From an optimization exercise on the open Yosys and OpenROAD flow, aimed at small area; shortcuts taken in it are not production practice. The RTL was checked by simulation tests, not by an equivalence proof against the original design. Not every run is shown, and edits may drop behaviour that the tests do not exercise.

==> flow/design.v <==
module multiply #(
    parameter
    SIGN_WIDTH = 1,
    EXPONENT_WIDTH = 8,
    MANTISSA_WIDTH = 18
)
(   
    input            clk,
    input [ 26 :0]   input_a,
    input [ 26 :0]   input_b,
    output [ 26 :0]  output_q,
    output           underflow
);
reg [35 : 0 ] reg_multiply;      
reg [8 : 0 ]  reg_summ1;         
reg [8 : 0 ]  reg_summ2;         
reg           reg_sign;          
reg [17 : 0 ] reg_mantissa1;  
reg [17 : 0 ] reg_mantissa2;     
reg [8 : 0 ]  reg_summ3;         
always@(posedge clk) begin
    if (input_a[17:0] == 0 || input_b[17:0] == 0) begin   
        reg_multiply <= 0;
        reg_summ1 <= 0 ;
        reg_summ2 <= 0 ;
        reg_sign <= 0;
        end
    else begin
        reg_multiply <= input_a[17:0] * input_b[17:0];           
        reg_summ1 <= input_a[25:18] + input_b[25:18] - 8'h7F ;   
        reg_summ2 <= input_a[25:18] + input_b[25:18] - 8'h80 ;
        reg_sign <= input_a[26] ^ input_b[26];                   
        end
end
always@* begin
    reg_mantissa1 <= reg_multiply >> 18 ; 
    reg_mantissa2 <= reg_multiply >> 17 ;            
    reg_summ3 <= input_a[25:18] + input_b[25:18];    
end
assign underflow =  reg_summ3 < 8'h7F     
                        ? 1'b1 : 1'b0 ;
assign output_q  = reg_multiply[35]  ? 
                        { reg_sign , reg_summ1[7:0] , reg_mantissa1[17:0] } 
                        :
                        { reg_sign , reg_summ2[7:0] , reg_mantissa2[17:0] }
                    ;
endmodule
==> flow/run.sh <==
#!/bin/bash
# synth_recipe.tcl (not shown) runs the flow's synth.tcl, then flattens the netlist and writes it again
# the make line also repeats each setting of config.mk as NAME=value (left out here)
make -C /OpenROAD-flow-scripts/flow DESIGN_CONFIG=/design/flow/config.mk WORK_HOME=/design/flow/orfs CLKGATE_MAP_FILE= SYNTH_SCRIPT=/design/flow/synth_recipe.tcl finish
==> flow/config.mk <==
export PLATFORM = sky130hd
export DESIGN_NAME = multiply
export DESIGN_NICKNAME = multiply
export VERILOG_FILES = /design/flow/design.v
export SDC_FILE = /design/flow/constraint.sdc
export NUM_CORES = 4
export LEC_CHECK = 0
export CAP_MARGIN = 20
export CORE_MARGIN = 2
export CORE_UTILIZATION = 40
export PLACE_DENSITY = 0.6
export SLEW_MARGIN = 20
==> flow/constraint.sdc <==
create_clock -name core_clock -period 8.5 [get_ports {clk}]
set_input_delay 1.7000 -clock core_clock [delete_from_list [all_inputs] [get_ports {clk}]]
set_output_delay 1.7000 -clock core_clock [all_outputs]
set_load 0.01 [all_outputs]
==> flow_summary.json, run 1 <==
{
  "clk_path_buf_depth": 2,
  "placed_area_mm2": 0.01349,
  "syn_inst": 1406,
  "clk_pin_slew_ns": 0.05,
  "clock-root-buffer": "clkbuf_16",
  "hold_viol": 0,
  "num-multi-input-gates": 997,
  "synth_seq_cells": 36,
  "rows": 64,
  "max_freq_mhz": 125.9,
  "place.gp.congestion": 0.8397,
  "synth_edf_count": 0,
  "finish.net_count": 1879,
  "synthSimpleGateAreaFrac_pct": 18.65,
  "instances_no_fill": 1850,
  "first_global_vias": 10230,
  "path_depth": 21,
  "cts.sinks": 36,
  "layout_common_cells": "inv_1 (290), fa_1 (255), nand2_1 (201), and2_1 (141), ha_1 (116)",
  "slew_headroom_pct": 49.80,
  "drtAntennaViolNets": 0,
  "highest_layer": "met4",
  "ys_warn_count": 1,
  "nNonClkBuffers": 123,
  "yosys.area.top_type": "fa_1",
  "nFillCells": 3012,
  "cp-endpoint": "reg_multiply[34]$_SDFF_PP0_",
  "syn-cell-area_mm2": 0.01223,
  "rsz0062_at_grt": "no",
  "seq_cells": 36,
  "top_regs": "reg_multiply x19, reg_summ1 x8, reg_summ2 x8",
  "yosysMostFrequentCell": "inv_1",
  "min_period_over_period_pct": 93.47,
  "dr_wl_met2_mm": 15.34,
  "drt_first_pass_iters": 6,
  "critPathLaunchType": "input port",
  "cts_resized": 0,
  "timing.setup.tns_ns": 0,
  "antenna_found_initial": 0,
  "yosysSeqAreaShare_pct": 5.893,
  "synth_fa_ha_area_share_pct": 53.61,
  "synth.distinct_cells": 58,
  "synth_compound_area_share_pct": 5.832,
  "grt_overflow": 0,
  "largest_reg_flops": 19,
  "hold_class": "input port to register",
  "met3RoutedLength_um": 937,
  "die_height_um": 178.9,
  "grt_max_degree": 38,
  "syn_nets": 1832,
  "layout.nonclk_buf_share_pct": 8.256,
  "slew_viol_final": 0,
  "finalSetupViolCount": 0,
  "worst_slack_ns": 0.5547,
  "cp.arrival_ns": 8.11,
  "cpPeakStageDelay_ns": 0.79,
  "critical_path_class": "input port to register",
  "synthMuxAreaShare_pct": 2.394,
  "largest_class": "multi-input gates",
  "synth_top_area_share_pct": 41.74,
  "cts_setup_buffers": 0,
  "met3_usage_pct": 1.230,
  "cpMostUsedCell": "fa_1",
  "synth_top_family_by_area": "adder cells",
  "num-nonclk-inverters": 290,
  "dieArea_mm2": 0.03199,
  "status": "timing/DRC/antenna clean",
  "crit_start": "input_a[14]",
  "holdWs_ns": 2.047,
  "coreArea_mm2": 0.03035,
  "path_max_fanout": 14,
  "drc": 0,
  "areaGrowthSynthToFinish_pct": 11.79,
  "synth_area_leaders": "fa_1 (42%), ha_1 (12%), inv_1 (8.9%), and2_1 (7.2%), nand2_1 (6.2%)",
  "fin_util_pct": 45.04,
  "drtIter0Drc": 377,
  "period_minus_slack_ns": 7.945,
  "die_width_um": 178.9,
  "cts_buffers": 5,
  "syn_avg_cell_area_um2": 8.698,
  "crit_path_end_kind": "register",
  "cts_tree": "yes"
}
==> run_1/registers.png <==
Scale: 3 px per µm. Other sequential cells in the stronger gray, the rest of the logic in the fainter gray.
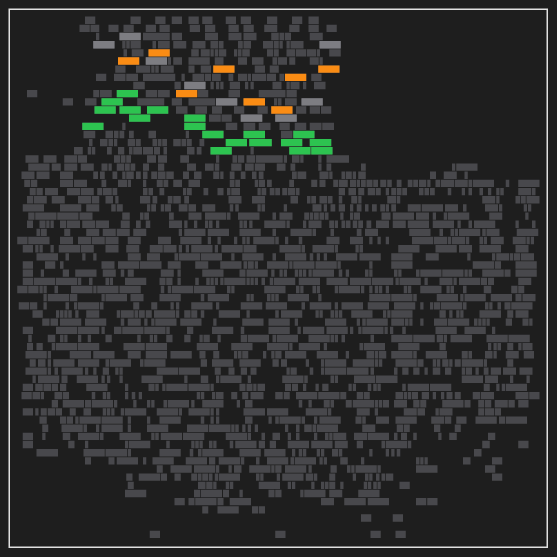
reg_multiply -> green  # placed flops 19
reg_summ2 -> orange  # placed flops 8, where top center
not colored = 9
fraction of area in registers: 5.281%
Reg area: 721.9 µm²

==> run_1/met2.png <==
Scale: 3 px per µm.
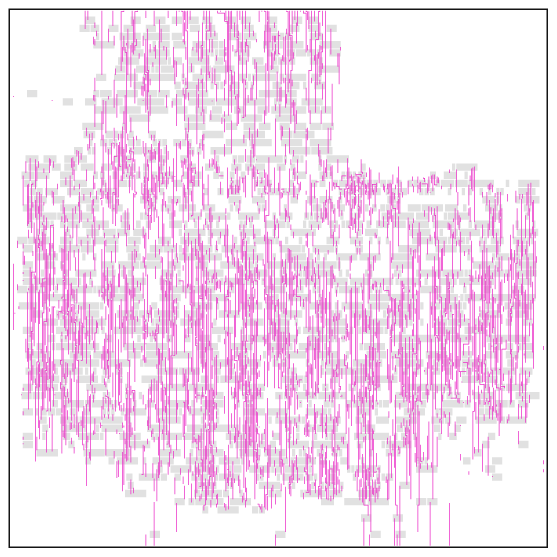
main direction = vertical
wire length on this layer = 15300 µm
longest straight run = 52.2 µm
share of all routed wire = 52%
final wirelength: 29.45 mm
routed vias: 9375

==> run_1/gate_families.png <==
Scale: 3 px per µm.
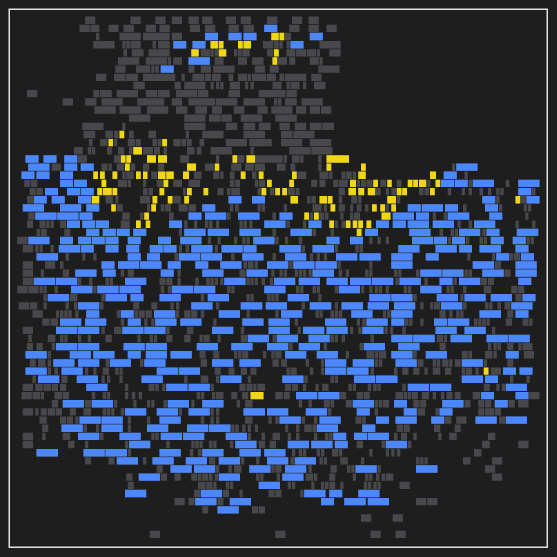
inverting AOI/OAI gates -> yellow  # cells 94, most used a21oi_1
adder and majority cells -> blue  # cells 371, most used fa_1

==> run_1/metal_stack.png <==
Scale: 3 px per µm.
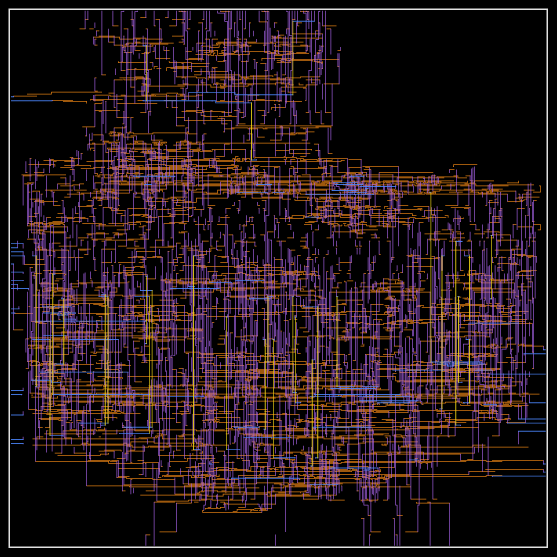
met1 -> orange  # wire length 12100 µm
met2 -> purple  # wire length 15300 µm
met3 -> blue  # wire length 937 µm
met4 -> yellow  # wire length 1040 µm
All-Layer GR Usage: 19.82%
WL/cell: 15.92 µm

==> run_1/final_congestion.png <==
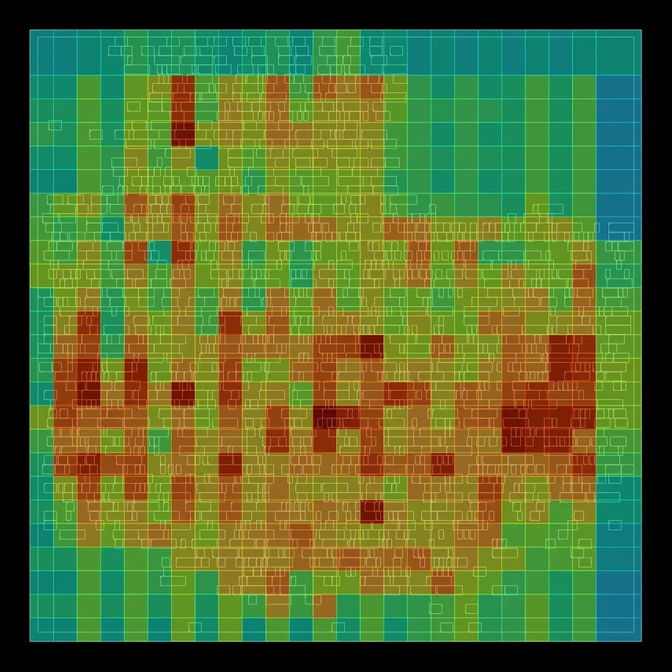

## Run 2: files that changed since run 1, shown whole
==> flow/design.v <==
module fa (input a, input b, input c, output s, output co);
  assign s = a ^ b ^ c;
  assign co = (a & b) | (a & c) | (b & c);
endmodule
module ha (input a, input b, output s, output co);
  assign s = a ^ b;
  assign co = a & b;
endmodule
module multiply (
    input             clk,
    input      [26:0] input_a,
    input      [26:0] input_b,
    output reg [26:0] output_q,
    output            underflow
);
wire [17:0] ma = input_a[17:0];
wire [17:0] mb = input_b[17:0];
wire [7:0]  ea = input_a[25:18];
wire [7:0]  eb = input_b[25:18];
wire [8:0]  esum = ea + eb;
assign underflow = esum < 9'd127;
wire one0, two0, neg0, bpn_0_0, bpn_0_1, bpn_0_2, bpn_0_3, bpn_0_4, bpn_0_5, bpn_0_6, bpn_0_7, bpn_0_8;
wire bpn_0_9, bpn_0_10, bpn_0_11, bpn_0_12, bpn_0_13, bpn_0_14, bpn_0_15, bpn_0_16, bpn_0_17, bpn_0_18, one1, two1;
wire neg1, bpn_1_0, bpn_1_1, bpn_1_2, bpn_1_3, bpn_1_4, bpn_1_5, bpn_1_6, bpn_1_7, bpn_1_8, bpn_1_9, bpn_1_10;
wire bpn_1_11, bpn_1_12, bpn_1_13, bpn_1_14, bpn_1_15, bpn_1_16, bpn_1_17, bpn_1_18, one2, two2, neg2, bpn_2_0;
wire bpn_2_1, bpn_2_2, bpn_2_3, bpn_2_4, bpn_2_5, bpn_2_6, bpn_2_7, bpn_2_8, bpn_2_9, bpn_2_10, bpn_2_11, bpn_2_12;
wire bpn_2_13, bpn_2_14, bpn_2_15, bpn_2_16, bpn_2_17, bpn_2_18, one3, two3, neg3, bpn_3_0, bpn_3_1, bpn_3_2;
wire bpn_3_3, bpn_3_4, bpn_3_5, bpn_3_6, bpn_3_7, bpn_3_8, bpn_3_9, bpn_3_10, bpn_3_11, bpn_3_12, bpn_3_13, bpn_3_14;
wire bpn_3_15, bpn_3_16, bpn_3_17, bpn_3_18, one4, two4, neg4, bpn_4_0, bpn_4_1, bpn_4_2, bpn_4_3, bpn_4_4;
wire bpn_4_5, bpn_4_6, bpn_4_7, bpn_4_8, bpn_4_9, bpn_4_10, bpn_4_11, bpn_4_12, bpn_4_13, bpn_4_14, bpn_4_15, bpn_4_16;
wire bpn_4_17, bpn_4_18, one5, two5, neg5, bpn_5_0, bpn_5_1, bpn_5_2, bpn_5_3, bpn_5_4, bpn_5_5, bpn_5_6;
wire bpn_5_7, bpn_5_8, bpn_5_9, bpn_5_10, bpn_5_11, bpn_5_12, bpn_5_13, bpn_5_14, bpn_5_15, bpn_5_16, bpn_5_17, bpn_5_18;
wire one6, two6, neg6, bpn_6_0, bpn_6_1, bpn_6_2, bpn_6_3, bpn_6_4, bpn_6_5, bpn_6_6, bpn_6_7, bpn_6_8;
wire bpn_6_9, bpn_6_10, bpn_6_11, bpn_6_12, bpn_6_13, bpn_6_14, bpn_6_15, bpn_6_16, bpn_6_17, bpn_6_18, one7, two7;
wire neg7, bpn_7_0, bpn_7_1, bpn_7_2, bpn_7_3, bpn_7_4, bpn_7_5, bpn_7_6, bpn_7_7, bpn_7_8, bpn_7_9, bpn_7_10;
wire bpn_7_11, bpn_7_12, bpn_7_13, bpn_7_14, bpn_7_15, bpn_7_16, bpn_7_17, bpn_7_18, one8, two8, neg8, bpn_8_0;
wire bpn_8_1, bpn_8_2, bpn_8_3, bpn_8_4, bpn_8_5, bpn_8_6, bpn_8_7, bpn_8_8, bpn_8_9, bpn_8_10, bpn_8_11, bpn_8_12;
wire bpn_8_13, bpn_8_14, bpn_8_15, bpn_8_16, bpn_8_17, bpn_8_18, ppn_l_0, ppn_l_1, ppn_l_2, ppn_l_3, ppn_l_4, ppn_l_5;
wire ppn_l_6, ppn_l_7, ppn_l_8, ppn_l_9, ppn_l_10, ppn_l_11, ppn_l_12, ppn_l_13, ppn_l_14, ppn_l_15, ppn_l_16, ppn_l_17;
wire is0, ic0, is1, ic1, fs0, fc0, fs1, fc1, fs2, fc2, fs3, fc3;
wire is2, ic2, is3, ic3, fs4, fc4, is4, ic4, fs5, fc5, is5, ic5;
wire fs6, fc6, fs7, fc7, is6, ic6, fs8, fc8, fs9, fc9, is7, ic7;
wire fs10, fc10, fs11, fc11, fs12, fc12, fs13, fc13, fs14, fc14, fs15, fc15;
wire fs16, fc16, fs17, fc17, fs18, fc18, fs19, fc19, fs20, fc20, fs21, fc21;
wire fs22, fc22, fs23, fc23, fs24, fc24, fs25, fc25, fs26, fc26, fs27, fc27;
wire fs28, fc28, fs29, fc29, fs30, fc30, fs31, fc31, fs32, fc32, fs33, fc33;
wire hs0, hc0, fs34, fc34, is8, ic8, fs35, fc35, fs36, fc36, hs1, hc1;
wire is9, ic9, fs37, fc37, is10, ic10, is11, ic11, fs38, fc38, is12, ic12;
wire fs39, fc39, is13, ic13, fs40, fc40, fs41, fc41, fs42, fc42, fs43, fc43;
wire fs44, fc44, fs45, fc45, fs46, fc46, fs47, fc47, fs48, fc48, fs49, fc49;
wire fs50, fc50, fs51, fc51, fs52, fc52, fs53, fc53, fs54, fc54, fs55, fc55;
wire fs56, fc56, fs57, fc57, fs58, fc58, fs59, fc59, fs60, fc60, fs61, fc61;
wire fs62, fc62, fs63, fc63, fs64, fc64, fs65, fc65, fs66, fc66, fs67, fc67;
wire fs68, fc68, fs69, fc69, fs70, fc70, fs71, fc71, fs72, fc72, fs73, fc73;
wire fs74, fc74, fs75, fc75, fs76, fc76, fs77, fc77, fs78, fc78, fs79, fc79;
wire hs2, hc2, is14, ic14, fs80, fc80, is15, ic15, is16, ic16, fs81, fc81;
wire fs82, fc82, fs83, fc83, fs84, fc84, fs85, fc85, fs86, fc86, fs87, fc87;
wire fs88, fc88, fs89, fc89, fs90, fc90, fs91, fc91, fs92, fc92, fs93, fc93;
wire fs94, fc94, fs95, fc95, fs96, fc96, fs97, fc97, fs98, fc98, fs99, fc99;
wire fs100, fc100, fs101, fc101, fs102, fc102, fs103, fc103, fs104, fc104, fs105, fc105;
wire fs106, fc106, fs107, fc107, fs108, fc108, is17, ic17, is18, ic18, fs109, fc109;
wire fs110, fc110, fs111, fc111, fs112, fc112, fs113, fc113, fs114, fc114, fs115, fc115;
wire fs116, fc116, fs117, fc117, fs118, fc118, fs119, fc119, fs120, fc120, fs121, fc121;
wire fs122, fc122, fs123, fc123, fs124, fc124, fs125, fc125, fs126, fc126, fs127, fc127;
wire fs128, fc128, fs129, fc129, fs130, fc130, fs131, fc131, fs132, fc132, fs133, fc133;
wire fs134, fc134, fs135, fc135, fs136, fc136, fs137, fc137, fs138, fc138, fs139, fc139;
wire fs140, fc140;
assign one0 = mb[0] ^ 1'b0;
assign two0 = (mb[1] & ~mb[0] & ~1'b0) | (~mb[1] & mb[0] & 1'b0);
assign neg0 = mb[1];
assign bpn_0_0 = ~(((one0 & ma[0])) ^ neg0);
assign bpn_0_1 = ~(((one0 & ma[1]) | (two0 & ma[0])) ^ neg0);
assign bpn_0_2 = ~(((one0 & ma[2]) | (two0 & ma[1])) ^ neg0);
assign bpn_0_3 = ~(((one0 & ma[3]) | (two0 & ma[2])) ^ neg0);
assign bpn_0_4 = ~(((one0 & ma[4]) | (two0 & ma[3])) ^ neg0);
assign bpn_0_5 = ~(((one0 & ma[5]) | (two0 & ma[4])) ^ neg0);
assign bpn_0_6 = ~(((one0 & ma[6]) | (two0 & ma[5])) ^ neg0);
assign bpn_0_7 = ~(((one0 & ma[7]) | (two0 & ma[6])) ^ neg0);
assign bpn_0_8 = ~(((one0 & ma[8]) | (two0 & ma[7])) ^ neg0);
assign bpn_0_9 = ~(((one0 & ma[9]) | (two0 & ma[8])) ^ neg0);
assign bpn_0_10 = ~(((one0 & ma[10]) | (two0 & ma[9])) ^ neg0);
assign bpn_0_11 = ~(((one0 & ma[11]) | (two0 & ma[10])) ^ neg0);
assign bpn_0_12 = ~(((one0 & ma[12]) | (two0 & ma[11])) ^ neg0);
assign bpn_0_13 = ~(((one0 & ma[13]) | (two0 & ma[12])) ^ neg0);
assign bpn_0_14 = ~(((one0 & ma[14]) | (two0 & ma[13])) ^ neg0);
assign bpn_0_15 = ~(((one0 & ma[15]) | (two0 & ma[14])) ^ neg0);
assign bpn_0_16 = ~(((one0 & ma[16]) | (two0 & ma[15])) ^ neg0);
assign bpn_0_17 = ~(((one0 & ma[17]) | (two0 & ma[16])) ^ neg0);
assign bpn_0_18 = ~(((two0 & ma[17])) ^ neg0);
assign one1 = mb[2] ^ mb[1];
assign two1 = (mb[3] & ~mb[2] & ~mb[1]) | (~mb[3] & mb[2] & mb[1]);
assign neg1 = mb[3];
assign bpn_1_0 = ~(((one1 & ma[0])) ^ neg1);
assign bpn_1_1 = ~(((one1 & ma[1]) | (two1 & ma[0])) ^ neg1);
assign bpn_1_2 = ~(((one1 & ma[2]) | (two1 & ma[1])) ^ neg1);
assign bpn_1_3 = ~(((one1 & ma[3]) | (two1 & ma[2])) ^ neg1);
assign bpn_1_4 = ~(((one1 & ma[4]) | (two1 & ma[3])) ^ neg1);
assign bpn_1_5 = ~(((one1 & ma[5]) | (two1 & ma[4])) ^ neg1);
assign bpn_1_6 = ~(((one1 & ma[6]) | (two1 & ma[5])) ^ neg1);
assign bpn_1_7 = ~(((one1 & ma[7]) | (two1 & ma[6])) ^ neg1);
assign bpn_1_8 = ~(((one1 & ma[8]) | (two1 & ma[7])) ^ neg1);
assign bpn_1_9 = ~(((one1 & ma[9]) | (two1 & ma[8])) ^ neg1);
assign bpn_1_10 = ~(((one1 & ma[10]) | (two1 & ma[9])) ^ neg1);
assign bpn_1_11 = ~(((one1 & ma[11]) | (two1 & ma[10])) ^ neg1);
assign bpn_1_12 = ~(((one1 & ma[12]) | (two1 & ma[11])) ^ neg1);
assign bpn_1_13 = ~(((one1 & ma[13]) | (two1 & ma[12])) ^ neg1);
assign bpn_1_14 = ~(((one1 & ma[14]) | (two1 & ma[13])) ^ neg1);
assign bpn_1_15 = ~(((one1 & ma[15]) | (two1 & ma[14])) ^ neg1);
assign bpn_1_16 = ~(((one1 & ma[16]) | (two1 & ma[15])) ^ neg1);
assign bpn_1_17 = ~(((one1 & ma[17]) | (two1 & ma[16])) ^ neg1);
assign bpn_1_18 = ~(((two1 & ma[17])) ^ neg1);
assign one2 = mb[4] ^ mb[3];
assign two2 = (mb[5] & ~mb[4] & ~mb[3]) | (~mb[5] & mb[4] & mb[3]);
assign neg2 = mb[5];
assign bpn_2_0 = ~(((one2 & ma[0])) ^ neg2);
assign bpn_2_1 = ~(((one2 & ma[1]) | (two2 & ma[0])) ^ neg2);
assign bpn_2_2 = ~(((one2 & ma[2]) | (two2 & ma[1])) ^ neg2);
assign bpn_2_3 = ~(((one2 & ma[3]) | (two2 & ma[2])) ^ neg2);
assign bpn_2_4 = ~(((one2 & ma[4]) | (two2 & ma[3])) ^ neg2);
assign bpn_2_5 = ~(((one2 & ma[5]) | (two2 & ma[4])) ^ neg2);
assign bpn_2_6 = ~(((one2 & ma[6]) | (two2 & ma[5])) ^ neg2);
assign bpn_2_7 = ~(((one2 & ma[7]) | (two2 & ma[6])) ^ neg2);
assign bpn_2_8 = ~(((one2 & ma[8]) | (two2 & ma[7])) ^ neg2);
assign bpn_2_9 = ~(((one2 & ma[9]) | (two2 & ma[8])) ^ neg2);
assign bpn_2_10 = ~(((one2 & ma[10]) | (two2 & ma[9])) ^ neg2);
assign bpn_2_11 = ~(((one2 & ma[11]) | (two2 & ma[10])) ^ neg2);
assign bpn_2_12 = ~(((one2 & ma[12]) | (two2 & ma[11])) ^ neg2);
assign bpn_2_13 = ~(((one2 & ma[13]) | (two2 & ma[12])) ^ neg2);
assign bpn_2_14 = ~(((one2 & ma[14]) | (two2 & ma[13])) ^ neg2);
assign bpn_2_15 = ~(((one2 & ma[15]) | (two2 & ma[14])) ^ neg2);
assign bpn_2_16 = ~(((one2 & ma[16]) | (two2 & ma[15])) ^ neg2);
assign bpn_2_17 = ~(((one2 & ma[17]) | (two2 & ma[16])) ^ neg2);
assign bpn_2_18 = ~(((two2 & ma[17])) ^ neg2);
assign one3 = mb[6] ^ mb[5];
assign two3 = (mb[7] & ~mb[6] & ~mb[5]) | (~mb[7] & mb[6] & mb[5]);
assign neg3 = mb[7];
assign bpn_3_0 = ~(((one3 & ma[0])) ^ neg3);
assign bpn_3_1 = ~(((one3 & ma[1]) | (two3 & ma[0])) ^ neg3);
assign bpn_3_2 = ~(((one3 & ma[2]) | (two3 & ma[1])) ^ neg3);
assign bpn_3_3 = ~(((one3 & ma[3]) | (two3 & ma[2])) ^ neg3);
assign bpn_3_4 = ~(((one3 & ma[4]) | (two3 & ma[3])) ^ neg3);
assign bpn_3_5 = ~(((one3 & ma[5]) | (two3 & ma[4])) ^ neg3);
assign bpn_3_6 = ~(((one3 & ma[6]) | (two3 & ma[5])) ^ neg3);
assign bpn_3_7 = ~(((one3 & ma[7]) | (two3 & ma[6])) ^ neg3);
assign bpn_3_8 = ~(((one3 & ma[8]) | (two3 & ma[7])) ^ neg3);
assign bpn_3_9 = ~(((one3 & ma[9]) | (two3 & ma[8])) ^ neg3);
assign bpn_3_10 = ~(((one3 & ma[10]) | (two3 & ma[9])) ^ neg3);
assign bpn_3_11 = ~(((one3 & ma[11]) | (two3 & ma[10])) ^ neg3);
assign bpn_3_12 = ~(((one3 & ma[12]) | (two3 & ma[11])) ^ neg3);
assign bpn_3_13 = ~(((one3 & ma[13]) | (two3 & ma[12])) ^ neg3);
assign bpn_3_14 = ~(((one3 & ma[14]) | (two3 & ma[13])) ^ neg3);
assign bpn_3_15 = ~(((one3 & ma[15]) | (two3 & ma[14])) ^ neg3);
assign bpn_3_16 = ~(((one3 & ma[16]) | (two3 & ma[15])) ^ neg3);
assign bpn_3_17 = ~(((one3 & ma[17]) | (two3 & ma[16])) ^ neg3);
assign bpn_3_18 = ~(((two3 & ma[17])) ^ neg3);
assign one4 = mb[8] ^ mb[7];
assign two4 = (mb[9] & ~mb[8] & ~mb[7]) | (~mb[9] & mb[8] & mb[7]);
assign neg4 = mb[9];
assign bpn_4_0 = ~(((one4 & ma[0])) ^ neg4);
assign bpn_4_1 = ~(((one4 & ma[1]) | (two4 & ma[0])) ^ neg4);
assign bpn_4_2 = ~(((one4 & ma[2]) | (two4 & ma[1])) ^ neg4);
assign bpn_4_3 = ~(((one4 & ma[3]) | (two4 & ma[2])) ^ neg4);
assign bpn_4_4 = ~(((one4 & ma[4]) | (two4 & ma[3])) ^ neg4);
assign bpn_4_5 = ~(((one4 & ma[5]) | (two4 & ma[4])) ^ neg4);
assign bpn_4_6 = ~(((one4 & ma[6]) | (two4 & ma[5])) ^ neg4);
assign bpn_4_7 = ~(((one4 & ma[7]) | (two4 & ma[6])) ^ neg4);
assign bpn_4_8 = ~(((one4 & ma[8]) | (two4 & ma[7])) ^ neg4);
assign bpn_4_9 = ~(((one4 & ma[9]) | (two4 & ma[8])) ^ neg4);
assign bpn_4_10 = ~(((one4 & ma[10]) | (two4 & ma[9])) ^ neg4);
assign bpn_4_11 = ~(((one4 & ma[11]) | (two4 & ma[10])) ^ neg4);
assign bpn_4_12 = ~(((one4 & ma[12]) | (two4 & ma[11])) ^ neg4);
assign bpn_4_13 = ~(((one4 & ma[13]) | (two4 & ma[12])) ^ neg4);
assign bpn_4_14 = ~(((one4 & ma[14]) | (two4 & ma[13])) ^ neg4);
assign bpn_4_15 = ~(((one4 & ma[15]) | (two4 & ma[14])) ^ neg4);
assign bpn_4_16 = ~(((one4 & ma[16]) | (two4 & ma[15])) ^ neg4);
assign bpn_4_17 = ~(((one4 & ma[17]) | (two4 & ma[16])) ^ neg4);
assign bpn_4_18 = ~(((two4 & ma[17])) ^ neg4);
assign one5 = mb[10] ^ mb[9];
assign two5 = (mb[11] & ~mb[10] & ~mb[9]) | (~mb[11] & mb[10] & mb[9]);
assign neg5 = mb[11];
assign bpn_5_0 = ~(((one5 & ma[0])) ^ neg5);
assign bpn_5_1 = ~(((one5 & ma[1]) | (two5 & ma[0])) ^ neg5);
assign bpn_5_2 = ~(((one5 & ma[2]) | (two5 & ma[1])) ^ neg5);
assign bpn_5_3 = ~(((one5 & ma[3]) | (two5 & ma[2])) ^ neg5);
assign bpn_5_4 = ~(((one5 & ma[4]) | (two5 & ma[3])) ^ neg5);
assign bpn_5_5 = ~(((one5 & ma[5]) | (two5 & ma[4])) ^ neg5);
assign bpn_5_6 = ~(((one5 & ma[6]) | (two5 & ma[5])) ^ neg5);
assign bpn_5_7 = ~(((one5 & ma[7]) | (two5 & ma[6])) ^ neg5);
assign bpn_5_8 = ~(((one5 & ma[8]) | (two5 & ma[7])) ^ neg5);
assign bpn_5_9 = ~(((one5 & ma[9]) | (two5 & ma[8])) ^ neg5);
assign bpn_5_10 = ~(((one5 & ma[10]) | (two5 & ma[9])) ^ neg5);
assign bpn_5_11 = ~(((one5 & ma[11]) | (two5 & ma[10])) ^ neg5);
assign bpn_5_12 = ~(((one5 & ma[12]) | (two5 & ma[11])) ^ neg5);
assign bpn_5_13 = ~(((one5 & ma[13]) | (two5 & ma[12])) ^ neg5);
assign bpn_5_14 = ~(((one5 & ma[14]) | (two5 & ma[13])) ^ neg5);
assign bpn_5_15 = ~(((one5 & ma[15]) | (two5 & ma[14])) ^ neg5);
assign bpn_5_16 = ~(((one5 & ma[16]) | (two5 & ma[15])) ^ neg5);
assign bpn_5_17 = ~(((one5 & ma[17]) | (two5 & ma[16])) ^ neg5);
assign bpn_5_18 = ~(((two5 & ma[17])) ^ neg5);
assign one6 = mb[12] ^ mb[11];
assign two6 = (mb[13] & ~mb[12] & ~mb[11]) | (~mb[13] & mb[12] & mb[11]);
assign neg6 = mb[13];
assign bpn_6_0 = ~(((one6 & ma[0])) ^ neg6);
assign bpn_6_1 = ~(((one6 & ma[1]) | (two6 & ma[0])) ^ neg6);
assign bpn_6_2 = ~(((one6 & ma[2]) | (two6 & ma[1])) ^ neg6);
assign bpn_6_3 = ~(((one6 & ma[3]) | (two6 & ma[2])) ^ neg6);
assign bpn_6_4 = ~(((one6 & ma[4]) | (two6 & ma[3])) ^ neg6);
assign bpn_6_5 = ~(((one6 & ma[5]) | (two6 & ma[4])) ^ neg6);
assign bpn_6_6 = ~(((one6 & ma[6]) | (two6 & ma[5])) ^ neg6);
assign bpn_6_7 = ~(((one6 & ma[7]) | (two6 & ma[6])) ^ neg6);
assign bpn_6_8 = ~(((one6 & ma[8]) | (two6 & ma[7])) ^ neg6);
assign bpn_6_9 = ~(((one6 & ma[9]) | (two6 & ma[8])) ^ neg6);
assign bpn_6_10 = ~(((one6 & ma[10]) | (two6 & ma[9])) ^ neg6);
assign bpn_6_11 = ~(((one6 & ma[11]) | (two6 & ma[10])) ^ neg6);
assign bpn_6_12 = ~(((one6 & ma[12]) | (two6 & ma[11])) ^ neg6);
assign bpn_6_13 = ~(((one6 & ma[13]) | (two6 & ma[12])) ^ neg6);
assign bpn_6_14 = ~(((one6 & ma[14]) | (two6 & ma[13])) ^ neg6);
assign bpn_6_15 = ~(((one6 & ma[15]) | (two6 & ma[14])) ^ neg6);
assign bpn_6_16 = ~(((one6 & ma[16]) | (two6 & ma[15])) ^ neg6);
assign bpn_6_17 = ~(((one6 & ma[17]) | (two6 & ma[16])) ^ neg6);
assign bpn_6_18 = ~(((two6 & ma[17])) ^ neg6);
assign one7 = mb[14] ^ mb[13];
assign two7 = (mb[15] & ~mb[14] & ~mb[13]) | (~mb[15] & mb[14] & mb[13]);
assign neg7 = mb[15];
assign bpn_7_0 = ~(((one7 & ma[0])) ^ neg7);
assign bpn_7_1 = ~(((one7 & ma[1]) | (two7 & ma[0])) ^ neg7);
assign bpn_7_2 = ~(((one7 & ma[2]) | (two7 & ma[1])) ^ neg7);
assign bpn_7_3 = ~(((one7 & ma[3]) | (two7 & ma[2])) ^ neg7);
assign bpn_7_4 = ~(((one7 & ma[4]) | (two7 & ma[3])) ^ neg7);
assign bpn_7_5 = ~(((one7 & ma[5]) | (two7 & ma[4])) ^ neg7);
assign bpn_7_6 = ~(((one7 & ma[6]) | (two7 & ma[5])) ^ neg7);
assign bpn_7_7 = ~(((one7 & ma[7]) | (two7 & ma[6])) ^ neg7);
assign bpn_7_8 = ~(((one7 & ma[8]) | (two7 & ma[7])) ^ neg7);
assign bpn_7_9 = ~(((one7 & ma[9]) | (two7 & ma[8])) ^ neg7);
assign bpn_7_10 = ~(((one7 & ma[10]) | (two7 & ma[9])) ^ neg7);
assign bpn_7_11 = ~(((one7 & ma[11]) | (two7 & ma[10])) ^ neg7);
assign bpn_7_12 = ~(((one7 & ma[12]) | (two7 & ma[11])) ^ neg7);
assign bpn_7_13 = ~(((one7 & ma[13]) | (two7 & ma[12])) ^ neg7);
assign bpn_7_14 = ~(((one7 & ma[14]) | (two7 & ma[13])) ^ neg7);
assign bpn_7_15 = ~(((one7 & ma[15]) | (two7 & ma[14])) ^ neg7);
assign bpn_7_16 = ~(((one7 & ma[16]) | (two7 & ma[15])) ^ neg7);
assign bpn_7_17 = ~(((one7 & ma[17]) | (two7 & ma[16])) ^ neg7);
assign bpn_7_18 = ~(((two7 & ma[17])) ^ neg7);
assign one8 = mb[16] ^ mb[15];
assign two8 = (mb[17] & ~mb[16] & ~mb[15]) | (~mb[17] & mb[16] & mb[15]);
assign neg8 = mb[17];
assign bpn_8_0 = ~(((one8 & ma[0])) ^ neg8);
assign bpn_8_1 = ~(((one8 & ma[1]) | (two8 & ma[0])) ^ neg8);
assign bpn_8_2 = ~(((one8 & ma[2]) | (two8 & ma[1])) ^ neg8);
assign bpn_8_3 = ~(((one8 & ma[3]) | (two8 & ma[2])) ^ neg8);
assign bpn_8_4 = ~(((one8 & ma[4]) | (two8 & ma[3])) ^ neg8);
assign bpn_8_5 = ~(((one8 & ma[5]) | (two8 & ma[4])) ^ neg8);
assign bpn_8_6 = ~(((one8 & ma[6]) | (two8 & ma[5])) ^ neg8);
assign bpn_8_7 = ~(((one8 & ma[7]) | (two8 & ma[6])) ^ neg8);
assign bpn_8_8 = ~(((one8 & ma[8]) | (two8 & ma[7])) ^ neg8);
assign bpn_8_9 = ~(((one8 & ma[9]) | (two8 & ma[8])) ^ neg8);
assign bpn_8_10 = ~(((one8 & ma[10]) | (two8 & ma[9])) ^ neg8);
assign bpn_8_11 = ~(((one8 & ma[11]) | (two8 & ma[10])) ^ neg8);
assign bpn_8_12 = ~(((one8 & ma[12]) | (two8 & ma[11])) ^ neg8);
assign bpn_8_13 = ~(((one8 & ma[13]) | (two8 & ma[12])) ^ neg8);
assign bpn_8_14 = ~(((one8 & ma[14]) | (two8 & ma[13])) ^ neg8);
assign bpn_8_15 = ~(((one8 & ma[15]) | (two8 & ma[14])) ^ neg8);
assign bpn_8_16 = ~(((one8 & ma[16]) | (two8 & ma[15])) ^ neg8);
assign bpn_8_17 = ~(((one8 & ma[17]) | (two8 & ma[16])) ^ neg8);
assign bpn_8_18 = ~(((two8 & ma[17])) ^ neg8);
assign ppn_l_0 = ~(ma[0] & mb[17]);
assign ppn_l_1 = ~(ma[1] & mb[17]);
assign ppn_l_2 = ~(ma[2] & mb[17]);
assign ppn_l_3 = ~(ma[3] & mb[17]);
assign ppn_l_4 = ~(ma[4] & mb[17]);
assign ppn_l_5 = ~(ma[5] & mb[17]);
assign ppn_l_6 = ~(ma[6] & mb[17]);
assign ppn_l_7 = ~(ma[7] & mb[17]);
assign ppn_l_8 = ~(ma[8] & mb[17]);
assign ppn_l_9 = ~(ma[9] & mb[17]);
assign ppn_l_10 = ~(ma[10] & mb[17]);
assign ppn_l_11 = ~(ma[11] & mb[17]);
assign ppn_l_12 = ~(ma[12] & mb[17]);
assign ppn_l_13 = ~(ma[13] & mb[17]);
assign ppn_l_14 = ~(ma[14] & mb[17]);
assign ppn_l_15 = ~(ma[15] & mb[17]);
assign ppn_l_16 = ~(ma[16] & mb[17]);
assign ppn_l_17 = ~(ma[17] & mb[17]);
assign is0 = ~(bpn_0_16 ^ bpn_1_14);
assign ic0 = bpn_0_16 | bpn_1_14;
assign is1 = ~(bpn_0_17 ^ bpn_1_15);
assign ic1 = bpn_0_17 | bpn_1_15;
fa u_fa0 (.a(bpn_0_18), .b(bpn_1_16), .c(bpn_2_14), .s(fs0), .co(fc0));
fa u_fa1 (.a(~neg0), .b(bpn_1_17), .c(bpn_2_15), .s(fs1), .co(fc1));
fa u_fa2 (.a(~neg0), .b(bpn_1_18), .c(bpn_2_16), .s(fs2), .co(fc2));
fa u_fa3 (.a(neg0), .b(neg1), .c(bpn_2_17), .s(fs3), .co(fc3));
assign is2 = ~(bpn_0_10 ^ bpn_1_8);
assign ic2 = bpn_0_10 | bpn_1_8;
assign is3 = ~(bpn_0_11 ^ bpn_1_9);
assign ic3 = bpn_0_11 | bpn_1_9;
fa u_fa4 (.a(bpn_0_12), .b(bpn_1_10), .c(bpn_2_8), .s(fs4), .co(fc4));
assign is4 = ~(bpn_3_6 ^ bpn_4_4);
assign ic4 = bpn_3_6 | bpn_4_4;
fa u_fa5 (.a(bpn_0_13), .b(bpn_1_11), .c(bpn_2_9), .s(fs5), .co(fc5));
assign is5 = ~(bpn_3_7 ^ bpn_4_5);
assign ic5 = bpn_3_7 | bpn_4_5;
fa u_fa6 (.a(bpn_0_14), .b(bpn_1_12), .c(bpn_2_10), .s(fs6), .co(fc6));
fa u_fa7 (.a(bpn_3_8), .b(bpn_4_6), .c(bpn_5_4), .s(fs7), .co(fc7));
assign is6 = ~(bpn_6_2 ^ bpn_7_0);
assign ic6 = bpn_6_2 | bpn_7_0;
fa u_fa8 (.a(bpn_0_15), .b(bpn_1_13), .c(bpn_2_11), .s(fs8), .co(fc8));
fa u_fa9 (.a(bpn_3_9), .b(bpn_4_7), .c(bpn_5_5), .s(fs9), .co(fc9));
assign is7 = ~(bpn_6_3 ^ bpn_7_1);
assign ic7 = bpn_6_3 | bpn_7_1;
fa u_fa10 (.a(is0), .b(bpn_2_12), .c(bpn_3_10), .s(fs10), .co(fc10));
fa u_fa11 (.a(bpn_4_8), .b(bpn_5_6), .c(bpn_6_4), .s(fs11), .co(fc11));
fa u_fa12 (.a(bpn_7_2), .b(bpn_8_0), .c(~neg8), .s(fs12), .co(fc12));
fa u_fa13 (.a(ic0), .b(is1), .c(bpn_2_13), .s(fs13), .co(fc13));
fa u_fa14 (.a(bpn_3_11), .b(bpn_4_9), .c(bpn_5_7), .s(fs14), .co(fc14));
fa u_fa15 (.a(bpn_6_5), .b(bpn_7_3), .c(bpn_8_1), .s(fs15), .co(fc15));
fa u_fa16 (.a(ic1), .b(fs0), .c(bpn_3_12), .s(fs16), .co(fc16));
fa u_fa17 (.a(bpn_4_10), .b(bpn_5_8), .c(bpn_6_6), .s(fs17), .co(fc17));
fa u_fa18 (.a(bpn_7_4), .b(bpn_8_2), .c(ppn_l_0), .s(fs18), .co(fc18));
fa u_fa19 (.a(fc0), .b(fs1), .c(bpn_3_13), .s(fs19), .co(fc19));
fa u_fa20 (.a(bpn_4_11), .b(bpn_5_9), .c(bpn_6_7), .s(fs20), .co(fc20));
fa u_fa21 (.a(bpn_7_5), .b(bpn_8_3), .c(ppn_l_1), .s(fs21), .co(fc21));
fa u_fa22 (.a(fc1), .b(fs2), .c(bpn_3_14), .s(fs22), .co(fc22));
fa u_fa23 (.a(bpn_4_12), .b(bpn_5_10), .c(bpn_6_8), .s(fs23), .co(fc23));
fa u_fa24 (.a(bpn_7_6), .b(bpn_8_4), .c(ppn_l_2), .s(fs24), .co(fc24));
fa u_fa25 (.a(fc2), .b(fs3), .c(bpn_3_15), .s(fs25), .co(fc25));
fa u_fa26 (.a(bpn_4_13), .b(bpn_5_11), .c(bpn_6_9), .s(fs26), .co(fc26));
fa u_fa27 (.a(bpn_7_7), .b(bpn_8_5), .c(ppn_l_3), .s(fs27), .co(fc27));
fa u_fa28 (.a(fc3), .b(~bpn_2_18), .c(bpn_3_16), .s(fs28), .co(fc28));
fa u_fa29 (.a(bpn_4_14), .b(bpn_5_12), .c(bpn_6_10), .s(fs29), .co(fc29));
fa u_fa30 (.a(bpn_7_8), .b(bpn_8_6), .c(ppn_l_4), .s(fs30), .co(fc30));
fa u_fa31 (.a(bpn_2_18), .b(neg2), .c(bpn_3_17), .s(fs31), .co(fc31));
fa u_fa32 (.a(bpn_4_15), .b(bpn_5_13), .c(bpn_6_11), .s(fs32), .co(fc32));
fa u_fa33 (.a(bpn_7_9), .b(bpn_8_7), .c(ppn_l_5), .s(fs33), .co(fc33));
ha u_ha0 (.a(bpn_3_18), .b(bpn_4_16), .s(hs0), .co(hc0));
fa u_fa34 (.a(bpn_5_14), .b(bpn_6_12), .c(bpn_7_10), .s(fs34), .co(fc34));
assign is8 = ~(bpn_8_8 ^ ppn_l_6);
assign ic8 = bpn_8_8 | ppn_l_6;
fa u_fa35 (.a(neg3), .b(bpn_4_17), .c(bpn_5_15), .s(fs35), .co(fc35));
fa u_fa36 (.a(bpn_6_13), .b(bpn_7_11), .c(bpn_8_9), .s(fs36), .co(fc36));
ha u_ha1 (.a(bpn_4_18), .b(bpn_5_16), .s(hs1), .co(hc1));
assign is9 = ~(bpn_6_14 ^ bpn_7_12);
assign ic9 = bpn_6_14 | bpn_7_12;
fa u_fa37 (.a(neg4), .b(bpn_5_17), .c(bpn_6_15), .s(fs37), .co(fc37));
assign is10 = ~(bpn_0_6 ^ bpn_1_4);
assign ic10 = bpn_0_6 | bpn_1_4;
assign is11 = ~(bpn_0_7 ^ bpn_1_5);
assign ic11 = bpn_0_7 | bpn_1_5;
fa u_fa38 (.a(bpn_0_8), .b(bpn_1_6), .c(bpn_2_4), .s(fs38), .co(fc38));
assign is12 = ~(bpn_3_2 ^ bpn_4_0);
assign ic12 = bpn_3_2 | bpn_4_0;
fa u_fa39 (.a(bpn_0_9), .b(bpn_1_7), .c(bpn_2_5), .s(fs39), .co(fc39));
assign is13 = ~(bpn_3_3 ^ bpn_4_1);
assign ic13 = bpn_3_3 | bpn_4_1;
fa u_fa40 (.a(is2), .b(bpn_2_6), .c(bpn_3_4), .s(fs40), .co(fc40));
fa u_fa41 (.a(bpn_4_2), .b(bpn_5_0), .c(~neg5), .s(fs41), .co(fc41));
fa u_fa42 (.a(ic2), .b(is3), .c(bpn_2_7), .s(fs42), .co(fc42));
fa u_fa43 (.a(bpn_3_5), .b(bpn_4_3), .c(bpn_5_1), .s(fs43), .co(fc43));
fa u_fa44 (.a(ic3), .b(fs4), .c(is4), .s(fs44), .co(fc44));
fa u_fa45 (.a(bpn_5_2), .b(bpn_6_0), .c(~neg6), .s(fs45), .co(fc45));
fa u_fa46 (.a(fc4), .b(ic4), .c(fs5), .s(fs46), .co(fc46));
fa u_fa47 (.a(is5), .b(bpn_5_3), .c(bpn_6_1), .s(fs47), .co(fc47));
fa u_fa48 (.a(fc5), .b(ic5), .c(fs6), .s(fs48), .co(fc48));
fa u_fa49 (.a(fs7), .b(is6), .c(~neg7), .s(fs49), .co(fc49));
fa u_fa50 (.a(fc6), .b(fc7), .c(ic6), .s(fs50), .co(fc50));
fa u_fa51 (.a(fs8), .b(fs9), .c(is7), .s(fs51), .co(fc51));
fa u_fa52 (.a(fc8), .b(fc9), .c(ic7), .s(fs52), .co(fc52));
fa u_fa53 (.a(fs10), .b(fs11), .c(fs12), .s(fs53), .co(fc53));
fa u_fa54 (.a(fc10), .b(fc11), .c(fc12), .s(fs54), .co(fc54));
fa u_fa55 (.a(fs13), .b(fs14), .c(fs15), .s(fs55), .co(fc55));
fa u_fa56 (.a(fc13), .b(fc14), .c(fc15), .s(fs56), .co(fc56));
fa u_fa57 (.a(fs16), .b(fs17), .c(fs18), .s(fs57), .co(fc57));
fa u_fa58 (.a(fc16), .b(fc17), .c(fc18), .s(fs58), .co(fc58));
fa u_fa59 (.a(fs19), .b(fs20), .c(fs21), .s(fs59), .co(fc59));
fa u_fa60 (.a(fc19), .b(fc20), .c(fc21), .s(fs60), .co(fc60));
fa u_fa61 (.a(fs22), .b(fs23), .c(fs24), .s(fs61), .co(fc61));
fa u_fa62 (.a(fc22), .b(fc23), .c(fc24), .s(fs62), .co(fc62));
fa u_fa63 (.a(fs25), .b(fs26), .c(fs27), .s(fs63), .co(fc63));
fa u_fa64 (.a(fc25), .b(fc26), .c(fc27), .s(fs64), .co(fc64));
fa u_fa65 (.a(fs28), .b(fs29), .c(fs30), .s(fs65), .co(fc65));
fa u_fa66 (.a(fc28), .b(fc29), .c(fc30), .s(fs66), .co(fc66));
fa u_fa67 (.a(fs31), .b(fs32), .c(fs33), .s(fs67), .co(fc67));
fa u_fa68 (.a(fc31), .b(fc32), .c(fc33), .s(fs68), .co(fc68));
fa u_fa69 (.a(hs0), .b(fs34), .c(is8), .s(fs69), .co(fc69));
fa u_fa70 (.a(hc0), .b(fc34), .c(ic8), .s(fs70), .co(fc70));
fa u_fa71 (.a(fs35), .b(fs36), .c(ppn_l_7), .s(fs71), .co(fc71));
fa u_fa72 (.a(fc35), .b(fc36), .c(hs1), .s(fs72), .co(fc72));
fa u_fa73 (.a(is9), .b(bpn_8_10), .c(ppn_l_8), .s(fs73), .co(fc73));
fa u_fa74 (.a(hc1), .b(ic9), .c(fs37), .s(fs74), .co(fc74));
fa u_fa75 (.a(bpn_7_13), .b(bpn_8_11), .c(ppn_l_9), .s(fs75), .co(fc75));
fa u_fa76 (.a(fc37), .b(~bpn_5_18), .c(bpn_6_16), .s(fs76), .co(fc76));
fa u_fa77 (.a(bpn_7_14), .b(bpn_8_12), .c(ppn_l_10), .s(fs77), .co(fc77));
fa u_fa78 (.a(bpn_5_18), .b(neg5), .c(bpn_6_17), .s(fs78), .co(fc78));
fa u_fa79 (.a(bpn_7_15), .b(bpn_8_13), .c(ppn_l_11), .s(fs79), .co(fc79));
ha u_ha2 (.a(bpn_6_18), .b(bpn_7_16), .s(hs2), .co(hc2));
assign is14 = ~(bpn_8_14 ^ ppn_l_12);
assign ic14 = bpn_8_14 | ppn_l_12;
fa u_fa80 (.a(neg6), .b(bpn_7_17), .c(bpn_8_15), .s(fs80), .co(fc80));
assign is15 = ~(bpn_0_4 ^ bpn_1_2);
assign ic15 = bpn_0_4 | bpn_1_2;
assign is16 = ~(bpn_0_5 ^ bpn_1_3);
assign ic16 = bpn_0_5 | bpn_1_3;
fa u_fa81 (.a(is10), .b(bpn_2_2), .c(bpn_3_0), .s(fs81), .co(fc81));
fa u_fa82 (.a(ic10), .b(is11), .c(bpn_2_3), .s(fs82), .co(fc82));
fa u_fa83 (.a(ic11), .b(fs38), .c(is12), .s(fs83), .co(fc83));
fa u_fa84 (.a(fc38), .b(ic12), .c(fs39), .s(fs84), .co(fc84));
fa u_fa85 (.a(fc39), .b(ic13), .c(fs40), .s(fs85), .co(fc85));
fa u_fa86 (.a(fc40), .b(fc41), .c(fs42), .s(fs86), .co(fc86));
fa u_fa87 (.a(fc42), .b(fc43), .c(fs44), .s(fs87), .co(fc87));
fa u_fa88 (.a(fc44), .b(fc45), .c(fs46), .s(fs88), .co(fc88));
fa u_fa89 (.a(fc46), .b(fc47), .c(fs48), .s(fs89), .co(fc89));
fa u_fa90 (.a(fc48), .b(fc49), .c(fs50), .s(fs90), .co(fc90));
fa u_fa91 (.a(fc50), .b(fc51), .c(fs52), .s(fs91), .co(fc91));
fa u_fa92 (.a(fc52), .b(fc53), .c(fs54), .s(fs92), .co(fc92));
fa u_fa93 (.a(fc54), .b(fc55), .c(fs56), .s(fs93), .co(fc93));
fa u_fa94 (.a(fc56), .b(fc57), .c(fs58), .s(fs94), .co(fc94));
fa u_fa95 (.a(fc58), .b(fc59), .c(fs60), .s(fs95), .co(fc95));
fa u_fa96 (.a(fc60), .b(fc61), .c(fs62), .s(fs96), .co(fc96));
fa u_fa97 (.a(fc62), .b(fc63), .c(fs64), .s(fs97), .co(fc97));
fa u_fa98 (.a(fc64), .b(fc65), .c(fs66), .s(fs98), .co(fc98));
fa u_fa99 (.a(fc66), .b(fc67), .c(fs68), .s(fs99), .co(fc99));
fa u_fa100 (.a(fc68), .b(fc69), .c(fs70), .s(fs100), .co(fc100));
fa u_fa101 (.a(fc70), .b(fc71), .c(fs72), .s(fs101), .co(fc101));
fa u_fa102 (.a(fc72), .b(fc73), .c(fs74), .s(fs102), .co(fc102));
fa u_fa103 (.a(fc74), .b(fc75), .c(fs76), .s(fs103), .co(fc103));
fa u_fa104 (.a(fc76), .b(fc77), .c(fs78), .s(fs104), .co(fc104));
fa u_fa105 (.a(fc78), .b(fc79), .c(hs2), .s(fs105), .co(fc105));
fa u_fa106 (.a(hc2), .b(ic14), .c(fs80), .s(fs106), .co(fc106));
fa u_fa107 (.a(fc80), .b(~bpn_7_18), .c(bpn_8_16), .s(fs107), .co(fc107));
fa u_fa108 (.a(bpn_7_18), .b(neg7), .c(bpn_8_17), .s(fs108), .co(fc108));
assign is17 = ~(bpn_0_2 ^ bpn_1_0);
assign ic17 = bpn_0_2 | bpn_1_0;
assign is18 = ~(bpn_0_3 ^ bpn_1_1);
assign ic18 = bpn_0_3 | bpn_1_1;
fa u_fa109 (.a(is15), .b(bpn_2_0), .c(~neg2), .s(fs109), .co(fc109));
fa u_fa110 (.a(ic15), .b(is16), .c(bpn_2_1), .s(fs110), .co(fc110));
fa u_fa111 (.a(ic16), .b(fs81), .c(~neg3), .s(fs111), .co(fc111));
fa u_fa112 (.a(fc81), .b(fs82), .c(bpn_3_1), .s(fs112), .co(fc112));
fa u_fa113 (.a(fc82), .b(fs83), .c(~neg4), .s(fs113), .co(fc113));
fa u_fa114 (.a(fc83), .b(fs84), .c(is13), .s(fs114), .co(fc114));
fa u_fa115 (.a(fc84), .b(fs85), .c(fs41), .s(fs115), .co(fc115));
fa u_fa116 (.a(fc85), .b(fs86), .c(fs43), .s(fs116), .co(fc116));
fa u_fa117 (.a(fc86), .b(fs87), .c(fs45), .s(fs117), .co(fc117));
fa u_fa118 (.a(fc87), .b(fs88), .c(fs47), .s(fs118), .co(fc118));
fa u_fa119 (.a(fc88), .b(fs89), .c(fs49), .s(fs119), .co(fc119));
fa u_fa120 (.a(fc89), .b(fs90), .c(fs51), .s(fs120), .co(fc120));
fa u_fa121 (.a(fc90), .b(fs91), .c(fs53), .s(fs121), .co(fc121));
fa u_fa122 (.a(fc91), .b(fs92), .c(fs55), .s(fs122), .co(fc122));
fa u_fa123 (.a(fc92), .b(fs93), .c(fs57), .s(fs123), .co(fc123));
fa u_fa124 (.a(fc93), .b(fs94), .c(fs59), .s(fs124), .co(fc124));
fa u_fa125 (.a(fc94), .b(fs95), .c(fs61), .s(fs125), .co(fc125));
fa u_fa126 (.a(fc95), .b(fs96), .c(fs63), .s(fs126), .co(fc126));
fa u_fa127 (.a(fc96), .b(fs97), .c(fs65), .s(fs127), .co(fc127));
fa u_fa128 (.a(fc97), .b(fs98), .c(fs67), .s(fs128), .co(fc128));
fa u_fa129 (.a(fc98), .b(fs99), .c(fs69), .s(fs129), .co(fc129));
fa u_fa130 (.a(fc99), .b(fs100), .c(fs71), .s(fs130), .co(fc130));
fa u_fa131 (.a(fc100), .b(fs101), .c(fs73), .s(fs131), .co(fc131));
fa u_fa132 (.a(fc101), .b(fs102), .c(fs75), .s(fs132), .co(fc132));
fa u_fa133 (.a(fc102), .b(fs103), .c(fs77), .s(fs133), .co(fc133));
fa u_fa134 (.a(fc103), .b(fs104), .c(fs79), .s(fs134), .co(fc134));
fa u_fa135 (.a(fc104), .b(fs105), .c(is14), .s(fs135), .co(fc135));
fa u_fa136 (.a(fc105), .b(fs106), .c(ppn_l_13), .s(fs136), .co(fc136));
fa u_fa137 (.a(fc106), .b(fs107), .c(ppn_l_14), .s(fs137), .co(fc137));
fa u_fa138 (.a(fc107), .b(fs108), .c(ppn_l_15), .s(fs138), .co(fc138));
fa u_fa139 (.a(fc108), .b(~bpn_8_18), .c(ppn_l_16), .s(fs139), .co(fc139));
fa u_fa140 (.a(bpn_8_18), .b(neg8), .c(ppn_l_17), .s(fs140), .co(fc140));
wire [35:0] ran = {fc139, fc138, fc137, fc136, fc135, fc134, fc133, fc132, fc131, fc130, fc129, fc128, fc127, fc126, fc125, fc124, fc123, fc122, fc121, fc120, fc119, fc118, fc117, fc116, fc115, fc114, fc113, fc112, fc111, fc110, fc109, ic18, ic17, is17, bpn_0_1, bpn_0_0};
wire [35:0] rbn = {fs140, fs139, fs138, fs137, fs136, fs135, fs134, fs133, fs132, fs131, fs130, fs129, fs128, fs127, fs126, fs125, fs124, fs123, fs122, fs121, fs120, fs119, fs118, fs117, fs116, fs115, fs114, fs113, fs112, fs111, fs110, fs109, is18, ~neg1, 1'b1, ~neg0};
wire [35:0] pn = ran + rbn + 36'd1;
wire p35 = ~pn[35];
wire nz = (|ma) & (|mb);
wire [7:0] einc = esum[7:0] + 8'd1;
wire [7:0] e = p35 ? einc : esum[7:0];
wire [17:0] m = ~(p35 ? pn[35:18] : pn[34:17]);
always @(posedge clk)
    output_q <= {(input_a[26] ^ input_b[26]) & nz, {~e[7], e[6:0]} & {8{nz}}, m};
endmodule
==> flow/config.mk <==
export PLATFORM = sky130hd
export DESIGN_NAME = multiply
export DESIGN_NICKNAME = multiply
export VERILOG_FILES = /design/flow/design.v
export SDC_FILE = /design/flow/constraint.sdc
export NUM_CORES = 4
export LEC_CHECK = 0
export ABC_AREA = 1
export CAP_MARGIN = 20
export CORE_MARGIN = 2
export CORE_UTILIZATION = 40
export PLACE_DENSITY = 0.6
export SLEW_MARGIN = 20
export SYNTH_HIERARCHICAL = 1
export SYNTH_MINIMUM_KEEP_SIZE = 0
==> run_2/final_congestion.png <==
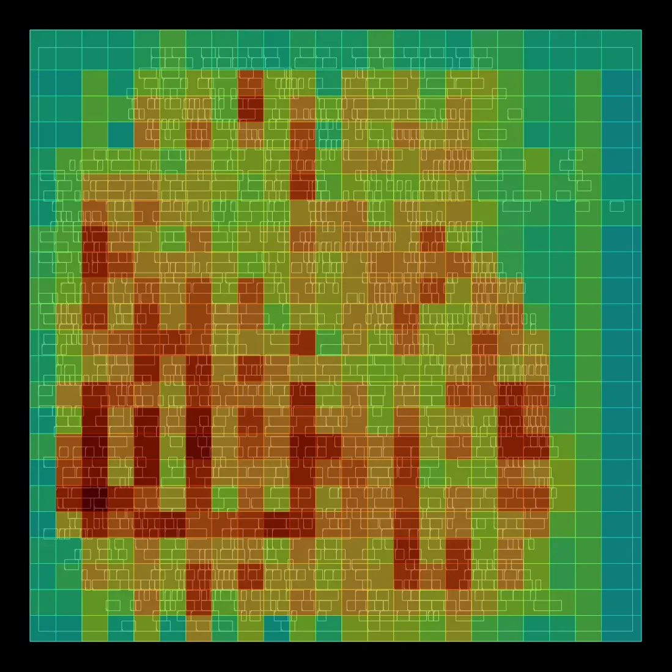
final core occ: 45.92%
met3 GRT Util: 3.183%
All-Layer GR Usage: 24.67%
met2 Use GR: 39.69%

==> run_2/gate_families.png <==
Scale: 4 px per µm.
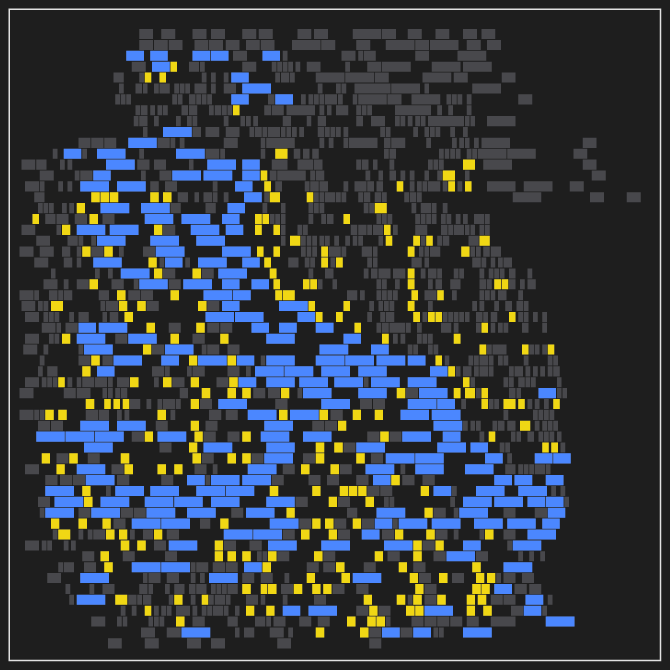
inverting AOI/OAI gates -> yellow  # cells 239, most used o22ai_1
adder and majority cells -> blue  # cells 206, most used fa_1

==> run 2 against run 1 <==
  * Setup slack improved by 0.27 ns
  * Sequential share of layout area fell by 0.47 points
  * Core utilization rose by 0.87 points
  * Synthesized cell count fell by 6.2%
  * Global-route usage rose by 4.9 points
  * Critical endpoint is now output_q[1]$_DFF_P_
  * Highest routed layer unchanged
  * Fmax rose by 3.5%
==> flow_summary.json, run 2 <==
{
  "layout_common_cells": "nand2_1 (265), xor2_1 (171), o22ai_1 (152), fa_1 (142), inv_1 (115)",
  "min_path_cells": 3,
  "synth_compound_area_share_pct": 15.03,
  "vias": 9388,
  "ys_warn_count": 7,
  "layout.nonclk_buf_share_pct": 8.979,
  "period_minus_slack_ns": 7.675,
  "synthSimpleGateAreaFrac_pct": 18.91,
  "largest_class": "multi-input gates",
  "synth_fa_ha_area_share_pct": 36.30,
  "seqAreaFraction_pct": 4.812,
  "cp-endpoint": "output_q[1]$_DFF_P_",
  "cts_buffers": 3,
  "cts_tree": "yes",
  "rsz0062_at_grt": "no",
  "num-nonclk-inverters": 147,
  "h-tree-depth": 1,
  "drive_above_1_share_pct": 4.751,
  "antenna_cells": 0,
  "crit_start": "input_b[7]",
  "crit_path_end_kind": "register",
  "dpl.cell_count": 1688,
  "synthArstFlopShare_pct": 0,
  "yosysSeqAreaShare_pct": 5.385,
  "synth_edf_count": 0,
  "synth_top_family_by_area": "adder cells",
  "path_max_fanout": 23,
  "critPathLaunchType": "input port",
  "cts.sinks": 27,
  "path_depth": 21,
  "hold_class": "input port to register",
  "grt-busiest-layer": "met2",
  "syn_avg_cell_area_um2": 7.611,
  "synth_common_cells": "nand2_1 (265), xor2_1 (171), o22ai_1 (152), fa_1 (142), inv_1 (115)",
  "holdPathEnd": "output_q[26]$_DFF_P_",
  "cpPeakStageDelay_ns": 0.73,
  "syn_inst": 1319,
  "placed_area_mm2": 0.01115,
  "die_width_um": 162.4,
  "final_common_cell": "nand2_1",
  "drt_first_pass_iters": 7,
  "slew_headroom_pct": 44.63,
  "pin_count": 83,
  "multi_input_area_mm2": 0.008645,
  "coreArea_mm2": 0.02446,
  "cts_resized": 0,
  "dieArea_mm2": 0.02638,
  "nFillCells": 2464,
  "maxCapViolCount": 0,
  "seq_cells": 27,
  "taps": 324,
  "nNonClkBuffers": 107,
  "rows": 57,
  "dp_slack_ns": 0.6653,
  "highest_layer": "met4",
  "worst_path_dominant_cell_family": "adder cells",
  "largest_reg_flops": 27,
  "met1_length_mm": 13.72,
  "synth_area_leaders": "fa_1 (28%), xor2_1 (15%), nand2_1 (9.9%), o22ai_1 (9.5%), ha_1 (8.0%)",
  "instances_no_fill": 1692,
  "worst_slack_ns": 0.8250,
  "synth_top_area_share_pct": 28.32,
  "met3RoutedLength_mm": 2.399,
  "cp.required_ns": 8.62,
  "place.gp.congestion": 0.9288,
  "clk_pin_slew_ns": 0.06,
  "drtIter0Drc": 740,
  "clock_buffers": 3,
  "cp.arrival_ns": 7.79,
  "cts_setup_buffers": 0,
  "clk_path_buf_depth": 2,
  "numPortBuffers": 82,
  "holdWs_ns": 2.085,
  "worstHoldStart": "input_a[26]",
  "first_global_vias": 9475,
  "timing.setup.tns_ns": 0,
  "top_regs": "output_q x27",
  "finish.net_count": 1630,
  "clock-root-buffer": "clkbuf_16",
  "yosys.area.top_type": "fa_1",
  "cp_slowest_cell": "clkdlybuf4s50_1",
  "regArea_um2": 540.5,
  "grt_first_pass_wirelength_mm": 51.41,
  "wl_per_cell_um": 18.87,
  "post-dp-hpwl_mm": 26.02,
  "die_height_um": 162.4,
  "path_cells": "clkdlybuf4s50_1 -> nor2_1 -> nor2_1 -> clkinv_1 -> o22ai_1 -> xor2_1 -> fa_1 -> fa_1 -> fa_1 -> fa_1 -> ha_1 -> a21oi_1 -> nand2_1 -> a21oi_1 -> nand3_2 -> nand2_2 -> nand2_2 -> nand2_1 -> nand2_2 -> nand2_1 -> o21ai_0",
  "synthMuxAreaShare_pct": 0,
  "multi_input_area_share_pct": 76.96,
  "worst_pin_slew_ns": 0.8230,
  "viasPerCell": 5.548,
  "antenna_found_initial": 0,
  "synth_top_flop_cell": "dfxtp_1",
  "drtAntennaViolNets": 0,
  "wl_mm": 31.93,
  "max_freq_mhz": 130.3,
  "drc": 0,
  "design_area_mm2": 0.01123,
  "min_period_over_period_pct": 90.29,
  "finalSetupViolCount": 0,
  "status": "timing/DRC/antenna clean",
  "grt_max_degree": 28,
  "start_util_pct": 41.04,
  "critical_path_class": "input port to register",
  "grt_overflow": 0,
  "hold_buffers": 0,
  "synth-xor-area-share_pct": 15.88,
  "yosysMostFrequentCell": "nand2_1",
  "global_route.usage.met1_pct": 34.38,
  "cpMostUsedCell": "fa_1",
  "synth.distinct_cells": 41,
  "top_register": "output_q",
  "cp_num_buf_inv": 2,
  "clkCellAreaFrac_pct": 0.7129,
  "areaGrowthSynthToFinish_pct": 11.89,
  "syn-cell-area_mm2": 0.01004,
  "num-multi-input-gates": 1083,
  "synth_seq_cells": 27,
  "syn_nets": 1580,
  "dr_wl_met2_mm": 14.60,
  "hold_viol": 0,
  "slew_viol_final": 0
}
==> run_2/zoom.png <==
Region (61, 94) to (101, 134) µm. Cells in gray, sequential cells in the stronger gray; small squares are vias.
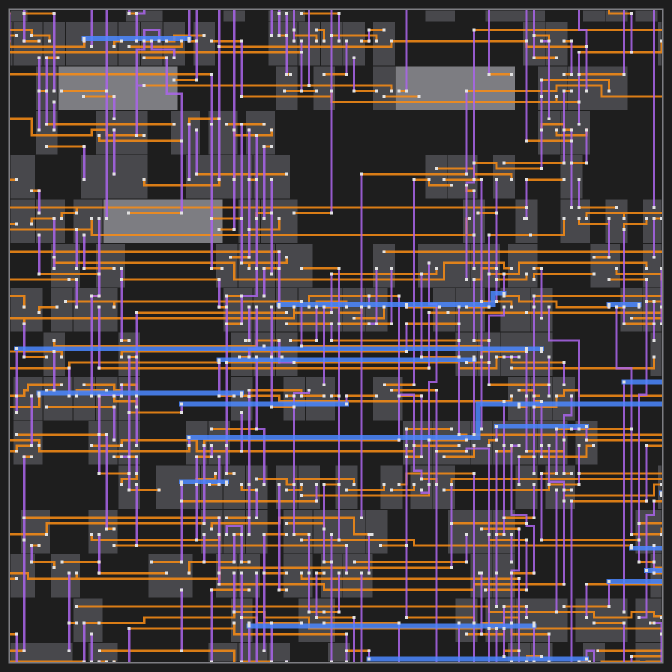
met3 -> blue
met1 -> orange
met2 -> purple
most frequent = nand2_1 (52), nor2_1 (16), nand3_1 (16)
netlist names of flops here include = output_q (3)
sequential cells in the window = 3
cells with their middle in the window = 144

==> run_2/met2.png <==
Scale: 4 px per µm.
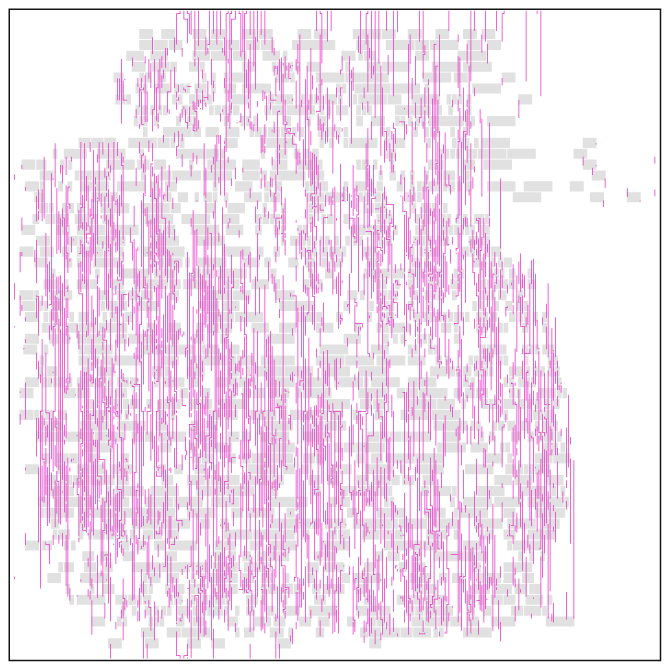

==> run 3, diff against run 2 <==
--- a/flow/design.v
+++ b/flow/design.v
@@ -466,5 +466,136 @@
 wire [35:0] ran = {fc139, fc138, fc137, fc136, fc135, fc134, fc133, fc132, fc131, fc130, fc129, fc128, fc127, fc126, fc125, fc124, fc123, fc122, fc121, fc120, fc119, fc118, fc117, fc116, fc115, fc114, fc113, fc112, fc111, fc110, fc109, ic18, ic17, is17, bpn_0_1, bpn_0_0};
 wire [35:0] rbn = {fs140, fs139, fs138, fs137, fs136, fs135, fs134, fs133, fs132, fs131, fs130, fs129, fs128, fs127, fs126, fs125, fs124, fs123, fs122, fs121, fs120, fs119, fs118, fs117, fs116, fs115, fs114, fs113, fs112, fs111, fs110, fs109, is18, ~neg1, 1'b1, ~neg0};
-wire [35:0] pn = ran + rbn + 36'd1;
+wire [35:0] pn, g, p;
+assign p = ran ^ rbn;
+assign g = {ran[35:1] & rbn[35:1], ran[0] | rbn[0]};
+wire G0 = g[1] | (p[1] & g[0]);
+wire G1 = g[3] | (p[3] & g[2]);
+wire P1 = p[3] & p[2];
+wire G2 = g[5] | (p[5] & g[4]);
+wire P2 = p[5] & p[4];
+wire G3 = g[7] | (p[7] & g[6]);
+wire P3 = p[7] & p[6];
+wire G4 = g[9] | (p[9] & g[8]);
+wire P4 = p[9] & p[8];
+wire G5 = g[11] | (p[11] & g[10]);
+wire P5 = p[11] & p[10];
+wire G6 = g[13] | (p[13] & g[12]);
+wire P6 = p[13] & p[12];
+wire G7 = g[15] | (p[15] & g[14]);
+wire P7 = p[15] & p[14];
+wire G8 = g[17] | (p[17] & g[16]);
+wire P8 = p[17] & p[16];
+wire G9 = g[19] | (p[19] & g[18]);
+wire P9 = p[19] & p[18];
+wire G10 = g[21] | (p[21] & g[20]);
+wire P10 = p[21] & p[20];
+wire G11 = g[23] | (p[23] & g[22]);
+wire P11 = p[23] & p[22];
+wire G12 = g[25] | (p[25] & g[24]);
+wire P12 = p[25] & p[24];
+wire G13 = g[27] | (p[27] & g[26]);
+wire P13 = p[27] & p[26];
+wire G14 = g[29] | (p[29] & g[28]);
+wire P14 = p[29] & p[28];
+wire G15 = g[31] | (p[31] & g[30]);
+wire P15 = p[31] & p[30];
+wire G16 = g[33] | (p[33] & g[32]);
+wire P16 = p[33] & p[32];
+wire G17 = g[35] | (p[35] & g[34]);
+wire P17 = p[35] & p[34];
+wire G18 = G1 | (P1 & G0);
+wire G19 = G3 | (P3 & G2);
+wire P19 = P3 & P2;
+wire G20 = G5 | (P5 & G4);
+wire P20 = P5 & P4;
+wire G21 = G7 | (P7 & G6);
+wire P21 = P7 & P6;
+wire G22 = G9 | (P9 & G8);
+wire P22 = P9 & P8;
+wire G23 = G11 | (P11 & G10);
+wire P23 = P11 & P10;
+wire G24 = G13 | (P13 & G12);
+wire P24 = P13 & P12;
+wire G25 = G15 | (P15 & G14);
+wire P25 = P15 & P14;
+wire G26 = G17 | (P17 & G16);
+wire P26 = P17 & P16;
+wire G27 = G19 | (P19 & G18);
+wire G28 = G21 | (P21 & G20);
+wire P28 = P21 & P20;
+wire G29 = G23 | (P23 & G22);
+wire P29 = P23 & P22;
+wire G30 = G25 | (P25 & G24);
+wire P30 = P25 & P24;
+wire G31 = G28 | (P28 & G27);
+wire G32 = G30 | (P30 & G29);
+wire P32 = P30 & P29;
+wire G33 = G32 | (P32 & G31);
+wire G34 = G29 | (P29 & G31);
+wire G35 = G20 | (P20 & G27);
+wire G36 = G22 | (P22 & G31);
+wire G37 = G24 | (P24 & G34);
+wire G38 = G26 | (P26 & G33);
+wire G39 = G2 | (P2 & G18);
+wire G40 = G4 | (P4 & G27);
+wire G41 = G6 | (P6 & G35);
+wire G42 = G8 | (P8 & G31);
+wire G43 = G10 | (P10 & G36);
+wire G44 = G12 | (P12 & G34);
+wire G45 = G14 | (P14 & G37);
+wire G46 = G16 | (P16 & G33);
+wire G47 = g[2] | (p[2] & G0);
+wire G48 = g[4] | (p[4] & G18);
+wire G49 = g[6] | (p[6] & G39);
+wire G50 = g[8] | (p[8] & G27);
+wire G51 = g[10] | (p[10] & G40);
+wire G52 = g[12] | (p[12] & G35);
+wire G53 = g[14] | (p[14] & G41);
+wire G54 = g[16] | (p[16] & G31);
+wire G55 = g[18] | (p[18] & G42);
+wire G56 = g[20] | (p[20] & G36);
+wire G57 = g[22] | (p[22] & G43);
+wire G58 = g[24] | (p[24] & G34);
+wire G59 = g[26] | (p[26] & G44);
+wire G60 = g[28] | (p[28] & G37);
+wire G61 = g[30] | (p[30] & G45);
+wire G62 = g[32] | (p[32] & G33);
+wire G63 = g[34] | (p[34] & G46);
+assign pn[0] = ~p[0];
+assign pn[1] = p[1] ^ g[0];
+assign pn[2] = p[2] ^ G0;
+assign pn[3] = p[3] ^ G47;
+assign pn[4] = p[4] ^ G18;
+assign pn[5] = p[5] ^ G48;
+assign pn[6] = p[6] ^ G39;
+assign pn[7] = p[7] ^ G49;
+assign pn[8] = p[8] ^ G27;
+assign pn[9] = p[9] ^ G50;
+assign pn[10] = p[10] ^ G40;
+assign pn[11] = p[11] ^ G51;
+assign pn[12] = p[12] ^ G35;
+assign pn[13] = p[13] ^ G52;
+assign pn[14] = p[14] ^ G41;
+assign pn[15] = p[15] ^ G53;
+assign pn[16] = p[16] ^ G31;
+assign pn[17] = p[17] ^ G54;
+assign pn[18] = p[18] ^ G42;
+assign pn[19] = p[19] ^ G55;
+assign pn[20] = p[20] ^ G36;
+assign pn[21] = p[21] ^ G56;
+assign pn[22] = p[22] ^ G43;
+assign pn[23] = p[23] ^ G57;
+assign pn[24] = p[24] ^ G34;
+assign pn[25] = p[25] ^ G58;
+assign pn[26] = p[26] ^ G44;
+assign pn[27] = p[27] ^ G59;
+assign pn[28] = p[28] ^ G37;
+assign pn[29] = p[29] ^ G60;
+assign pn[30] = p[30] ^ G45;
+assign pn[31] = p[31] ^ G61;
+assign pn[32] = p[32] ^ G33;
+assign pn[33] = p[33] ^ G62;
+assign pn[34] = p[34] ^ G46;
+assign pn[35] = p[35] ^ G63;
 wire p35 = ~pn[35];
 wire nz = (|ma) & (|mb);
==> run_3/met2.png <==
Scale: 4 px per µm.
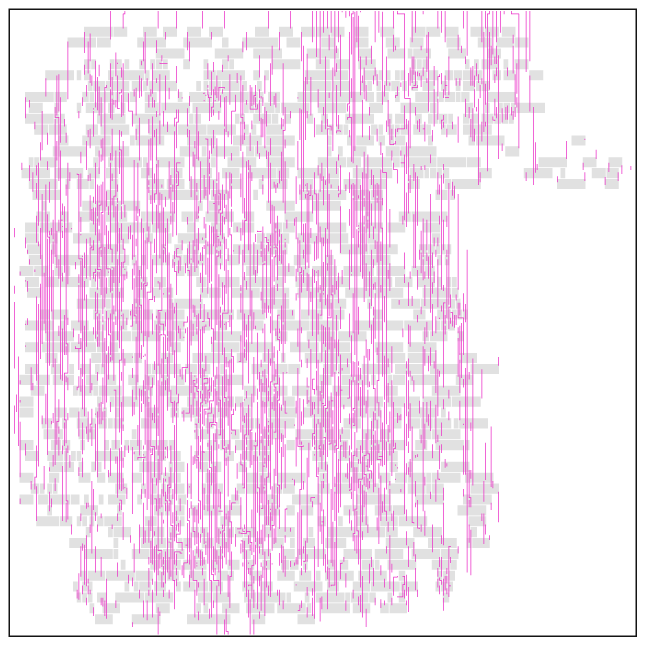
wire length on this layer = 12400 µm
longest straight run = 80.6 µm
final wirelength: 27.09 mm
met2 Use GR: 36.65%
routed vias: 7732

==> run_3/gate_families.png <==
Scale: 4 px per µm.
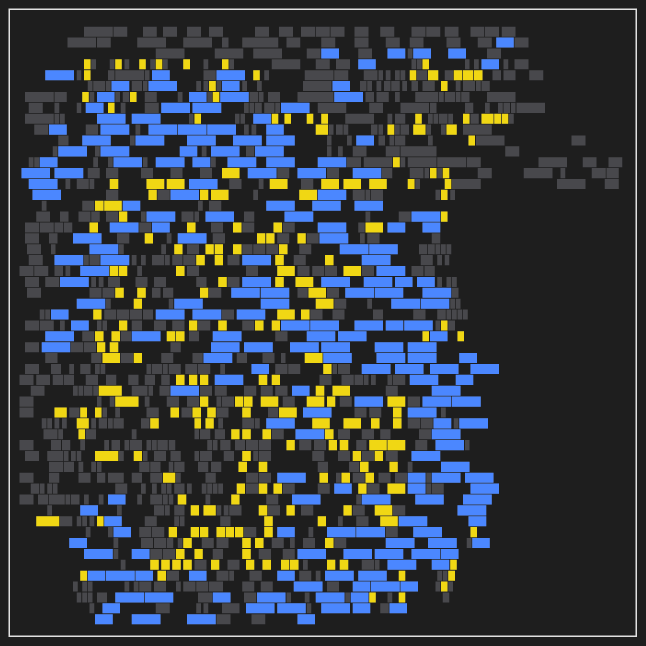
inverting AOI/OAI gates -> yellow  # cells 218, most used o22ai_1
adder and majority cells -> blue  # cells 214, most used fa_1

==> run 3 against run 2 <==
  * Flip-flop and latch count did not move
  * Global-route usage fell by 2.0 points
  * Fmax fell by 3.8%
  * Largest cell class unchanged
  * Setup slack got worse by 0.30 ns
  * Worst hold slack improved by 0.0030 ns
  * Still clean
  * First-iteration DRC count fell by 9.9%
  * Critical path depth rose by 11
  * Highest routed layer unchanged
==> flow_summary.json, run 3 <==
{
  "synthArstFlopShare_pct": 0,
  "nNonClkBuffers": 143,
  "period_minus_slack_ns": 7.980,
  "synthSimpleGateAreaFrac_pct": 9.403,
  "drtIter0Drc": 667,
  "grt_max_degree": 23,
  "synth-xor-area-share_pct": 17.15,
  "hold_buffers": 0,
  "place.gp.congestion": 0.9263,
  "holdPathEnd": "output_q[26]$_DFF_P_",
  "synthMuxAreaShare_pct": 0,
  "holdWs_ns": 2.088,
  "worstHoldStart": "input_a[26]",
  "multi_input_area_mm2": 0.007885,
  "critical_path_class": "input port to register",
  "drc": 0,
  "drive_above_1_share_pct": 13.20,
  "pin_count": 83,
  "cp.arrival_ns": 8.15,
  "dp_slack_ns": 0.2160,
  "synth.distinct_cells": 45,
  "largest_class": "multi-input gates",
  "wl_per_cell_um": 19.36,
  "met3_usage_pct": 3.960,
  "synth_fa_ha_area_share_pct": 41.03,
  "taps": 285,
  "yosysMostFrequentCell": "xor2_1",
  "antenna_cells": 0,
  "min_path_cells": 3,
  "slew_viol_final": 0,
  "worst_pin_slew_ns": 0.5871,
  "dieArea_mm2": 0.02445,
  "start_util_pct": 40.90,
  "yosys.area.top_type": "fa_1",
  "grt-busiest-layer": "met2",
  "design_area_mm2": 0.01063,
  "cp-endpoint": "output_q[24]$_DFF_P_",
  "met3RoutedLength_mm": 2.130,
  "largest_reg_flops": 27,
  "synth_edf_count": 0,
  "dr_wl_met2_mm": 12.39,
  "clkCellAreaFrac_pct": 0.7532,
  "clk_path_buf_depth": 2,
  "clk_pin_slew_ns": 0.07,
  "die_height_um": 156.4,
  "cts_buffers": 3,
  "dpl.cell_count": 1395,
  "worst_path_dominant_cell_family": "adder cells",
  "finalSetupViolCount": 0,
  "seqAreaFraction_pct": 5.084,
  "hold_class": "input port to register",
  "placed_area_mm2": 0.01055,
  "slew_headroom_pct": 60.56,
  "layout_common_cells": "xor2_1 (171), fa_1 (151), o22ai_1 (121), nand2_1 (102), inv_1 (88)",
  "final_common_cell": "xor2_1",
  "cp_num_buf_inv": 7,
  "synth_top_family_by_area": "adder cells",
  "synth_seq_cells": 27,
  "cp_slowest_cell": "clkdlybuf4s50_1",
  "top_register": "output_q",
  "clock_buffers": 3,
  "grt_use_total_pct": 22.69,
  "synth_top_area_share_pct": 32.55,
  "grt_overflow": 0,
  "top_regs": "output_q x27",
  "path_depth": 32,
  "numPortBuffers": 82,
  "timing.setup.tns_ns": 0,
  "die_width_um": 156.4,
  "ys_warn_count": 7,
  "fin_util_pct": 46.82,
  "layout.nonclk_buf_share_pct": 12.05,
  "cts_setup_buffers": 0,
  "finish.net_count": 1384,
  "min_period_over_period_pct": 93.88,
  "syn_nets": 1298,
  "path_max_fanout": 17,
  "critPathLaunchType": "input port",
  "max_freq_mhz": 125.3,
  "grt_first_pass_wirelength_mm": 43.13,
  "crit_start": "input_b[3]",
  "syn_inst": 1029,
  "synth_top_flop_cell": "dfxtp_1",
  "cts.sinks": 27,
  "antenna_found_initial": 0,
  "h-tree-depth": 1,
  "cpMostUsedCell": "fa_1",
  "num-multi-input-gates": 812,
  "seq_cells": 27,
  "highest_layer": "met4",
  "num-nonclk-inverters": 128,
  "instances_no_fill": 1399,
  "cts_resized": 0,
  "post-dp-hpwl_mm": 22.01,
  "syn_avg_cell_area_um2": 9.026,
  "clock-root-buffer": "clkbuf_16",
  "areaGrowthSynthToFinish_pct": 14.47,
  "crit_path_end_kind": "register",
  "cts_tree": "yes",
  "syn-cell-area_mm2": 0.009288,
  "regArea_um2": 540.5,
  "synth_compound_area_share_pct": 17.28,
  "hold_viol": 0,
  "status": "timing/DRC/antenna clean",
  "synth_common_cells": "xor2_1 (171), fa_1 (151), o22ai_1 (121), nand2_1 (103), inv_1 (88)",
  "worst_slack_ns": 0.5201,
  "maxCapViolCount": 0,
  "global_route.usage.met1_pct": 31.48,
  "nFillCells": 2226,
  "synth_area_leaders": "fa_1 (33%), xor2_1 (16%), ha_1 (8.5%), o22ai_1 (8.2%), dfxtp_1 (5.8%)",
  "drtAntennaViolNets": 0,
  "rsz0062_at_grt": "no",
  "yosysSeqAreaShare_pct": 5.820,
  "viasPerCell": 5.527,
  "coreArea_mm2": 0.02271,
  "first_global_vias": 7943,
  "multi_input_area_share_pct": 74.17,
  "drt_first_pass_iters": 5,
  "rows": 55,
  "cp.required_ns": 8.67,
  "cpPeakStageDelay_ns": 0.57,
  "met1_length_mm": 11.75
}
==> run_3/zoom.png <==
Region (58, 89) to (98, 129) µm. Cells in gray, sequential cells in the stronger gray; small squares are vias.
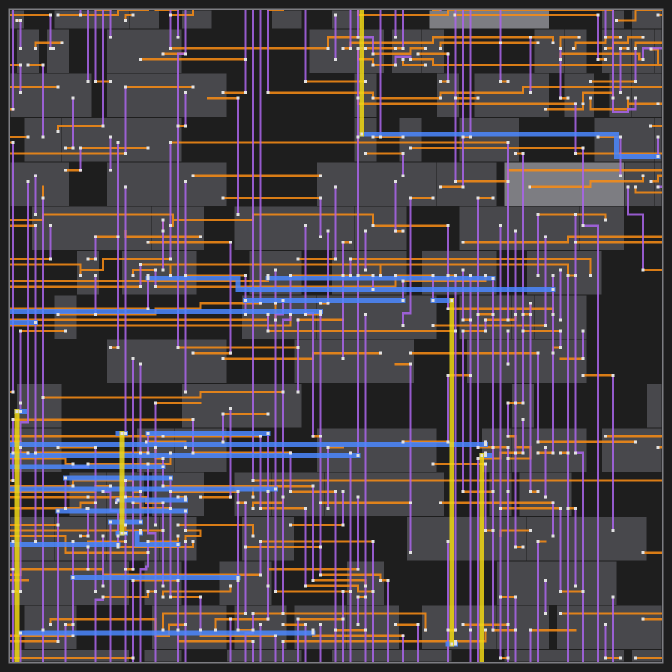
met3 -> blue
met2 -> purple
met1 -> orange
met4 -> yellow
cells with their middle in the window = 89
sequential cells in the window = 1
netlist names of flops here include = output_q (1)
most frequent = fa_1 (20), xor2_1 (19)

==> run_3/metal_stack.png <==
Scale: 3 px per µm.
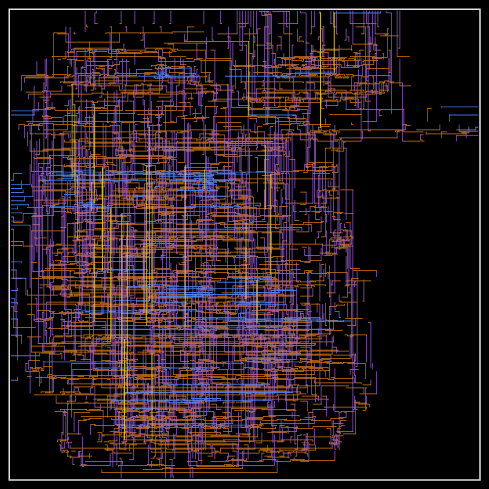

==> run 4, diff against run 3 <==
==> flow/flow/run.sh (new file) <==
#!/bin/bash
# Layout flow: the standard flow, except that
#  - synthesis maps the logic with our own ABC script (flow/abc.script),
#    otherwise it is the standard flow's synthesis script unchanged;
#  - ports are buffered with the smallest buffer;
#  - non-critical gates are downsized after global routing (RECOVER_POWER).
set -euo pipefail
W=$(pwd)
{
  head -n 1 synth_recipe.tcl
  cat <<'EOT'
proc abc {args} {
  set i [lsearch -exact $args -script]
  if {$i >= 0} { lset args [expr {$i + 1}] $::env(MY_ABC_SCRIPT) }
  yosys abc {*}$args
}
EOT
  tail -n +2 synth_recipe.tcl
} > my_synth.tcl
export MY_ABC_SCRIPT=$W/flow/abc.script
EXTRA=()
[[ -f flow/extra.txt ]] && mapfile -t EXTRA < flow/extra.txt
bash standard.sh SYNTH_SCRIPT=$W/my_synth.tcl "${EXTRA[@]}" finish > make_finish.log 2>&1
==> flow/flow/abc.script (new file) <==
strash
dch
amap
topo
stime -c
==> flow/flow/extra.txt (new file) <==
BUFFER_PORTS_ARGS=-buffer_cell sky130_fd_sc_hd__buf_1
RECOVER_POWER=100
==> flow/standard.sh (new file) <==
#!/bin/bash
# synth_recipe.tcl (not shown) runs the flow's synth.tcl, then flattens the netlist and writes it again
# the make line also repeats each setting of config.mk as NAME=value (left out here)
make -C /OpenROAD-flow-scripts/flow DESIGN_CONFIG=/design/flow/config.mk WORK_HOME=/design/flow/orfs CLKGATE_MAP_FILE= SYNTH_SCRIPT=/design/flow/synth_recipe.tcl "${@:-finish}"
--- a/flow/config.mk
+++ b/flow/config.mk
@@ -6,5 +6,4 @@
 export NUM_CORES = 4
 export LEC_CHECK = 0
-export ABC_AREA = 1
 export CAP_MARGIN = 20
 export CORE_MARGIN = 2
removed: flow/run.sh
==> run_4/metal_stack.png <==
Scale: 3 px per µm.
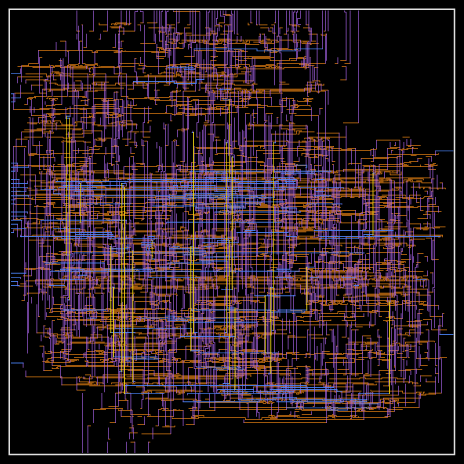
met2 -> purple  # wire length 12900 µm
met3 -> blue  # wire length 2170 µm
met4 -> yellow  # wire length 837 µm
met1 -> orange  # wire length 11700 µm

==> run_4/gate_families.png <==
Scale: 4 px per µm.
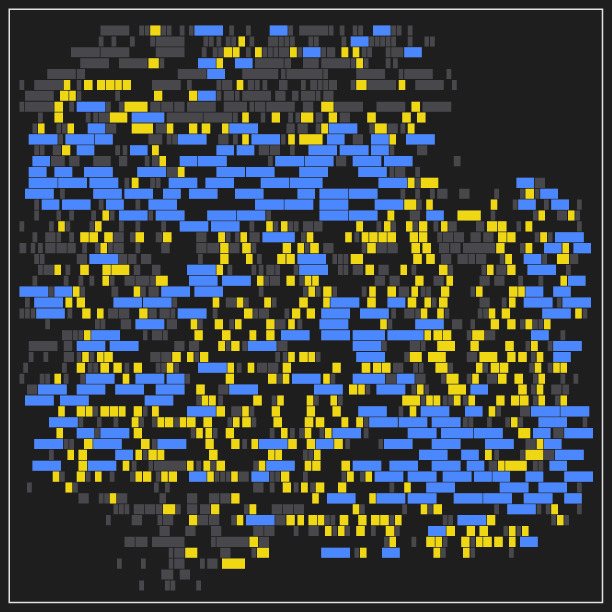
adder and majority cells -> blue  # cells 214, most used fa_1
inverting AOI/OAI gates -> yellow  # cells 399, most used o22ai_1, where all over the die
fraction of area in multi-input gates: 74.02%
commonest non-fill, non-tap cell in the layout: nor2_1

==> run_4/met2.png <==
Scale: 4 px per µm.
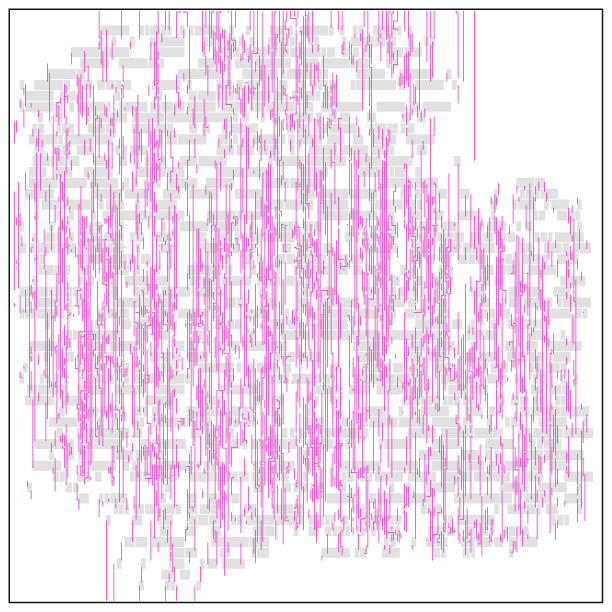
longest straight run = 56.4 µm
share of all routed wire = 47%
wire length on this layer = 12900 µm
main direction = vertical
nets with wire on the layer = 1225

==> run 4 against run 3 <==
  * Final area is 3.3% lower
  * Synthesized area down 11%
  * Critical endpoint unchanged
  * Die area decreased by 11%
  * Clock-buffer cell count stayed put
  * Via count grew 11%
  * Global-route usage increased by 2.9 points
  * Setup slack got worse by 0.21 ns
  * Sequential share of layout area increased by 0.17 points
  * Fmax is 2.5% lower
==> flow_summary.json, run 4 <==
{
  "status": "timing/DRC/antenna clean",
  "syn_inst": 1051,
  "synth_compound_area_share_pct": 28.73,
  "dpl.cell_count": 1529,
  "cpMostUsedCell": "clkinv_1",
  "place.gp.congestion": 0.9523,
  "synthMuxAreaShare_pct": 0,
  "drtAntennaViolNets": 0,
  "grt_overflow": 0,
  "rows": 52,
  "cts_buffers": 3,
  "path_depth": 31,
  "clock_buffers": 3,
  "min_period_over_period_pct": 96.30,
  "maxCapViolCount": 0,
  "critical_path_class": "input port to register",
  "max_freq_mhz": 122.2,
  "synth_area_leaders": "fa_1 (36%), o22ai_1 (13%), ha_1 (9.5%), a21oi_1 (9.3%), nor2_1 (8.3%)",
  "synth_edf_count": 0,
  "drt_first_pass_iters": 5,
  "ys_warn_count": 7,
  "seq_cells": 27,
  "clk_pin_slew_ns": 0.06,
  "synth_fa_ha_area_share_pct": 45.99,
  "timing.setup.tns_ns": 0,
  "clk_path_buf_depth": 2,
  "largest_reg_flops": 27,
  "synthArstFlopShare_pct": 0,
  "holdWs_ns": 1.649,
  "viasPerCell": 5.574,
  "slew_headroom_pct": 62.65,
  "yosys.area.top_type": "fa_1",
  "met3_usage_pct": 4.599,
  "synth_top_flop_cell": "dfxtp_1",
  "grt-busiest-layer": "met2",
  "synth.distinct_cells": 31,
  "path_max_fanout": 7,
  "coreArea_mm2": 0.02030,
  "cpPeakStageDelay_ns": 0.58,
  "cp_slowest_cell": "fa_1",
  "wl_mm": 27.69,
  "hold_viol": 0,
  "hold_class": "input port to register",
  "finish.net_count": 1535,
  "antenna_found_initial": 0,
  "met2_usage_pct": 41.05,
  "start_util_pct": 40.82,
  "cts_resized": 1,
  "cts_tree": "yes",
  "yosysMostFrequentCell": "nor2_1",
  "synth-xor-area-share_pct": 0,
  "dp_slack_ns": -0.3470,
  "seqAreaFraction_pct": 5.259,
  "numPortBuffers": 82,
  "num-nonclk-inverters": 107
}
==> run_4/final_congestion.png <==
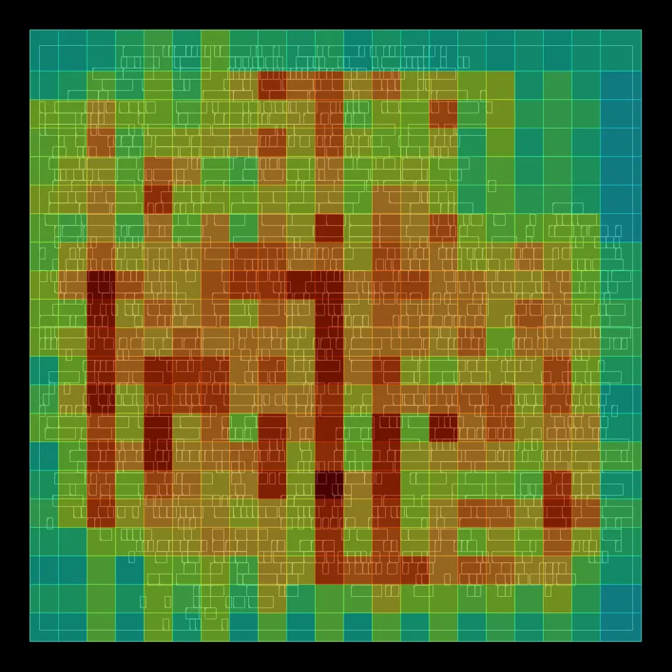

==> run 5, diff against run 4 <==
==> flow/flow/abc.script (replaced) <==
strash
dch
map
topo
stime -c
==> run_5/final_congestion.png <==
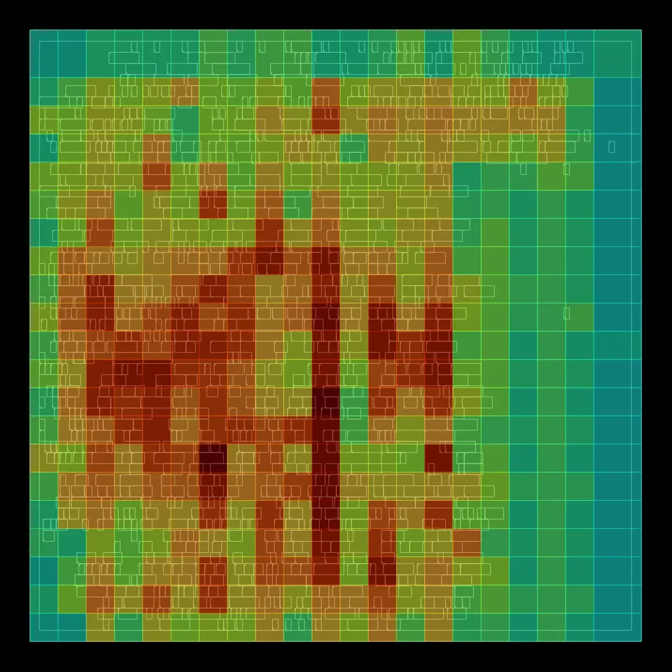
All-Layer GR Usage: 24.76%
GRT met1 Usage: 33.60%
met3 GRT Util: 4.085%

==> run_5/gate_families.png <==
Scale: 4 px per µm.
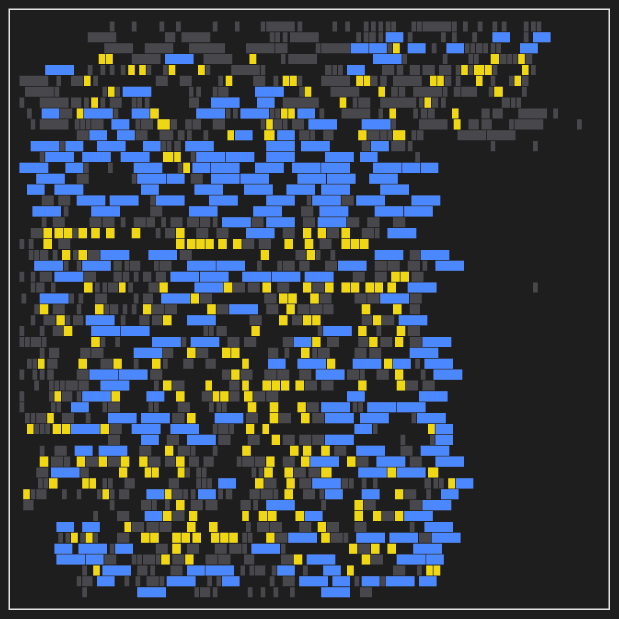
adder and majority cells -> blue  # cells 214, most used fa_1
inverting AOI/OAI gates -> yellow  # cells 229, most used o22ai_1

==> run_5/metal_stack.png <==
Scale: 3 px per µm.
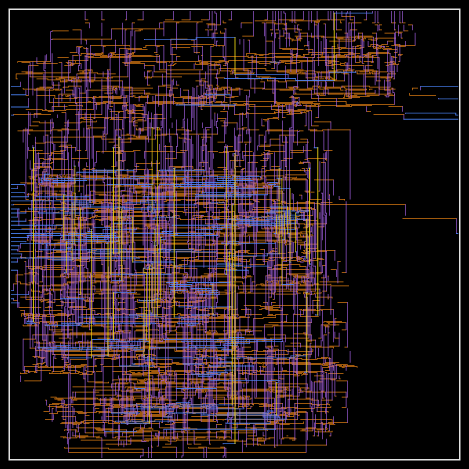
met2 -> purple  # wire length 12200 µm
met4 -> yellow  # wire length 1220 µm
met1 -> orange  # wire length 11100 µm
met3 -> blue  # wire length 2330 µm

==> run 5 against run 4 <==
  * Core utilization fell by 4.6 points
  * Highest routed layer unchanged
  * Critical path type unchanged
  * Worst hold slack better by 0.066 ns
  * Critical endpoint is now output_q[0]$_DFF_P_
  * Via count shrank 8.9%
  * Still clean on timing, DRC and antenna
==> flow_summary.json, run 5 <==
{
  "cts_tree": "yes",
  "synth_compound_area_share_pct": 17.18,
  "status": "timing/DRC/antenna clean",
  "cts_resized": 0,
  "clock_buffers": 3,
  "clock-root-buffer": "clkbuf_16",
  "yosys.area.top_type": "fa_1",
  "cp_slowest_cell": "fa_1",
  "synthArstFlopShare_pct": 0,
  "synth_top_flop_cell": "dfxtp_1",
  "synth_fa_ha_area_share_pct": 44.93,
  "synth_area_leaders": "fa_1 (36%), xor2_1 (17%), o22ai_1 (11%), ha_1 (9.3%), dfxtp_1 (6.4%)",
  "met2_usage_pct": 39.66,
  "cpMostUsedCell": "fa_1",
  "slew_headroom_pct": 52.03,
  "drtAntennaViolNets": 0,
  "drt_first_pass_iters": 5,
  "slew_viol_final": 0,
  "min_path_cells": 3,
  "pin_count": 83,
  "max_freq_mhz": 124.6,
  "multi_input_area_share_pct": 78.35,
  "place.gp.congestion": 0.9279,
  "largest_reg_flops": 27,
  "yosysMostFrequentCell": "xor2_1",
  "wl_per_cell_um": 19.92,
  "seq_cells": 27,
  "critical_path_class": "input port to register",
  "timing.setup.tns_ns": 0,
  "cts_buffers": 3,
  "hold_class": "input port to register",
  "dp_slack_ns": 0.2969,
  "hold_viol": 0,
  "cpPeakStageDelay_ns": 0.58,
  "synth_edf_count": 0,
  "synth-xor-area-share_pct": 18.27,
  "rows": 53,
  "antenna_found_initial": 0,
  "start_util_pct": 40.61,
  "holdWs_ns": 1.715,
  "synth_seq_cells": 27,
  "wl_mm": 26.85,
  "synth.distinct_cells": 29,
  "grt_overflow": 0,
  "path_max_fanout": 20,
  "regArea_um2": 540.5,
  "clk_pin_slew_ns": 0.07,
  "final_common_cell": "xor2_1",
  "cts.sinks": 27,
  "syn_inst": 933,
  "clk_path_buf_depth": 2,
  "coreArea_mm2": 0.02089,
  "seqAreaFraction_pct": 5.618,
  "grt-busiest-layer": "met2",
  "dpl.cell_count": 1344,
  "multi_input_area_mm2": 0.007537,
  "min_period_over_period_pct": 94.46,
  "finish.net_count": 1343,
  "viasPerCell": 5.785,
  "synthMuxAreaShare_pct": 0,
  "numPortBuffers": 82,
  "maxCapViolCount": 0,
  "vias": 7798,
  "ys_warn_count": 7,
  "path_depth": 23,
  "num-nonclk-inverters": 108
}
==> run_5/met2.png <==
Scale: 4 px per µm.
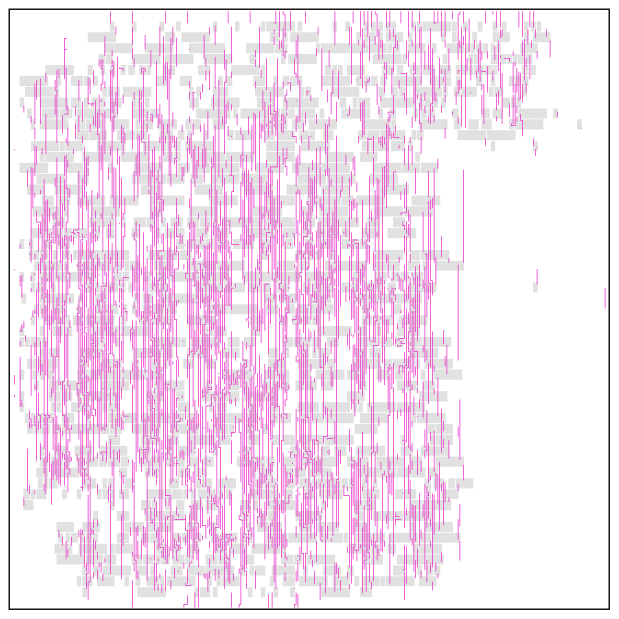

--- run 6: outline of the changes from run 5 ---
flow/design.v: 607 -> 642 lines; modules unchanged: 1
  hai: new, 4 lines
  sel3: new, 3 lines
  multiply: edited, 599 -> 631 lines
  removed: ha
==> module sel3 as of run 6 <==
module sel3 (input s1, input s2, input s3, input a, input b, input c, output y);
  assign y = ~((s1 & a) | (s2 & b) | (s3 & c));
endmodule
==> module hai as of run 6 <==
module hai (input an, input bn, output sn, output con);
  assign sn = ~(an ^ bn);
  assign con = an | bn;
endmodule
==> flow/flow/run.sh (replaced) <==
#!/bin/bash
# Layout flow: the standard flow (standard.sh), except that
#  - synthesis maps the small leaf modules (sel3, hai) with an area-oriented
#    ABC script (flow/abc_leaf.script) and the rest with flow/abc.script, and
#    extracts half adders only inside the design's ha modules (full adders
#    everywhere); otherwise it is the standard flow's synthesis script unchanged;
#  - extra make variables from flow/extra.txt (port buffer cell, power
#    recovery).
# Tool logs are under orfs/logs; make's output goes to make_finish.log.
set -euo pipefail
W=$(pwd)
{
  head -n 1 synth_recipe.tcl
  cat <<'EOT'
proc abc {args} {
  set i [lsearch -exact $args -script]
  set a1 $args; set a2 $args
  lset a1 [expr {$i + 1}] $::env(MY_ABC_SCRIPT_LEAF)
  lset a2 [expr {$i + 1}] $::env(MY_ABC_SCRIPT)
  yosys abc {*}$a1 sel3 hai
  yosys abc {*}$a2 multiply
}
proc extract_fa {args} {
  yosys extract_fa -fa {*}$args
  yosys extract_fa -ha {*}$args ha
}
EOT
  tail -n +2 synth_recipe.tcl
} > my_synth.tcl
export MY_ABC_SCRIPT=$W/flow/abc.script
export MY_ABC_SCRIPT_LEAF=$W/flow/abc_leaf.script
EXTRA=()
[[ -f flow/extra.txt ]] && mapfile -t EXTRA < flow/extra.txt
bash standard.sh SYNTH_SCRIPT=$W/my_synth.tcl "${EXTRA[@]}" finish > make_finish.log 2>&1
==> flow/flow/abc.script (replaced) <==
strash
dch
map -D 5000
topo
stime -c
==> flow/flow/abc_leaf.script (new file) <==
strash
dch
amap
topo
stime -c
--- a/flow/config.mk
+++ b/flow/config.mk
@@ -7,7 +7,9 @@
 export LEC_CHECK = 0
 export CAP_MARGIN = 20
+export CELL_PAD_IN_SITES_DETAIL_PLACEMENT = 1
 export CORE_MARGIN = 2
 export CORE_UTILIZATION = 40
-export PLACE_DENSITY = 0.6
+export GPL_TIMING_DRIVEN = 0
+export PLACE_DENSITY = 0.5
 export SLEW_MARGIN = 20
 export SYNTH_HIERARCHICAL = 1
==> run_6/met2.png <==
Scale: 4 px per µm.
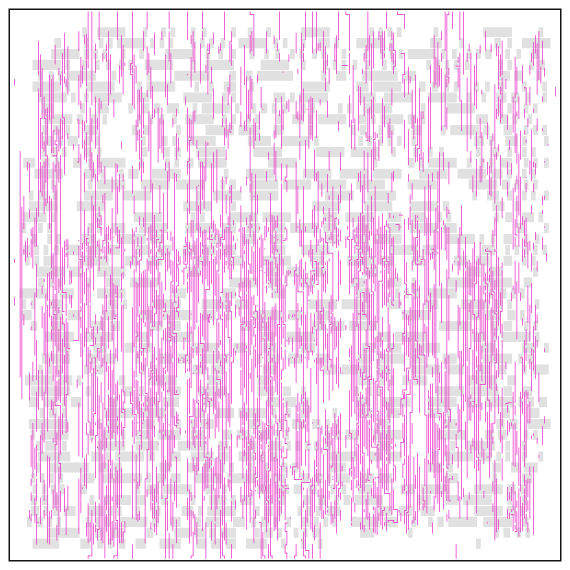
main direction = vertical
wire length on this layer = 14100 µm
nets with wire on the layer = 1044

==> run_6/final_congestion.png <==
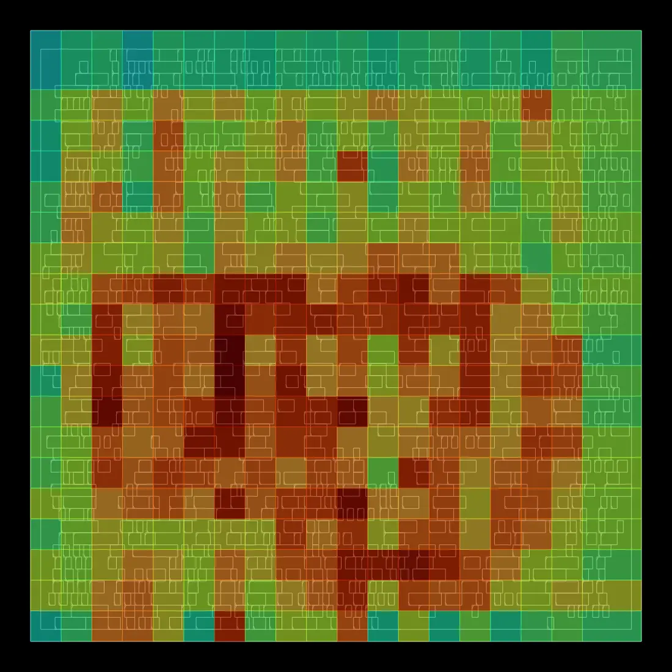
All-Layer GR Usage: 30.90%
GRT met1 Usage: 37.16%
WL/cell: 24.69 µm

==> run_6/registers.png <==
Scale: 3 px per µm. Other sequential cells in the stronger gray, the rest of the logic in the fainter gray.
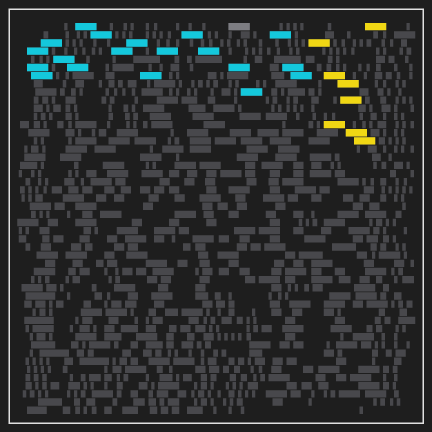
q_exp -> yellow  # placed flops 8, where upper right
q_prod -> cyan  # placed flops 19
not colored = 1
Reg area: 560.5 µm²
fraction of area in registers: 6.702%
final core occ: 48.19%

==> run 6 against run 5 <==
  * Final area down 13%
  * First-iteration DRC count up 130%
  * Critical path depth up 15
  * Critical endpoint is now q_prod[18]$_DFF_P_
  * Worst hold slack better by 0.017 ns
  * Wire length up 7.3%
==> flow_summary.json, run 6 <==
{
  "grt-busiest-layer": "met2",
  "dp_slack_ns": -2.077,
  "dr_wl_met2_mm": 14.07,
  "yosysMostFrequentCell": "a222oi_1",
  "crit_path_end_kind": "register",
  "cp_slowest_cell": "fa_1",
  "path_depth": 38,
  "first_global_vias": 8378,
  "largest_class": "multi-input gates",
  "synth_fa_ha_area_share_pct": 36.24,
  "clkCellAreaFrac_pct": 0.8975,
  "worst_slack_ns": 0.2599,
  "met1_length_mm": 10.24,
  "cts_tree": "yes",
  "period_minus_slack_ns": 8.240,
  "cp.arrival_ns": 8.39,
  "dieArea_mm2": 0.01890,
  "cp.required_ns": 8.65,
  "cp_num_buf_inv": 8,
  "synth_seq_cells": 28,
  "cts_buffers": 3,
  "synthMuxAreaShare_pct": 0,
  "grt_max_degree": 24,
  "drive_above_1_share_pct": 12.74,
  "synthArstFlopShare_pct": 0,
  "met3_usage_pct": 8.352,
  "status": "timing/DRC/antenna clean",
  "synth_common_cells": "a222oi_1 (152), nand2_1 (136), fa_1 (129), clkinv_1 (127), nor2_1 (102)",
  "hold_class": "input port to register",
  "holdWs_ns": 1.732,
  "die_width_um": 137.5,
  "highest_layer": "met4",
  "cts.sinks": 28,
  "multi_input_area_share_pct": 76.47,
  "areaGrowthSynthToFinish_pct": 17.36,
  "worstHoldStart": "input_a[26]",
  "die_height_um": 137.5,
  "maxCapViolCount": 0,
  "layout_common_cells": "a222oi_1 (152), nand2_1 (133), fa_1 (125), clkinv_1 (110), nor2_1 (71)",
  "finish.net_count": 1128,
  "largest_reg_flops": 19,
  "placed_area_mm2": 0.007815,
  "crit_start": "input_a[1]",
  "rows": 48,
  "slew_viol_final": 0,
  "cts_setup_buffers": 2,
  "synth_compound_area_share_pct": 28.99,
  "num-multi-input-gates": 687,
  "synth-xor-area-share_pct": 4.301,
  "syn-cell-area_mm2": 0.007127,
  "clock_buffers": 3,
  "max_freq_mhz": 121.4,
  "min_period_over_period_pct": 96.94,
  "h-tree-depth": 1,
  "syn_nets": 1027,
  "place.gp.congestion": 0.8855,
  "nNonClkBuffers": 97,
  "hold_viol": 0,
  "yosysSeqAreaShare_pct": 7.865,
  "num-nonclk-inverters": 127,
  "met2_usage_pct": 51.19,
  "post-dp-hpwl_mm": 20.43,
  "ys_warn_count": 8,
  "instances_no_fill": 1167,
  "dpl.cell_count": 1152,
  "pin_count": 83,
  "critical_path_class": "input port to register",
  "worst_path_dominant_cell_family": "adder cells",
  "synth_area_leaders": "fa_1 (36%), a222oi_1 (21%), dfxtp_1 (7.9%), nand2_1 (7.2%), clkinv_1 (6.7%)",
  "grt_first_pass_wirelength_mm": 45.05,
  "slew_headroom_pct": 22.60,
  "cp-endpoint": "q_prod[18]$_DFF_P_",
  "synth_edf_count": 0,
  "vias": 8016,
  "syn_inst": 843,
  "cpPeakStageDelay_ns": 0.56,
  "cts_resized": 71,
  "top_regs": "q_prod x19, q_exp x8, q_sign x1",
  "drtIter0Drc": 1405,
  "synth.distinct_cells": 29,
  "clock-root-buffer": "clkbuf_16",
  "numPortBuffers": 82,
  "finalSetupViolCount": 0,
  "nFillCells": 2110,
  "synth_top_family_by_area": "adder cells",
  "drt_first_pass_iters": 17,
  "synth_top_flop_cell": "dfxtp_1",
  "syn_avg_cell_area_um2": 8.454,
  "synth_top_area_share_pct": 36.24,
  "drtAntennaViolNets": 0,
  "design_area_mm2": 0.008364,
  "taps": 225,
  "clk_path_buf_depth": 2,
  "holdPathEnd": "q_sign$_DFF_P_",
  "yosys.area.top_type": "fa_1",
  "antenna_cells": 0,
  "seq_cells": 28,
  "viasPerCell": 6.869,
  "critPathLaunchType": "input port",
  "final_common_cell": "a222oi_1",
  "hold_buffers": 0,
  "multi_input_area_mm2": 0.006396,
  "grt_overflow": 0,
  "synthSimpleGateAreaFrac_pct": 15.82,
  "path_max_fanout": 20,
  "worst_pin_slew_ns": 1.157,
  "met3RoutedLength_mm": 3.142,
  "coreArea_mm2": 0.01736,
  "start_util_pct": 41.06,
  "layout.nonclk_buf_share_pct": 6.372,
  "drc": 0,
  "antenna_found_initial": 0,
  "wl_mm": 28.82,
  "clk_pin_slew_ns": 0.07,
  "min_path_cells": 3,
  "top_register": "q_prod",
  "timing.setup.tns_ns": 0
}
==> run_6/metal_stack.png <==
Scale: 3 px per µm.
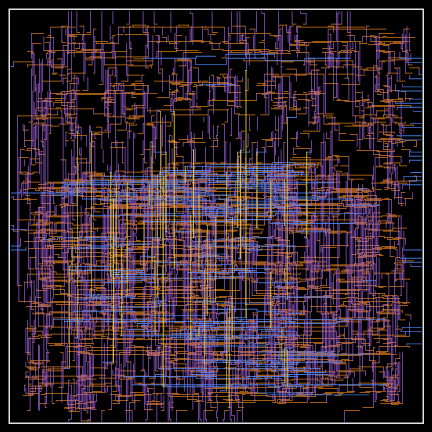

==> run 7, diff against run 6 <==
==> flow/flow/abc.script (replaced) <==
strash
dch
map -D 1300
topo
stime -c
--- a/flow/config.mk
+++ b/flow/config.mk
@@ -7,9 +7,8 @@
 export LEC_CHECK = 0
 export CAP_MARGIN = 20
-export CELL_PAD_IN_SITES_DETAIL_PLACEMENT = 1
 export CORE_MARGIN = 2
 export CORE_UTILIZATION = 40
 export GPL_TIMING_DRIVEN = 0
-export PLACE_DENSITY = 0.5
+export PLACE_DENSITY = 0.6
 export SLEW_MARGIN = 20
 export SYNTH_HIERARCHICAL = 1
==> run_7/metal_stack.png <==
Scale: 3 px per µm.
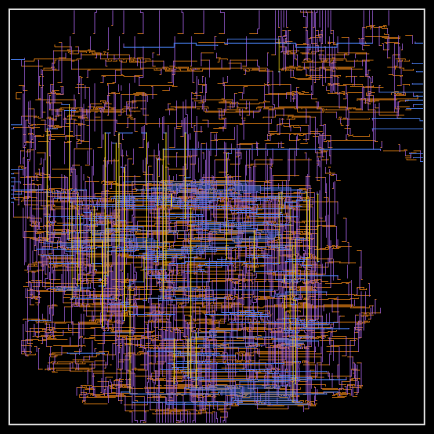
met3 -> blue  # wire length 2930 µm
met4 -> yellow  # wire length 1100 µm
met1 -> orange  # wire length 9240 µm
met2 -> purple  # wire length 11100 µm
routed vias: 7628
WL/cell: 21.14 µm

==> run_7/final_congestion.png <==
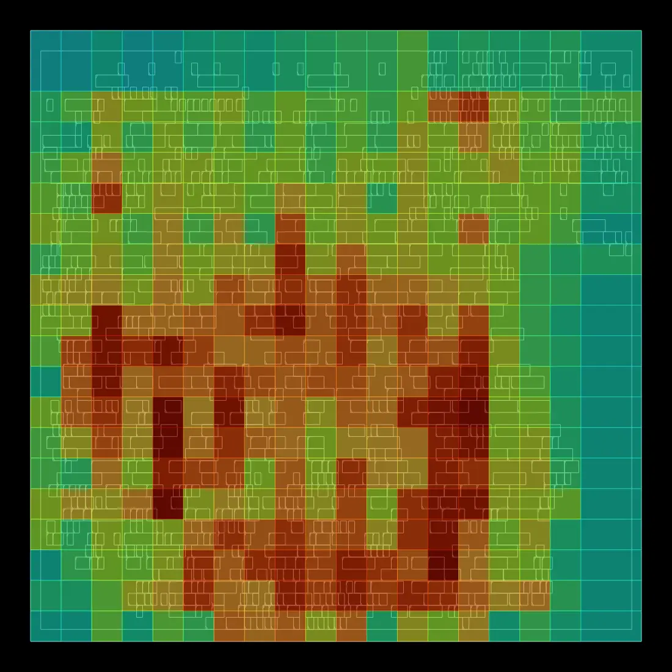
final core occ: 46.61%
GRT met1 Usage: 35.24%

==> run 7 against run 6 <==
  * Largest cell class unchanged
  * Still clean on timing, DRC and antenna
  * Flip-flop and latch count did not move
  * Non-clock buffer count fell by 10
  * Core utilization fell by 1.6 points
  * Setup slack improved by 0.17 ns
  * Critical path type unchanged
  * Highest routed layer unchanged
  * Synthesized cell count fell by 0.83%
  * Wire length fell by 16%
==> flow_summary.json, run 7 <==
{
  "highest_layer": "met4",
  "rsz0062_at_grt": "no",
  "met3_usage_pct": 5.702,
  "final_common_cell": "a222oi_1",
  "clk_path_buf_depth": 2,
  "viasPerCell": 6.627,
  "status": "timing/DRC/antenna clean",
  "synth_top_flop_cell": "dfxtp_1",
  "yosysSeqAreaShare_pct": 7.818,
  "synth-xor-area-share_pct": 4.520,
  "synth_edf_count": 0,
  "synthSimpleGateAreaFrac_pct": 16.25,
  "instances_no_fill": 1151,
  "critPathLaunchType": "input port",
  "yosys.area.top_type": "fa_1",
  "nFillCells": 1779,
  "ys_warn_count": 8,
  "synth_top_family_by_area": "adder cells",
  "wl_mm": 24.33,
  "placed_area_mm2": 0.007844,
  "cp.required_ns": 8.71,
  "nNonClkBuffers": 87,
  "drt_first_pass_iters": 21,
  "cpPeakStageDelay_ns": 0.67,
  "areaGrowthSynthToFinish_pct": 13.23,
  "finish.net_count": 1111,
  "dr_wl_met2_mm": 11.06,
  "multi_input_area_mm2": 0.006332,
  "cpMostUsedCell": "fa_1",
  "synth_seq_cells": 28,
  "cts_buffers": 3,
  "drc": 0,
  "synth_area_leaders": "fa_1 (36%), a222oi_1 (21%), dfxtp_1 (7.8%), nand2_1 (7.4%), clkinv_1 (6.0%)",
  "synth_common_cells": "a222oi_1 (152), nand2_1 (142), fa_1 (129), clkinv_1 (114), nor2_1 (95)",
  "largest_reg_flops": 19,
  "coreArea_mm2": 0.01742,
  "clkCellAreaFrac_pct": 1.094,
  "largest_class": "multi-input gates",
  "worst_path_dominant_cell_family": "adder cells",
  "num-multi-input-gates": 693,
  "met2_usage_pct": 41.09,
  "grt_overflow": 0,
  "finalSetupViolCount": 0,
  "max_freq_mhz": 123.9,
  "synth.distinct_cells": 37,
  "min_path_cells": 3,
  "die_height_um": 137.9,
  "timing.setup.tns_ns": 0,
  "layout_common_cells": "a222oi_1 (152), nand2_1 (142), fa_1 (128), clkinv_1 (112), nor2_1 (71)",
  "crit_path_end_kind": "register",
  "multi_input_area_share_pct": 78.01,
  "h-tree-depth": 1,
  "numPortBuffers": 82,
  "worst_slack_ns": 0.4270,
  "synthArstFlopShare_pct": 0,
  "met3RoutedLength_mm": 2.934,
  "cts_setup_buffers": 0,
  "cp_num_buf_inv": 2,
  "taps": 225,
  "grt_max_degree": 24,
  "holdPathEnd": "q_sign$_DFF_P_",
  "critical_path_class": "input port to register",
  "holdWs_ns": 1.703,
  "seq_cells": 28,
  "syn_nets": 1020,
  "top_regs": "q_prod x19, q_exp x8, q_sign x1",
  "die_width_um": 137.9,
  "min_period_over_period_pct": 94.98,
  "synthMuxAreaShare_pct": 0,
  "path_depth": 25,
  "drtIter0Drc": 1535,
  "hold_viol": 0,
  "synth_fa_ha_area_share_pct": 36.02,
  "design_area_mm2": 0.008118,
  "grt-busiest-layer": "met2",
  "cp_slowest_cell": "fa_1",
  "cp-endpoint": "q_prod[18]$_DFF_P_",
  "post-dp-hpwl_mm": 17.86,
  "cts_tree": "yes",
  "clock_buffers": 4,
  "met1_length_mm": 9.239,
  "worstHoldStart": "input_a[26]",
  "top_register": "q_prod",
  "dp_slack_ns": -1.410,
  "slew_viol_final": 0,
  "drive_above_1_share_pct": 8.423,
  "seqAreaFraction_pct": 6.905,
  "crit_start": "input_a[11]",
  "layout.nonclk_buf_share_pct": 5.194,
  "antenna_found_initial": 0,
  "drtAntennaViolNets": 0,
  "cp.arrival_ns": 8.28,
  "worst_pin_slew_ns": 1.169,
  "pin_count": 83,
  "synth_top_area_share_pct": 36.02,
  "path_max_fanout": 23,
  "cts.sinks": 28,
  "grt_first_pass_wirelength_mm": 38.98,
  "hold_buffers": 0,
  "start_util_pct": 41.16,
  "first_global_vias": 7275,
  "yosysMostFrequentCell": "a222oi_1",
  "syn-cell-area_mm2": 0.007169,
  "syn_avg_cell_area_um2": 8.576,
  "slew_headroom_pct": 21.81,
  "rows": 48,
  "synth_compound_area_share_pct": 29.32,
  "dieArea_mm2": 0.01901,
  "period_minus_slack_ns": 8.073,
  "clock-root-buffer": "clkbuf_16",
  "num-nonclk-inverters": 114,
  "dpl.cell_count": 1146,
  "syn_inst": 836,
  "antenna_cells": 0,
  "place.gp.congestion": 0.9326,
  "cts_resized": 48,
  "clk_pin_slew_ns": 0.07,
  "grt_use_total_pct": 26.12,
  "maxCapViolCount": 0,
  "hold_class": "input port to register",
  "regArea_um2": 560.5
}
==> run_7/registers.png <==
Scale: 3 px per µm. Other sequential cells in the stronger gray, the rest of the logic in the fainter gray.
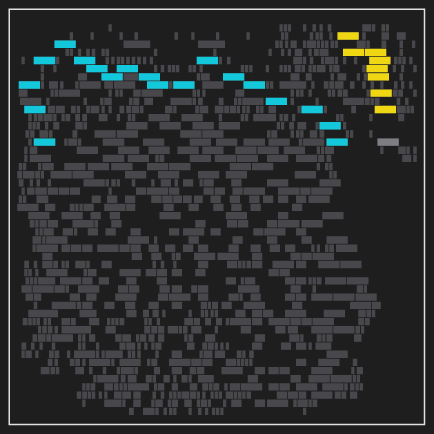
q_prod -> cyan  # placed flops 19
q_exp -> yellow  # placed flops 8, where upper right
not colored = 1

==> run_7/gate_families.png <==
Scale: 4 px per µm.
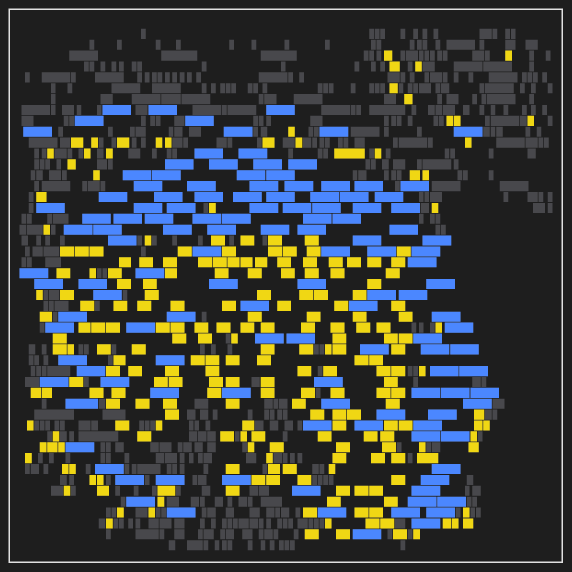

## Run 8: large edit since run 7, in outline
flow/design.v: 642 -> 690 lines; modules unchanged: 3
  multiply: edited, 631 -> 679 lines
==> flow/flow/abc.script (replaced) <==
strash
dch
map -D 5000
topo
stime -c
==> run_8/gate_families.png <==
Scale: 4 px per µm.
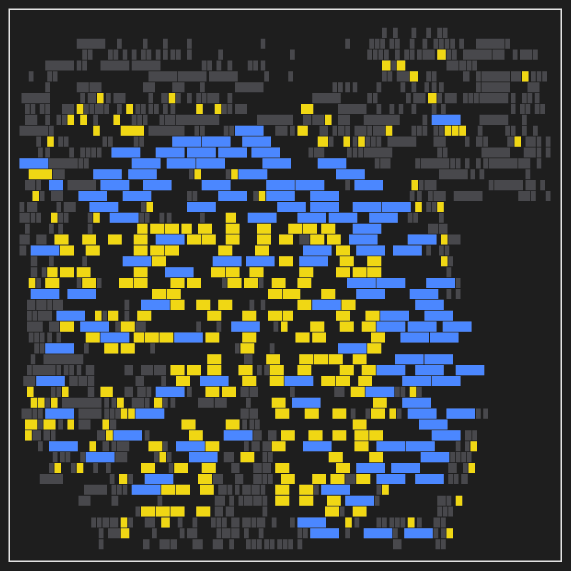
inverting AOI/OAI gates -> yellow  # cells 238, most used a222oi_1
adder and majority cells -> blue  # cells 122, most used fa_1
commonest non-fill, non-tap cell in the layout: a222oi_1
fraction of area in multi-input gates: 77.74%
fin cells: 1184

==> run_8/met2.png <==
Scale: 4 px per µm.
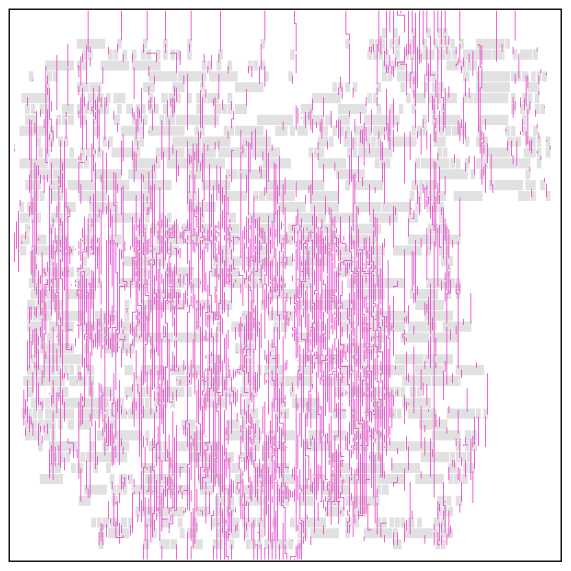
wire length on this layer = 10800 µm
nets with wire on the layer = 953
final wirelength: 24.31 mm
routed vias: 7750

==> run 8 against run 7 <==
  * Still clean
  * Via count rose by 1.6%
  * Non-clock buffer count up 4
  * Critical path depth up 4
  * Synthesized area decreased by 0.37%
  * Fmax decreased by 0.54%
==> flow_summary.json, run 8 <==
{
  "cts_buffers": 3,
  "cts.sinks": 28,
  "rows": 48,
  "grt-busiest-layer": "met2",
  "die_width_um": 137.6,
  "syn_avg_cell_area_um2": 8.258,
  "synth_compound_area_share_pct": 28.34,
  "clkCellAreaFrac_pct": 1.296,
  "synth_top_flop_cell": "dfxtp_1",
  "cp.required_ns": 8.70,
  "layout_common_cells": "a222oi_1 (152), nand2_1 (143), fa_1 (121), clkinv_1 (114), nor2_1 (98)",
  "seqAreaFraction_pct": 6.910,
  "dpl.cell_count": 1176,
  "grt_first_pass_wirelength_mm": 39.23,
  "cp_num_buf_inv": 5,
  "synthArstFlopShare_pct": 0,
  "place.gp.congestion": 0.9100,
  "syn_inst": 865,
  "finalSetupViolCount": 0,
  "slew_headroom_pct": 18.61,
  "design_area_mm2": 0.008112,
  "top_regs": "q_prod x19, q_exp x8, q_sign x1",
  "nFillCells": 1739,
  "worstHoldStart": "input_a[26]",
  "synth_fa_ha_area_share_pct": 34.05,
  "synth_edf_count": 0,
  "viasPerCell": 6.546,
  "nNonClkBuffers": 91,
  "regArea_um2": 560.5,
  "yosysSeqAreaShare_pct": 7.847,
  "h-tree-depth": 1,
  "dp_slack_ns": -1.300,
  "path_max_fanout": 22,
  "met3_usage_pct": 6.034,
  "critPathLaunchType": "input port",
  "coreArea_mm2": 0.01736,
  "placed_area_mm2": 0.007819,
  "top_register": "q_prod",
  "drtAntennaViolNets": 0,
  "path_depth": 29,
  "maxCapViolCount": 0,
  "met3RoutedLength_mm": 3.115,
  "slew_viol_final": 0,
  "first_global_vias": 7277,
  "crit_path_end_kind": "register",
  "synth_seq_cells": 28,
  "syn_nets": 1041,
  "hold_viol": 0,
  "cp.arrival_ns": 8.31,
  "finish.net_count": 1136,
  "cpPeakStageDelay_ns": 0.54,
  "min_path_cells": 3,
  "max_freq_mhz": 123.2,
  "synthSimpleGateAreaFrac_pct": 17.73,
  "taps": 225,
  "drtIter0Drc": 1684,
  "areaGrowthSynthToFinish_pct": 13.56,
  "status": "timing/DRC/antenna clean",
  "cts_setup_buffers": 2,
  "layout.nonclk_buf_share_pct": 5.214,
  "clk_path_buf_depth": 2,
  "drt_first_pass_iters": 28,
  "synth_common_cells": "a222oi_1 (152), nand2_1 (144), nor2_1 (124), fa_1 (121), clkinv_1 (115)",
  "pin_count": 83,
  "cp-endpoint": "q_prod[18]$_DFF_P_",
  "numPortBuffers": 82,
  "holdPathEnd": "q_sign$_DFF_P_",
  "largest_class": "multi-input gates",
  "fin_util_pct": 46.73,
  "multi_input_area_mm2": 0.006306,
  "post-dp-hpwl_mm": 17.67,
  "synth.distinct_cells": 30,
  "synthMuxAreaShare_pct": 0,
  "drive_above_1_share_pct": 8.133,
  "largest_reg_flops": 19,
  "holdWs_ns": 1.708,
  "min_period_over_period_pct": 95.50,
  "num-nonclk-inverters": 115,
  "cp_slowest_cell": "a222oi_1",
  "crit_start": "input_a[3]",
  "highest_layer": "met4",
  "met1_length_mm": 9.616,
  "start_util_pct": 41.15,
  "ys_warn_count": 8,
  "cts_tree": "yes",
  "critical_path_class": "input port to register",
  "syn-cell-area_mm2": 0.007143,
  "antenna_cells": 0,
  "period_minus_slack_ns": 8.117,
  "cpMostUsedCell": "fa_1",
  "yosys.area.top_type": "fa_1",
  "grt_overflow": 0,
  "dieArea_mm2": 0.01894,
  "clock-root-buffer": "clkbuf_16",
  "synth_area_leaders": "fa_1 (34%), a222oi_1 (21%), dfxtp_1 (7.8%), nand2_1 (7.6%), nor2_1 (6.5%)",
  "clk_pin_slew_ns": 0.07,
  "seq_cells": 28,
  "cts_resized": 36,
  "num-multi-input-gates": 721,
  "timing.setup.tns_ns": 0,
  "worst_path_dominant_cell_family": "adder cells",
  "hold_class": "input port to register",
  "grt_max_degree": 24,
  "drc": 0,
  "synth_top_area_share_pct": 33.91,
  "global_route.usage.met1_pct": 36.90,
  "clock_buffers": 3,
  "dr_wl_met2_mm": 10.81,
  "worst_slack_ns": 0.3828,
  "antenna_found_initial": 0,
  "die_height_um": 137.6,
  "rsz0062_at_grt": "no",
  "worst_pin_slew_ns": 1.217,
  "hold_buffers": 0,
  "yosysMostFrequentCell": "a222oi_1",
  "synth_top_family_by_area": "adder cells",
  "synth-xor-area-share_pct": 5.885,
  "met2_usage_pct": 41.04
}
==> run_8/metal_stack.png <==
Scale: 3 px per µm.
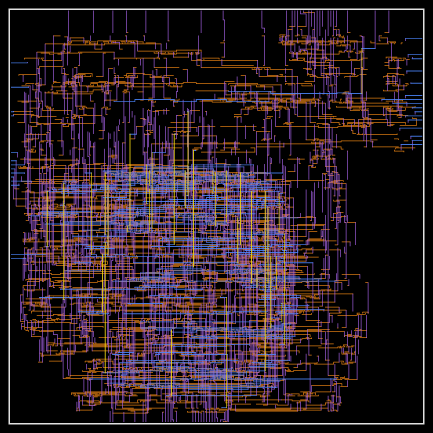
met1 -> orange  # wire length 9620 µm
met3 -> blue  # wire length 3120 µm
met4 -> yellow  # wire length 762 µm
met2 -> purple  # wire length 10800 µm
All-Layer GR Usage: 26.39%
WL/cell: 20.53 µm

[port drivers added, routing unchanged]
No port has a modelled driver above. Below, the same layouts with a new extraction and two added sets of constraints.
Step 1 assumes that a clkbuf_16 drives the clock port and a buf_2 every other input.
Step 2 moves the port delays by t, midway between the first and last clock arrival at a register: inputs arrive t later, outputs are due t later. That takes back most of the time a late clock gives input paths.
a / b / c = no drivers / after step 1 / after step 2; a / b = the first two.
run | t (ns) | setup WS [ns] | worst setup path after step 2 | worst data-port slew with drivers (ns)
run 1 | 0.308 | 0.555 / 0.567 / 0.259 | input to register | 0.05
run 2 | 0.284 | 0.825 / 0.834 / 0.549 | input to register | 0.05
run 3 | 0.298 | 0.520 / 0.530 / 0.231 | input to register | 0.05
run 4 | 0.286 | 0.315 / 0.312 / 0.026 | input to register | 0.05
run 5 | 0.297 | 0.471 / 0.484 / 0.187 | input to register | 0.06
run 6 | 0.292 | 0.260 / 0.232 / -0.060 | input to register | 0.07
run 7 | 0.297 | 0.427 / 0.426 / 0.129 | input to register | 0.04
run 8 | 0.301 | 0.383 / 0.386 / 0.085 | input to register | 0.04
With both steps, setup timing fails in run 6, where it was met with ideal ports. For run 6, which loses most, drivers alone change the setup slack by -0.028 ns; drivers and shift together by -0.320 ns.
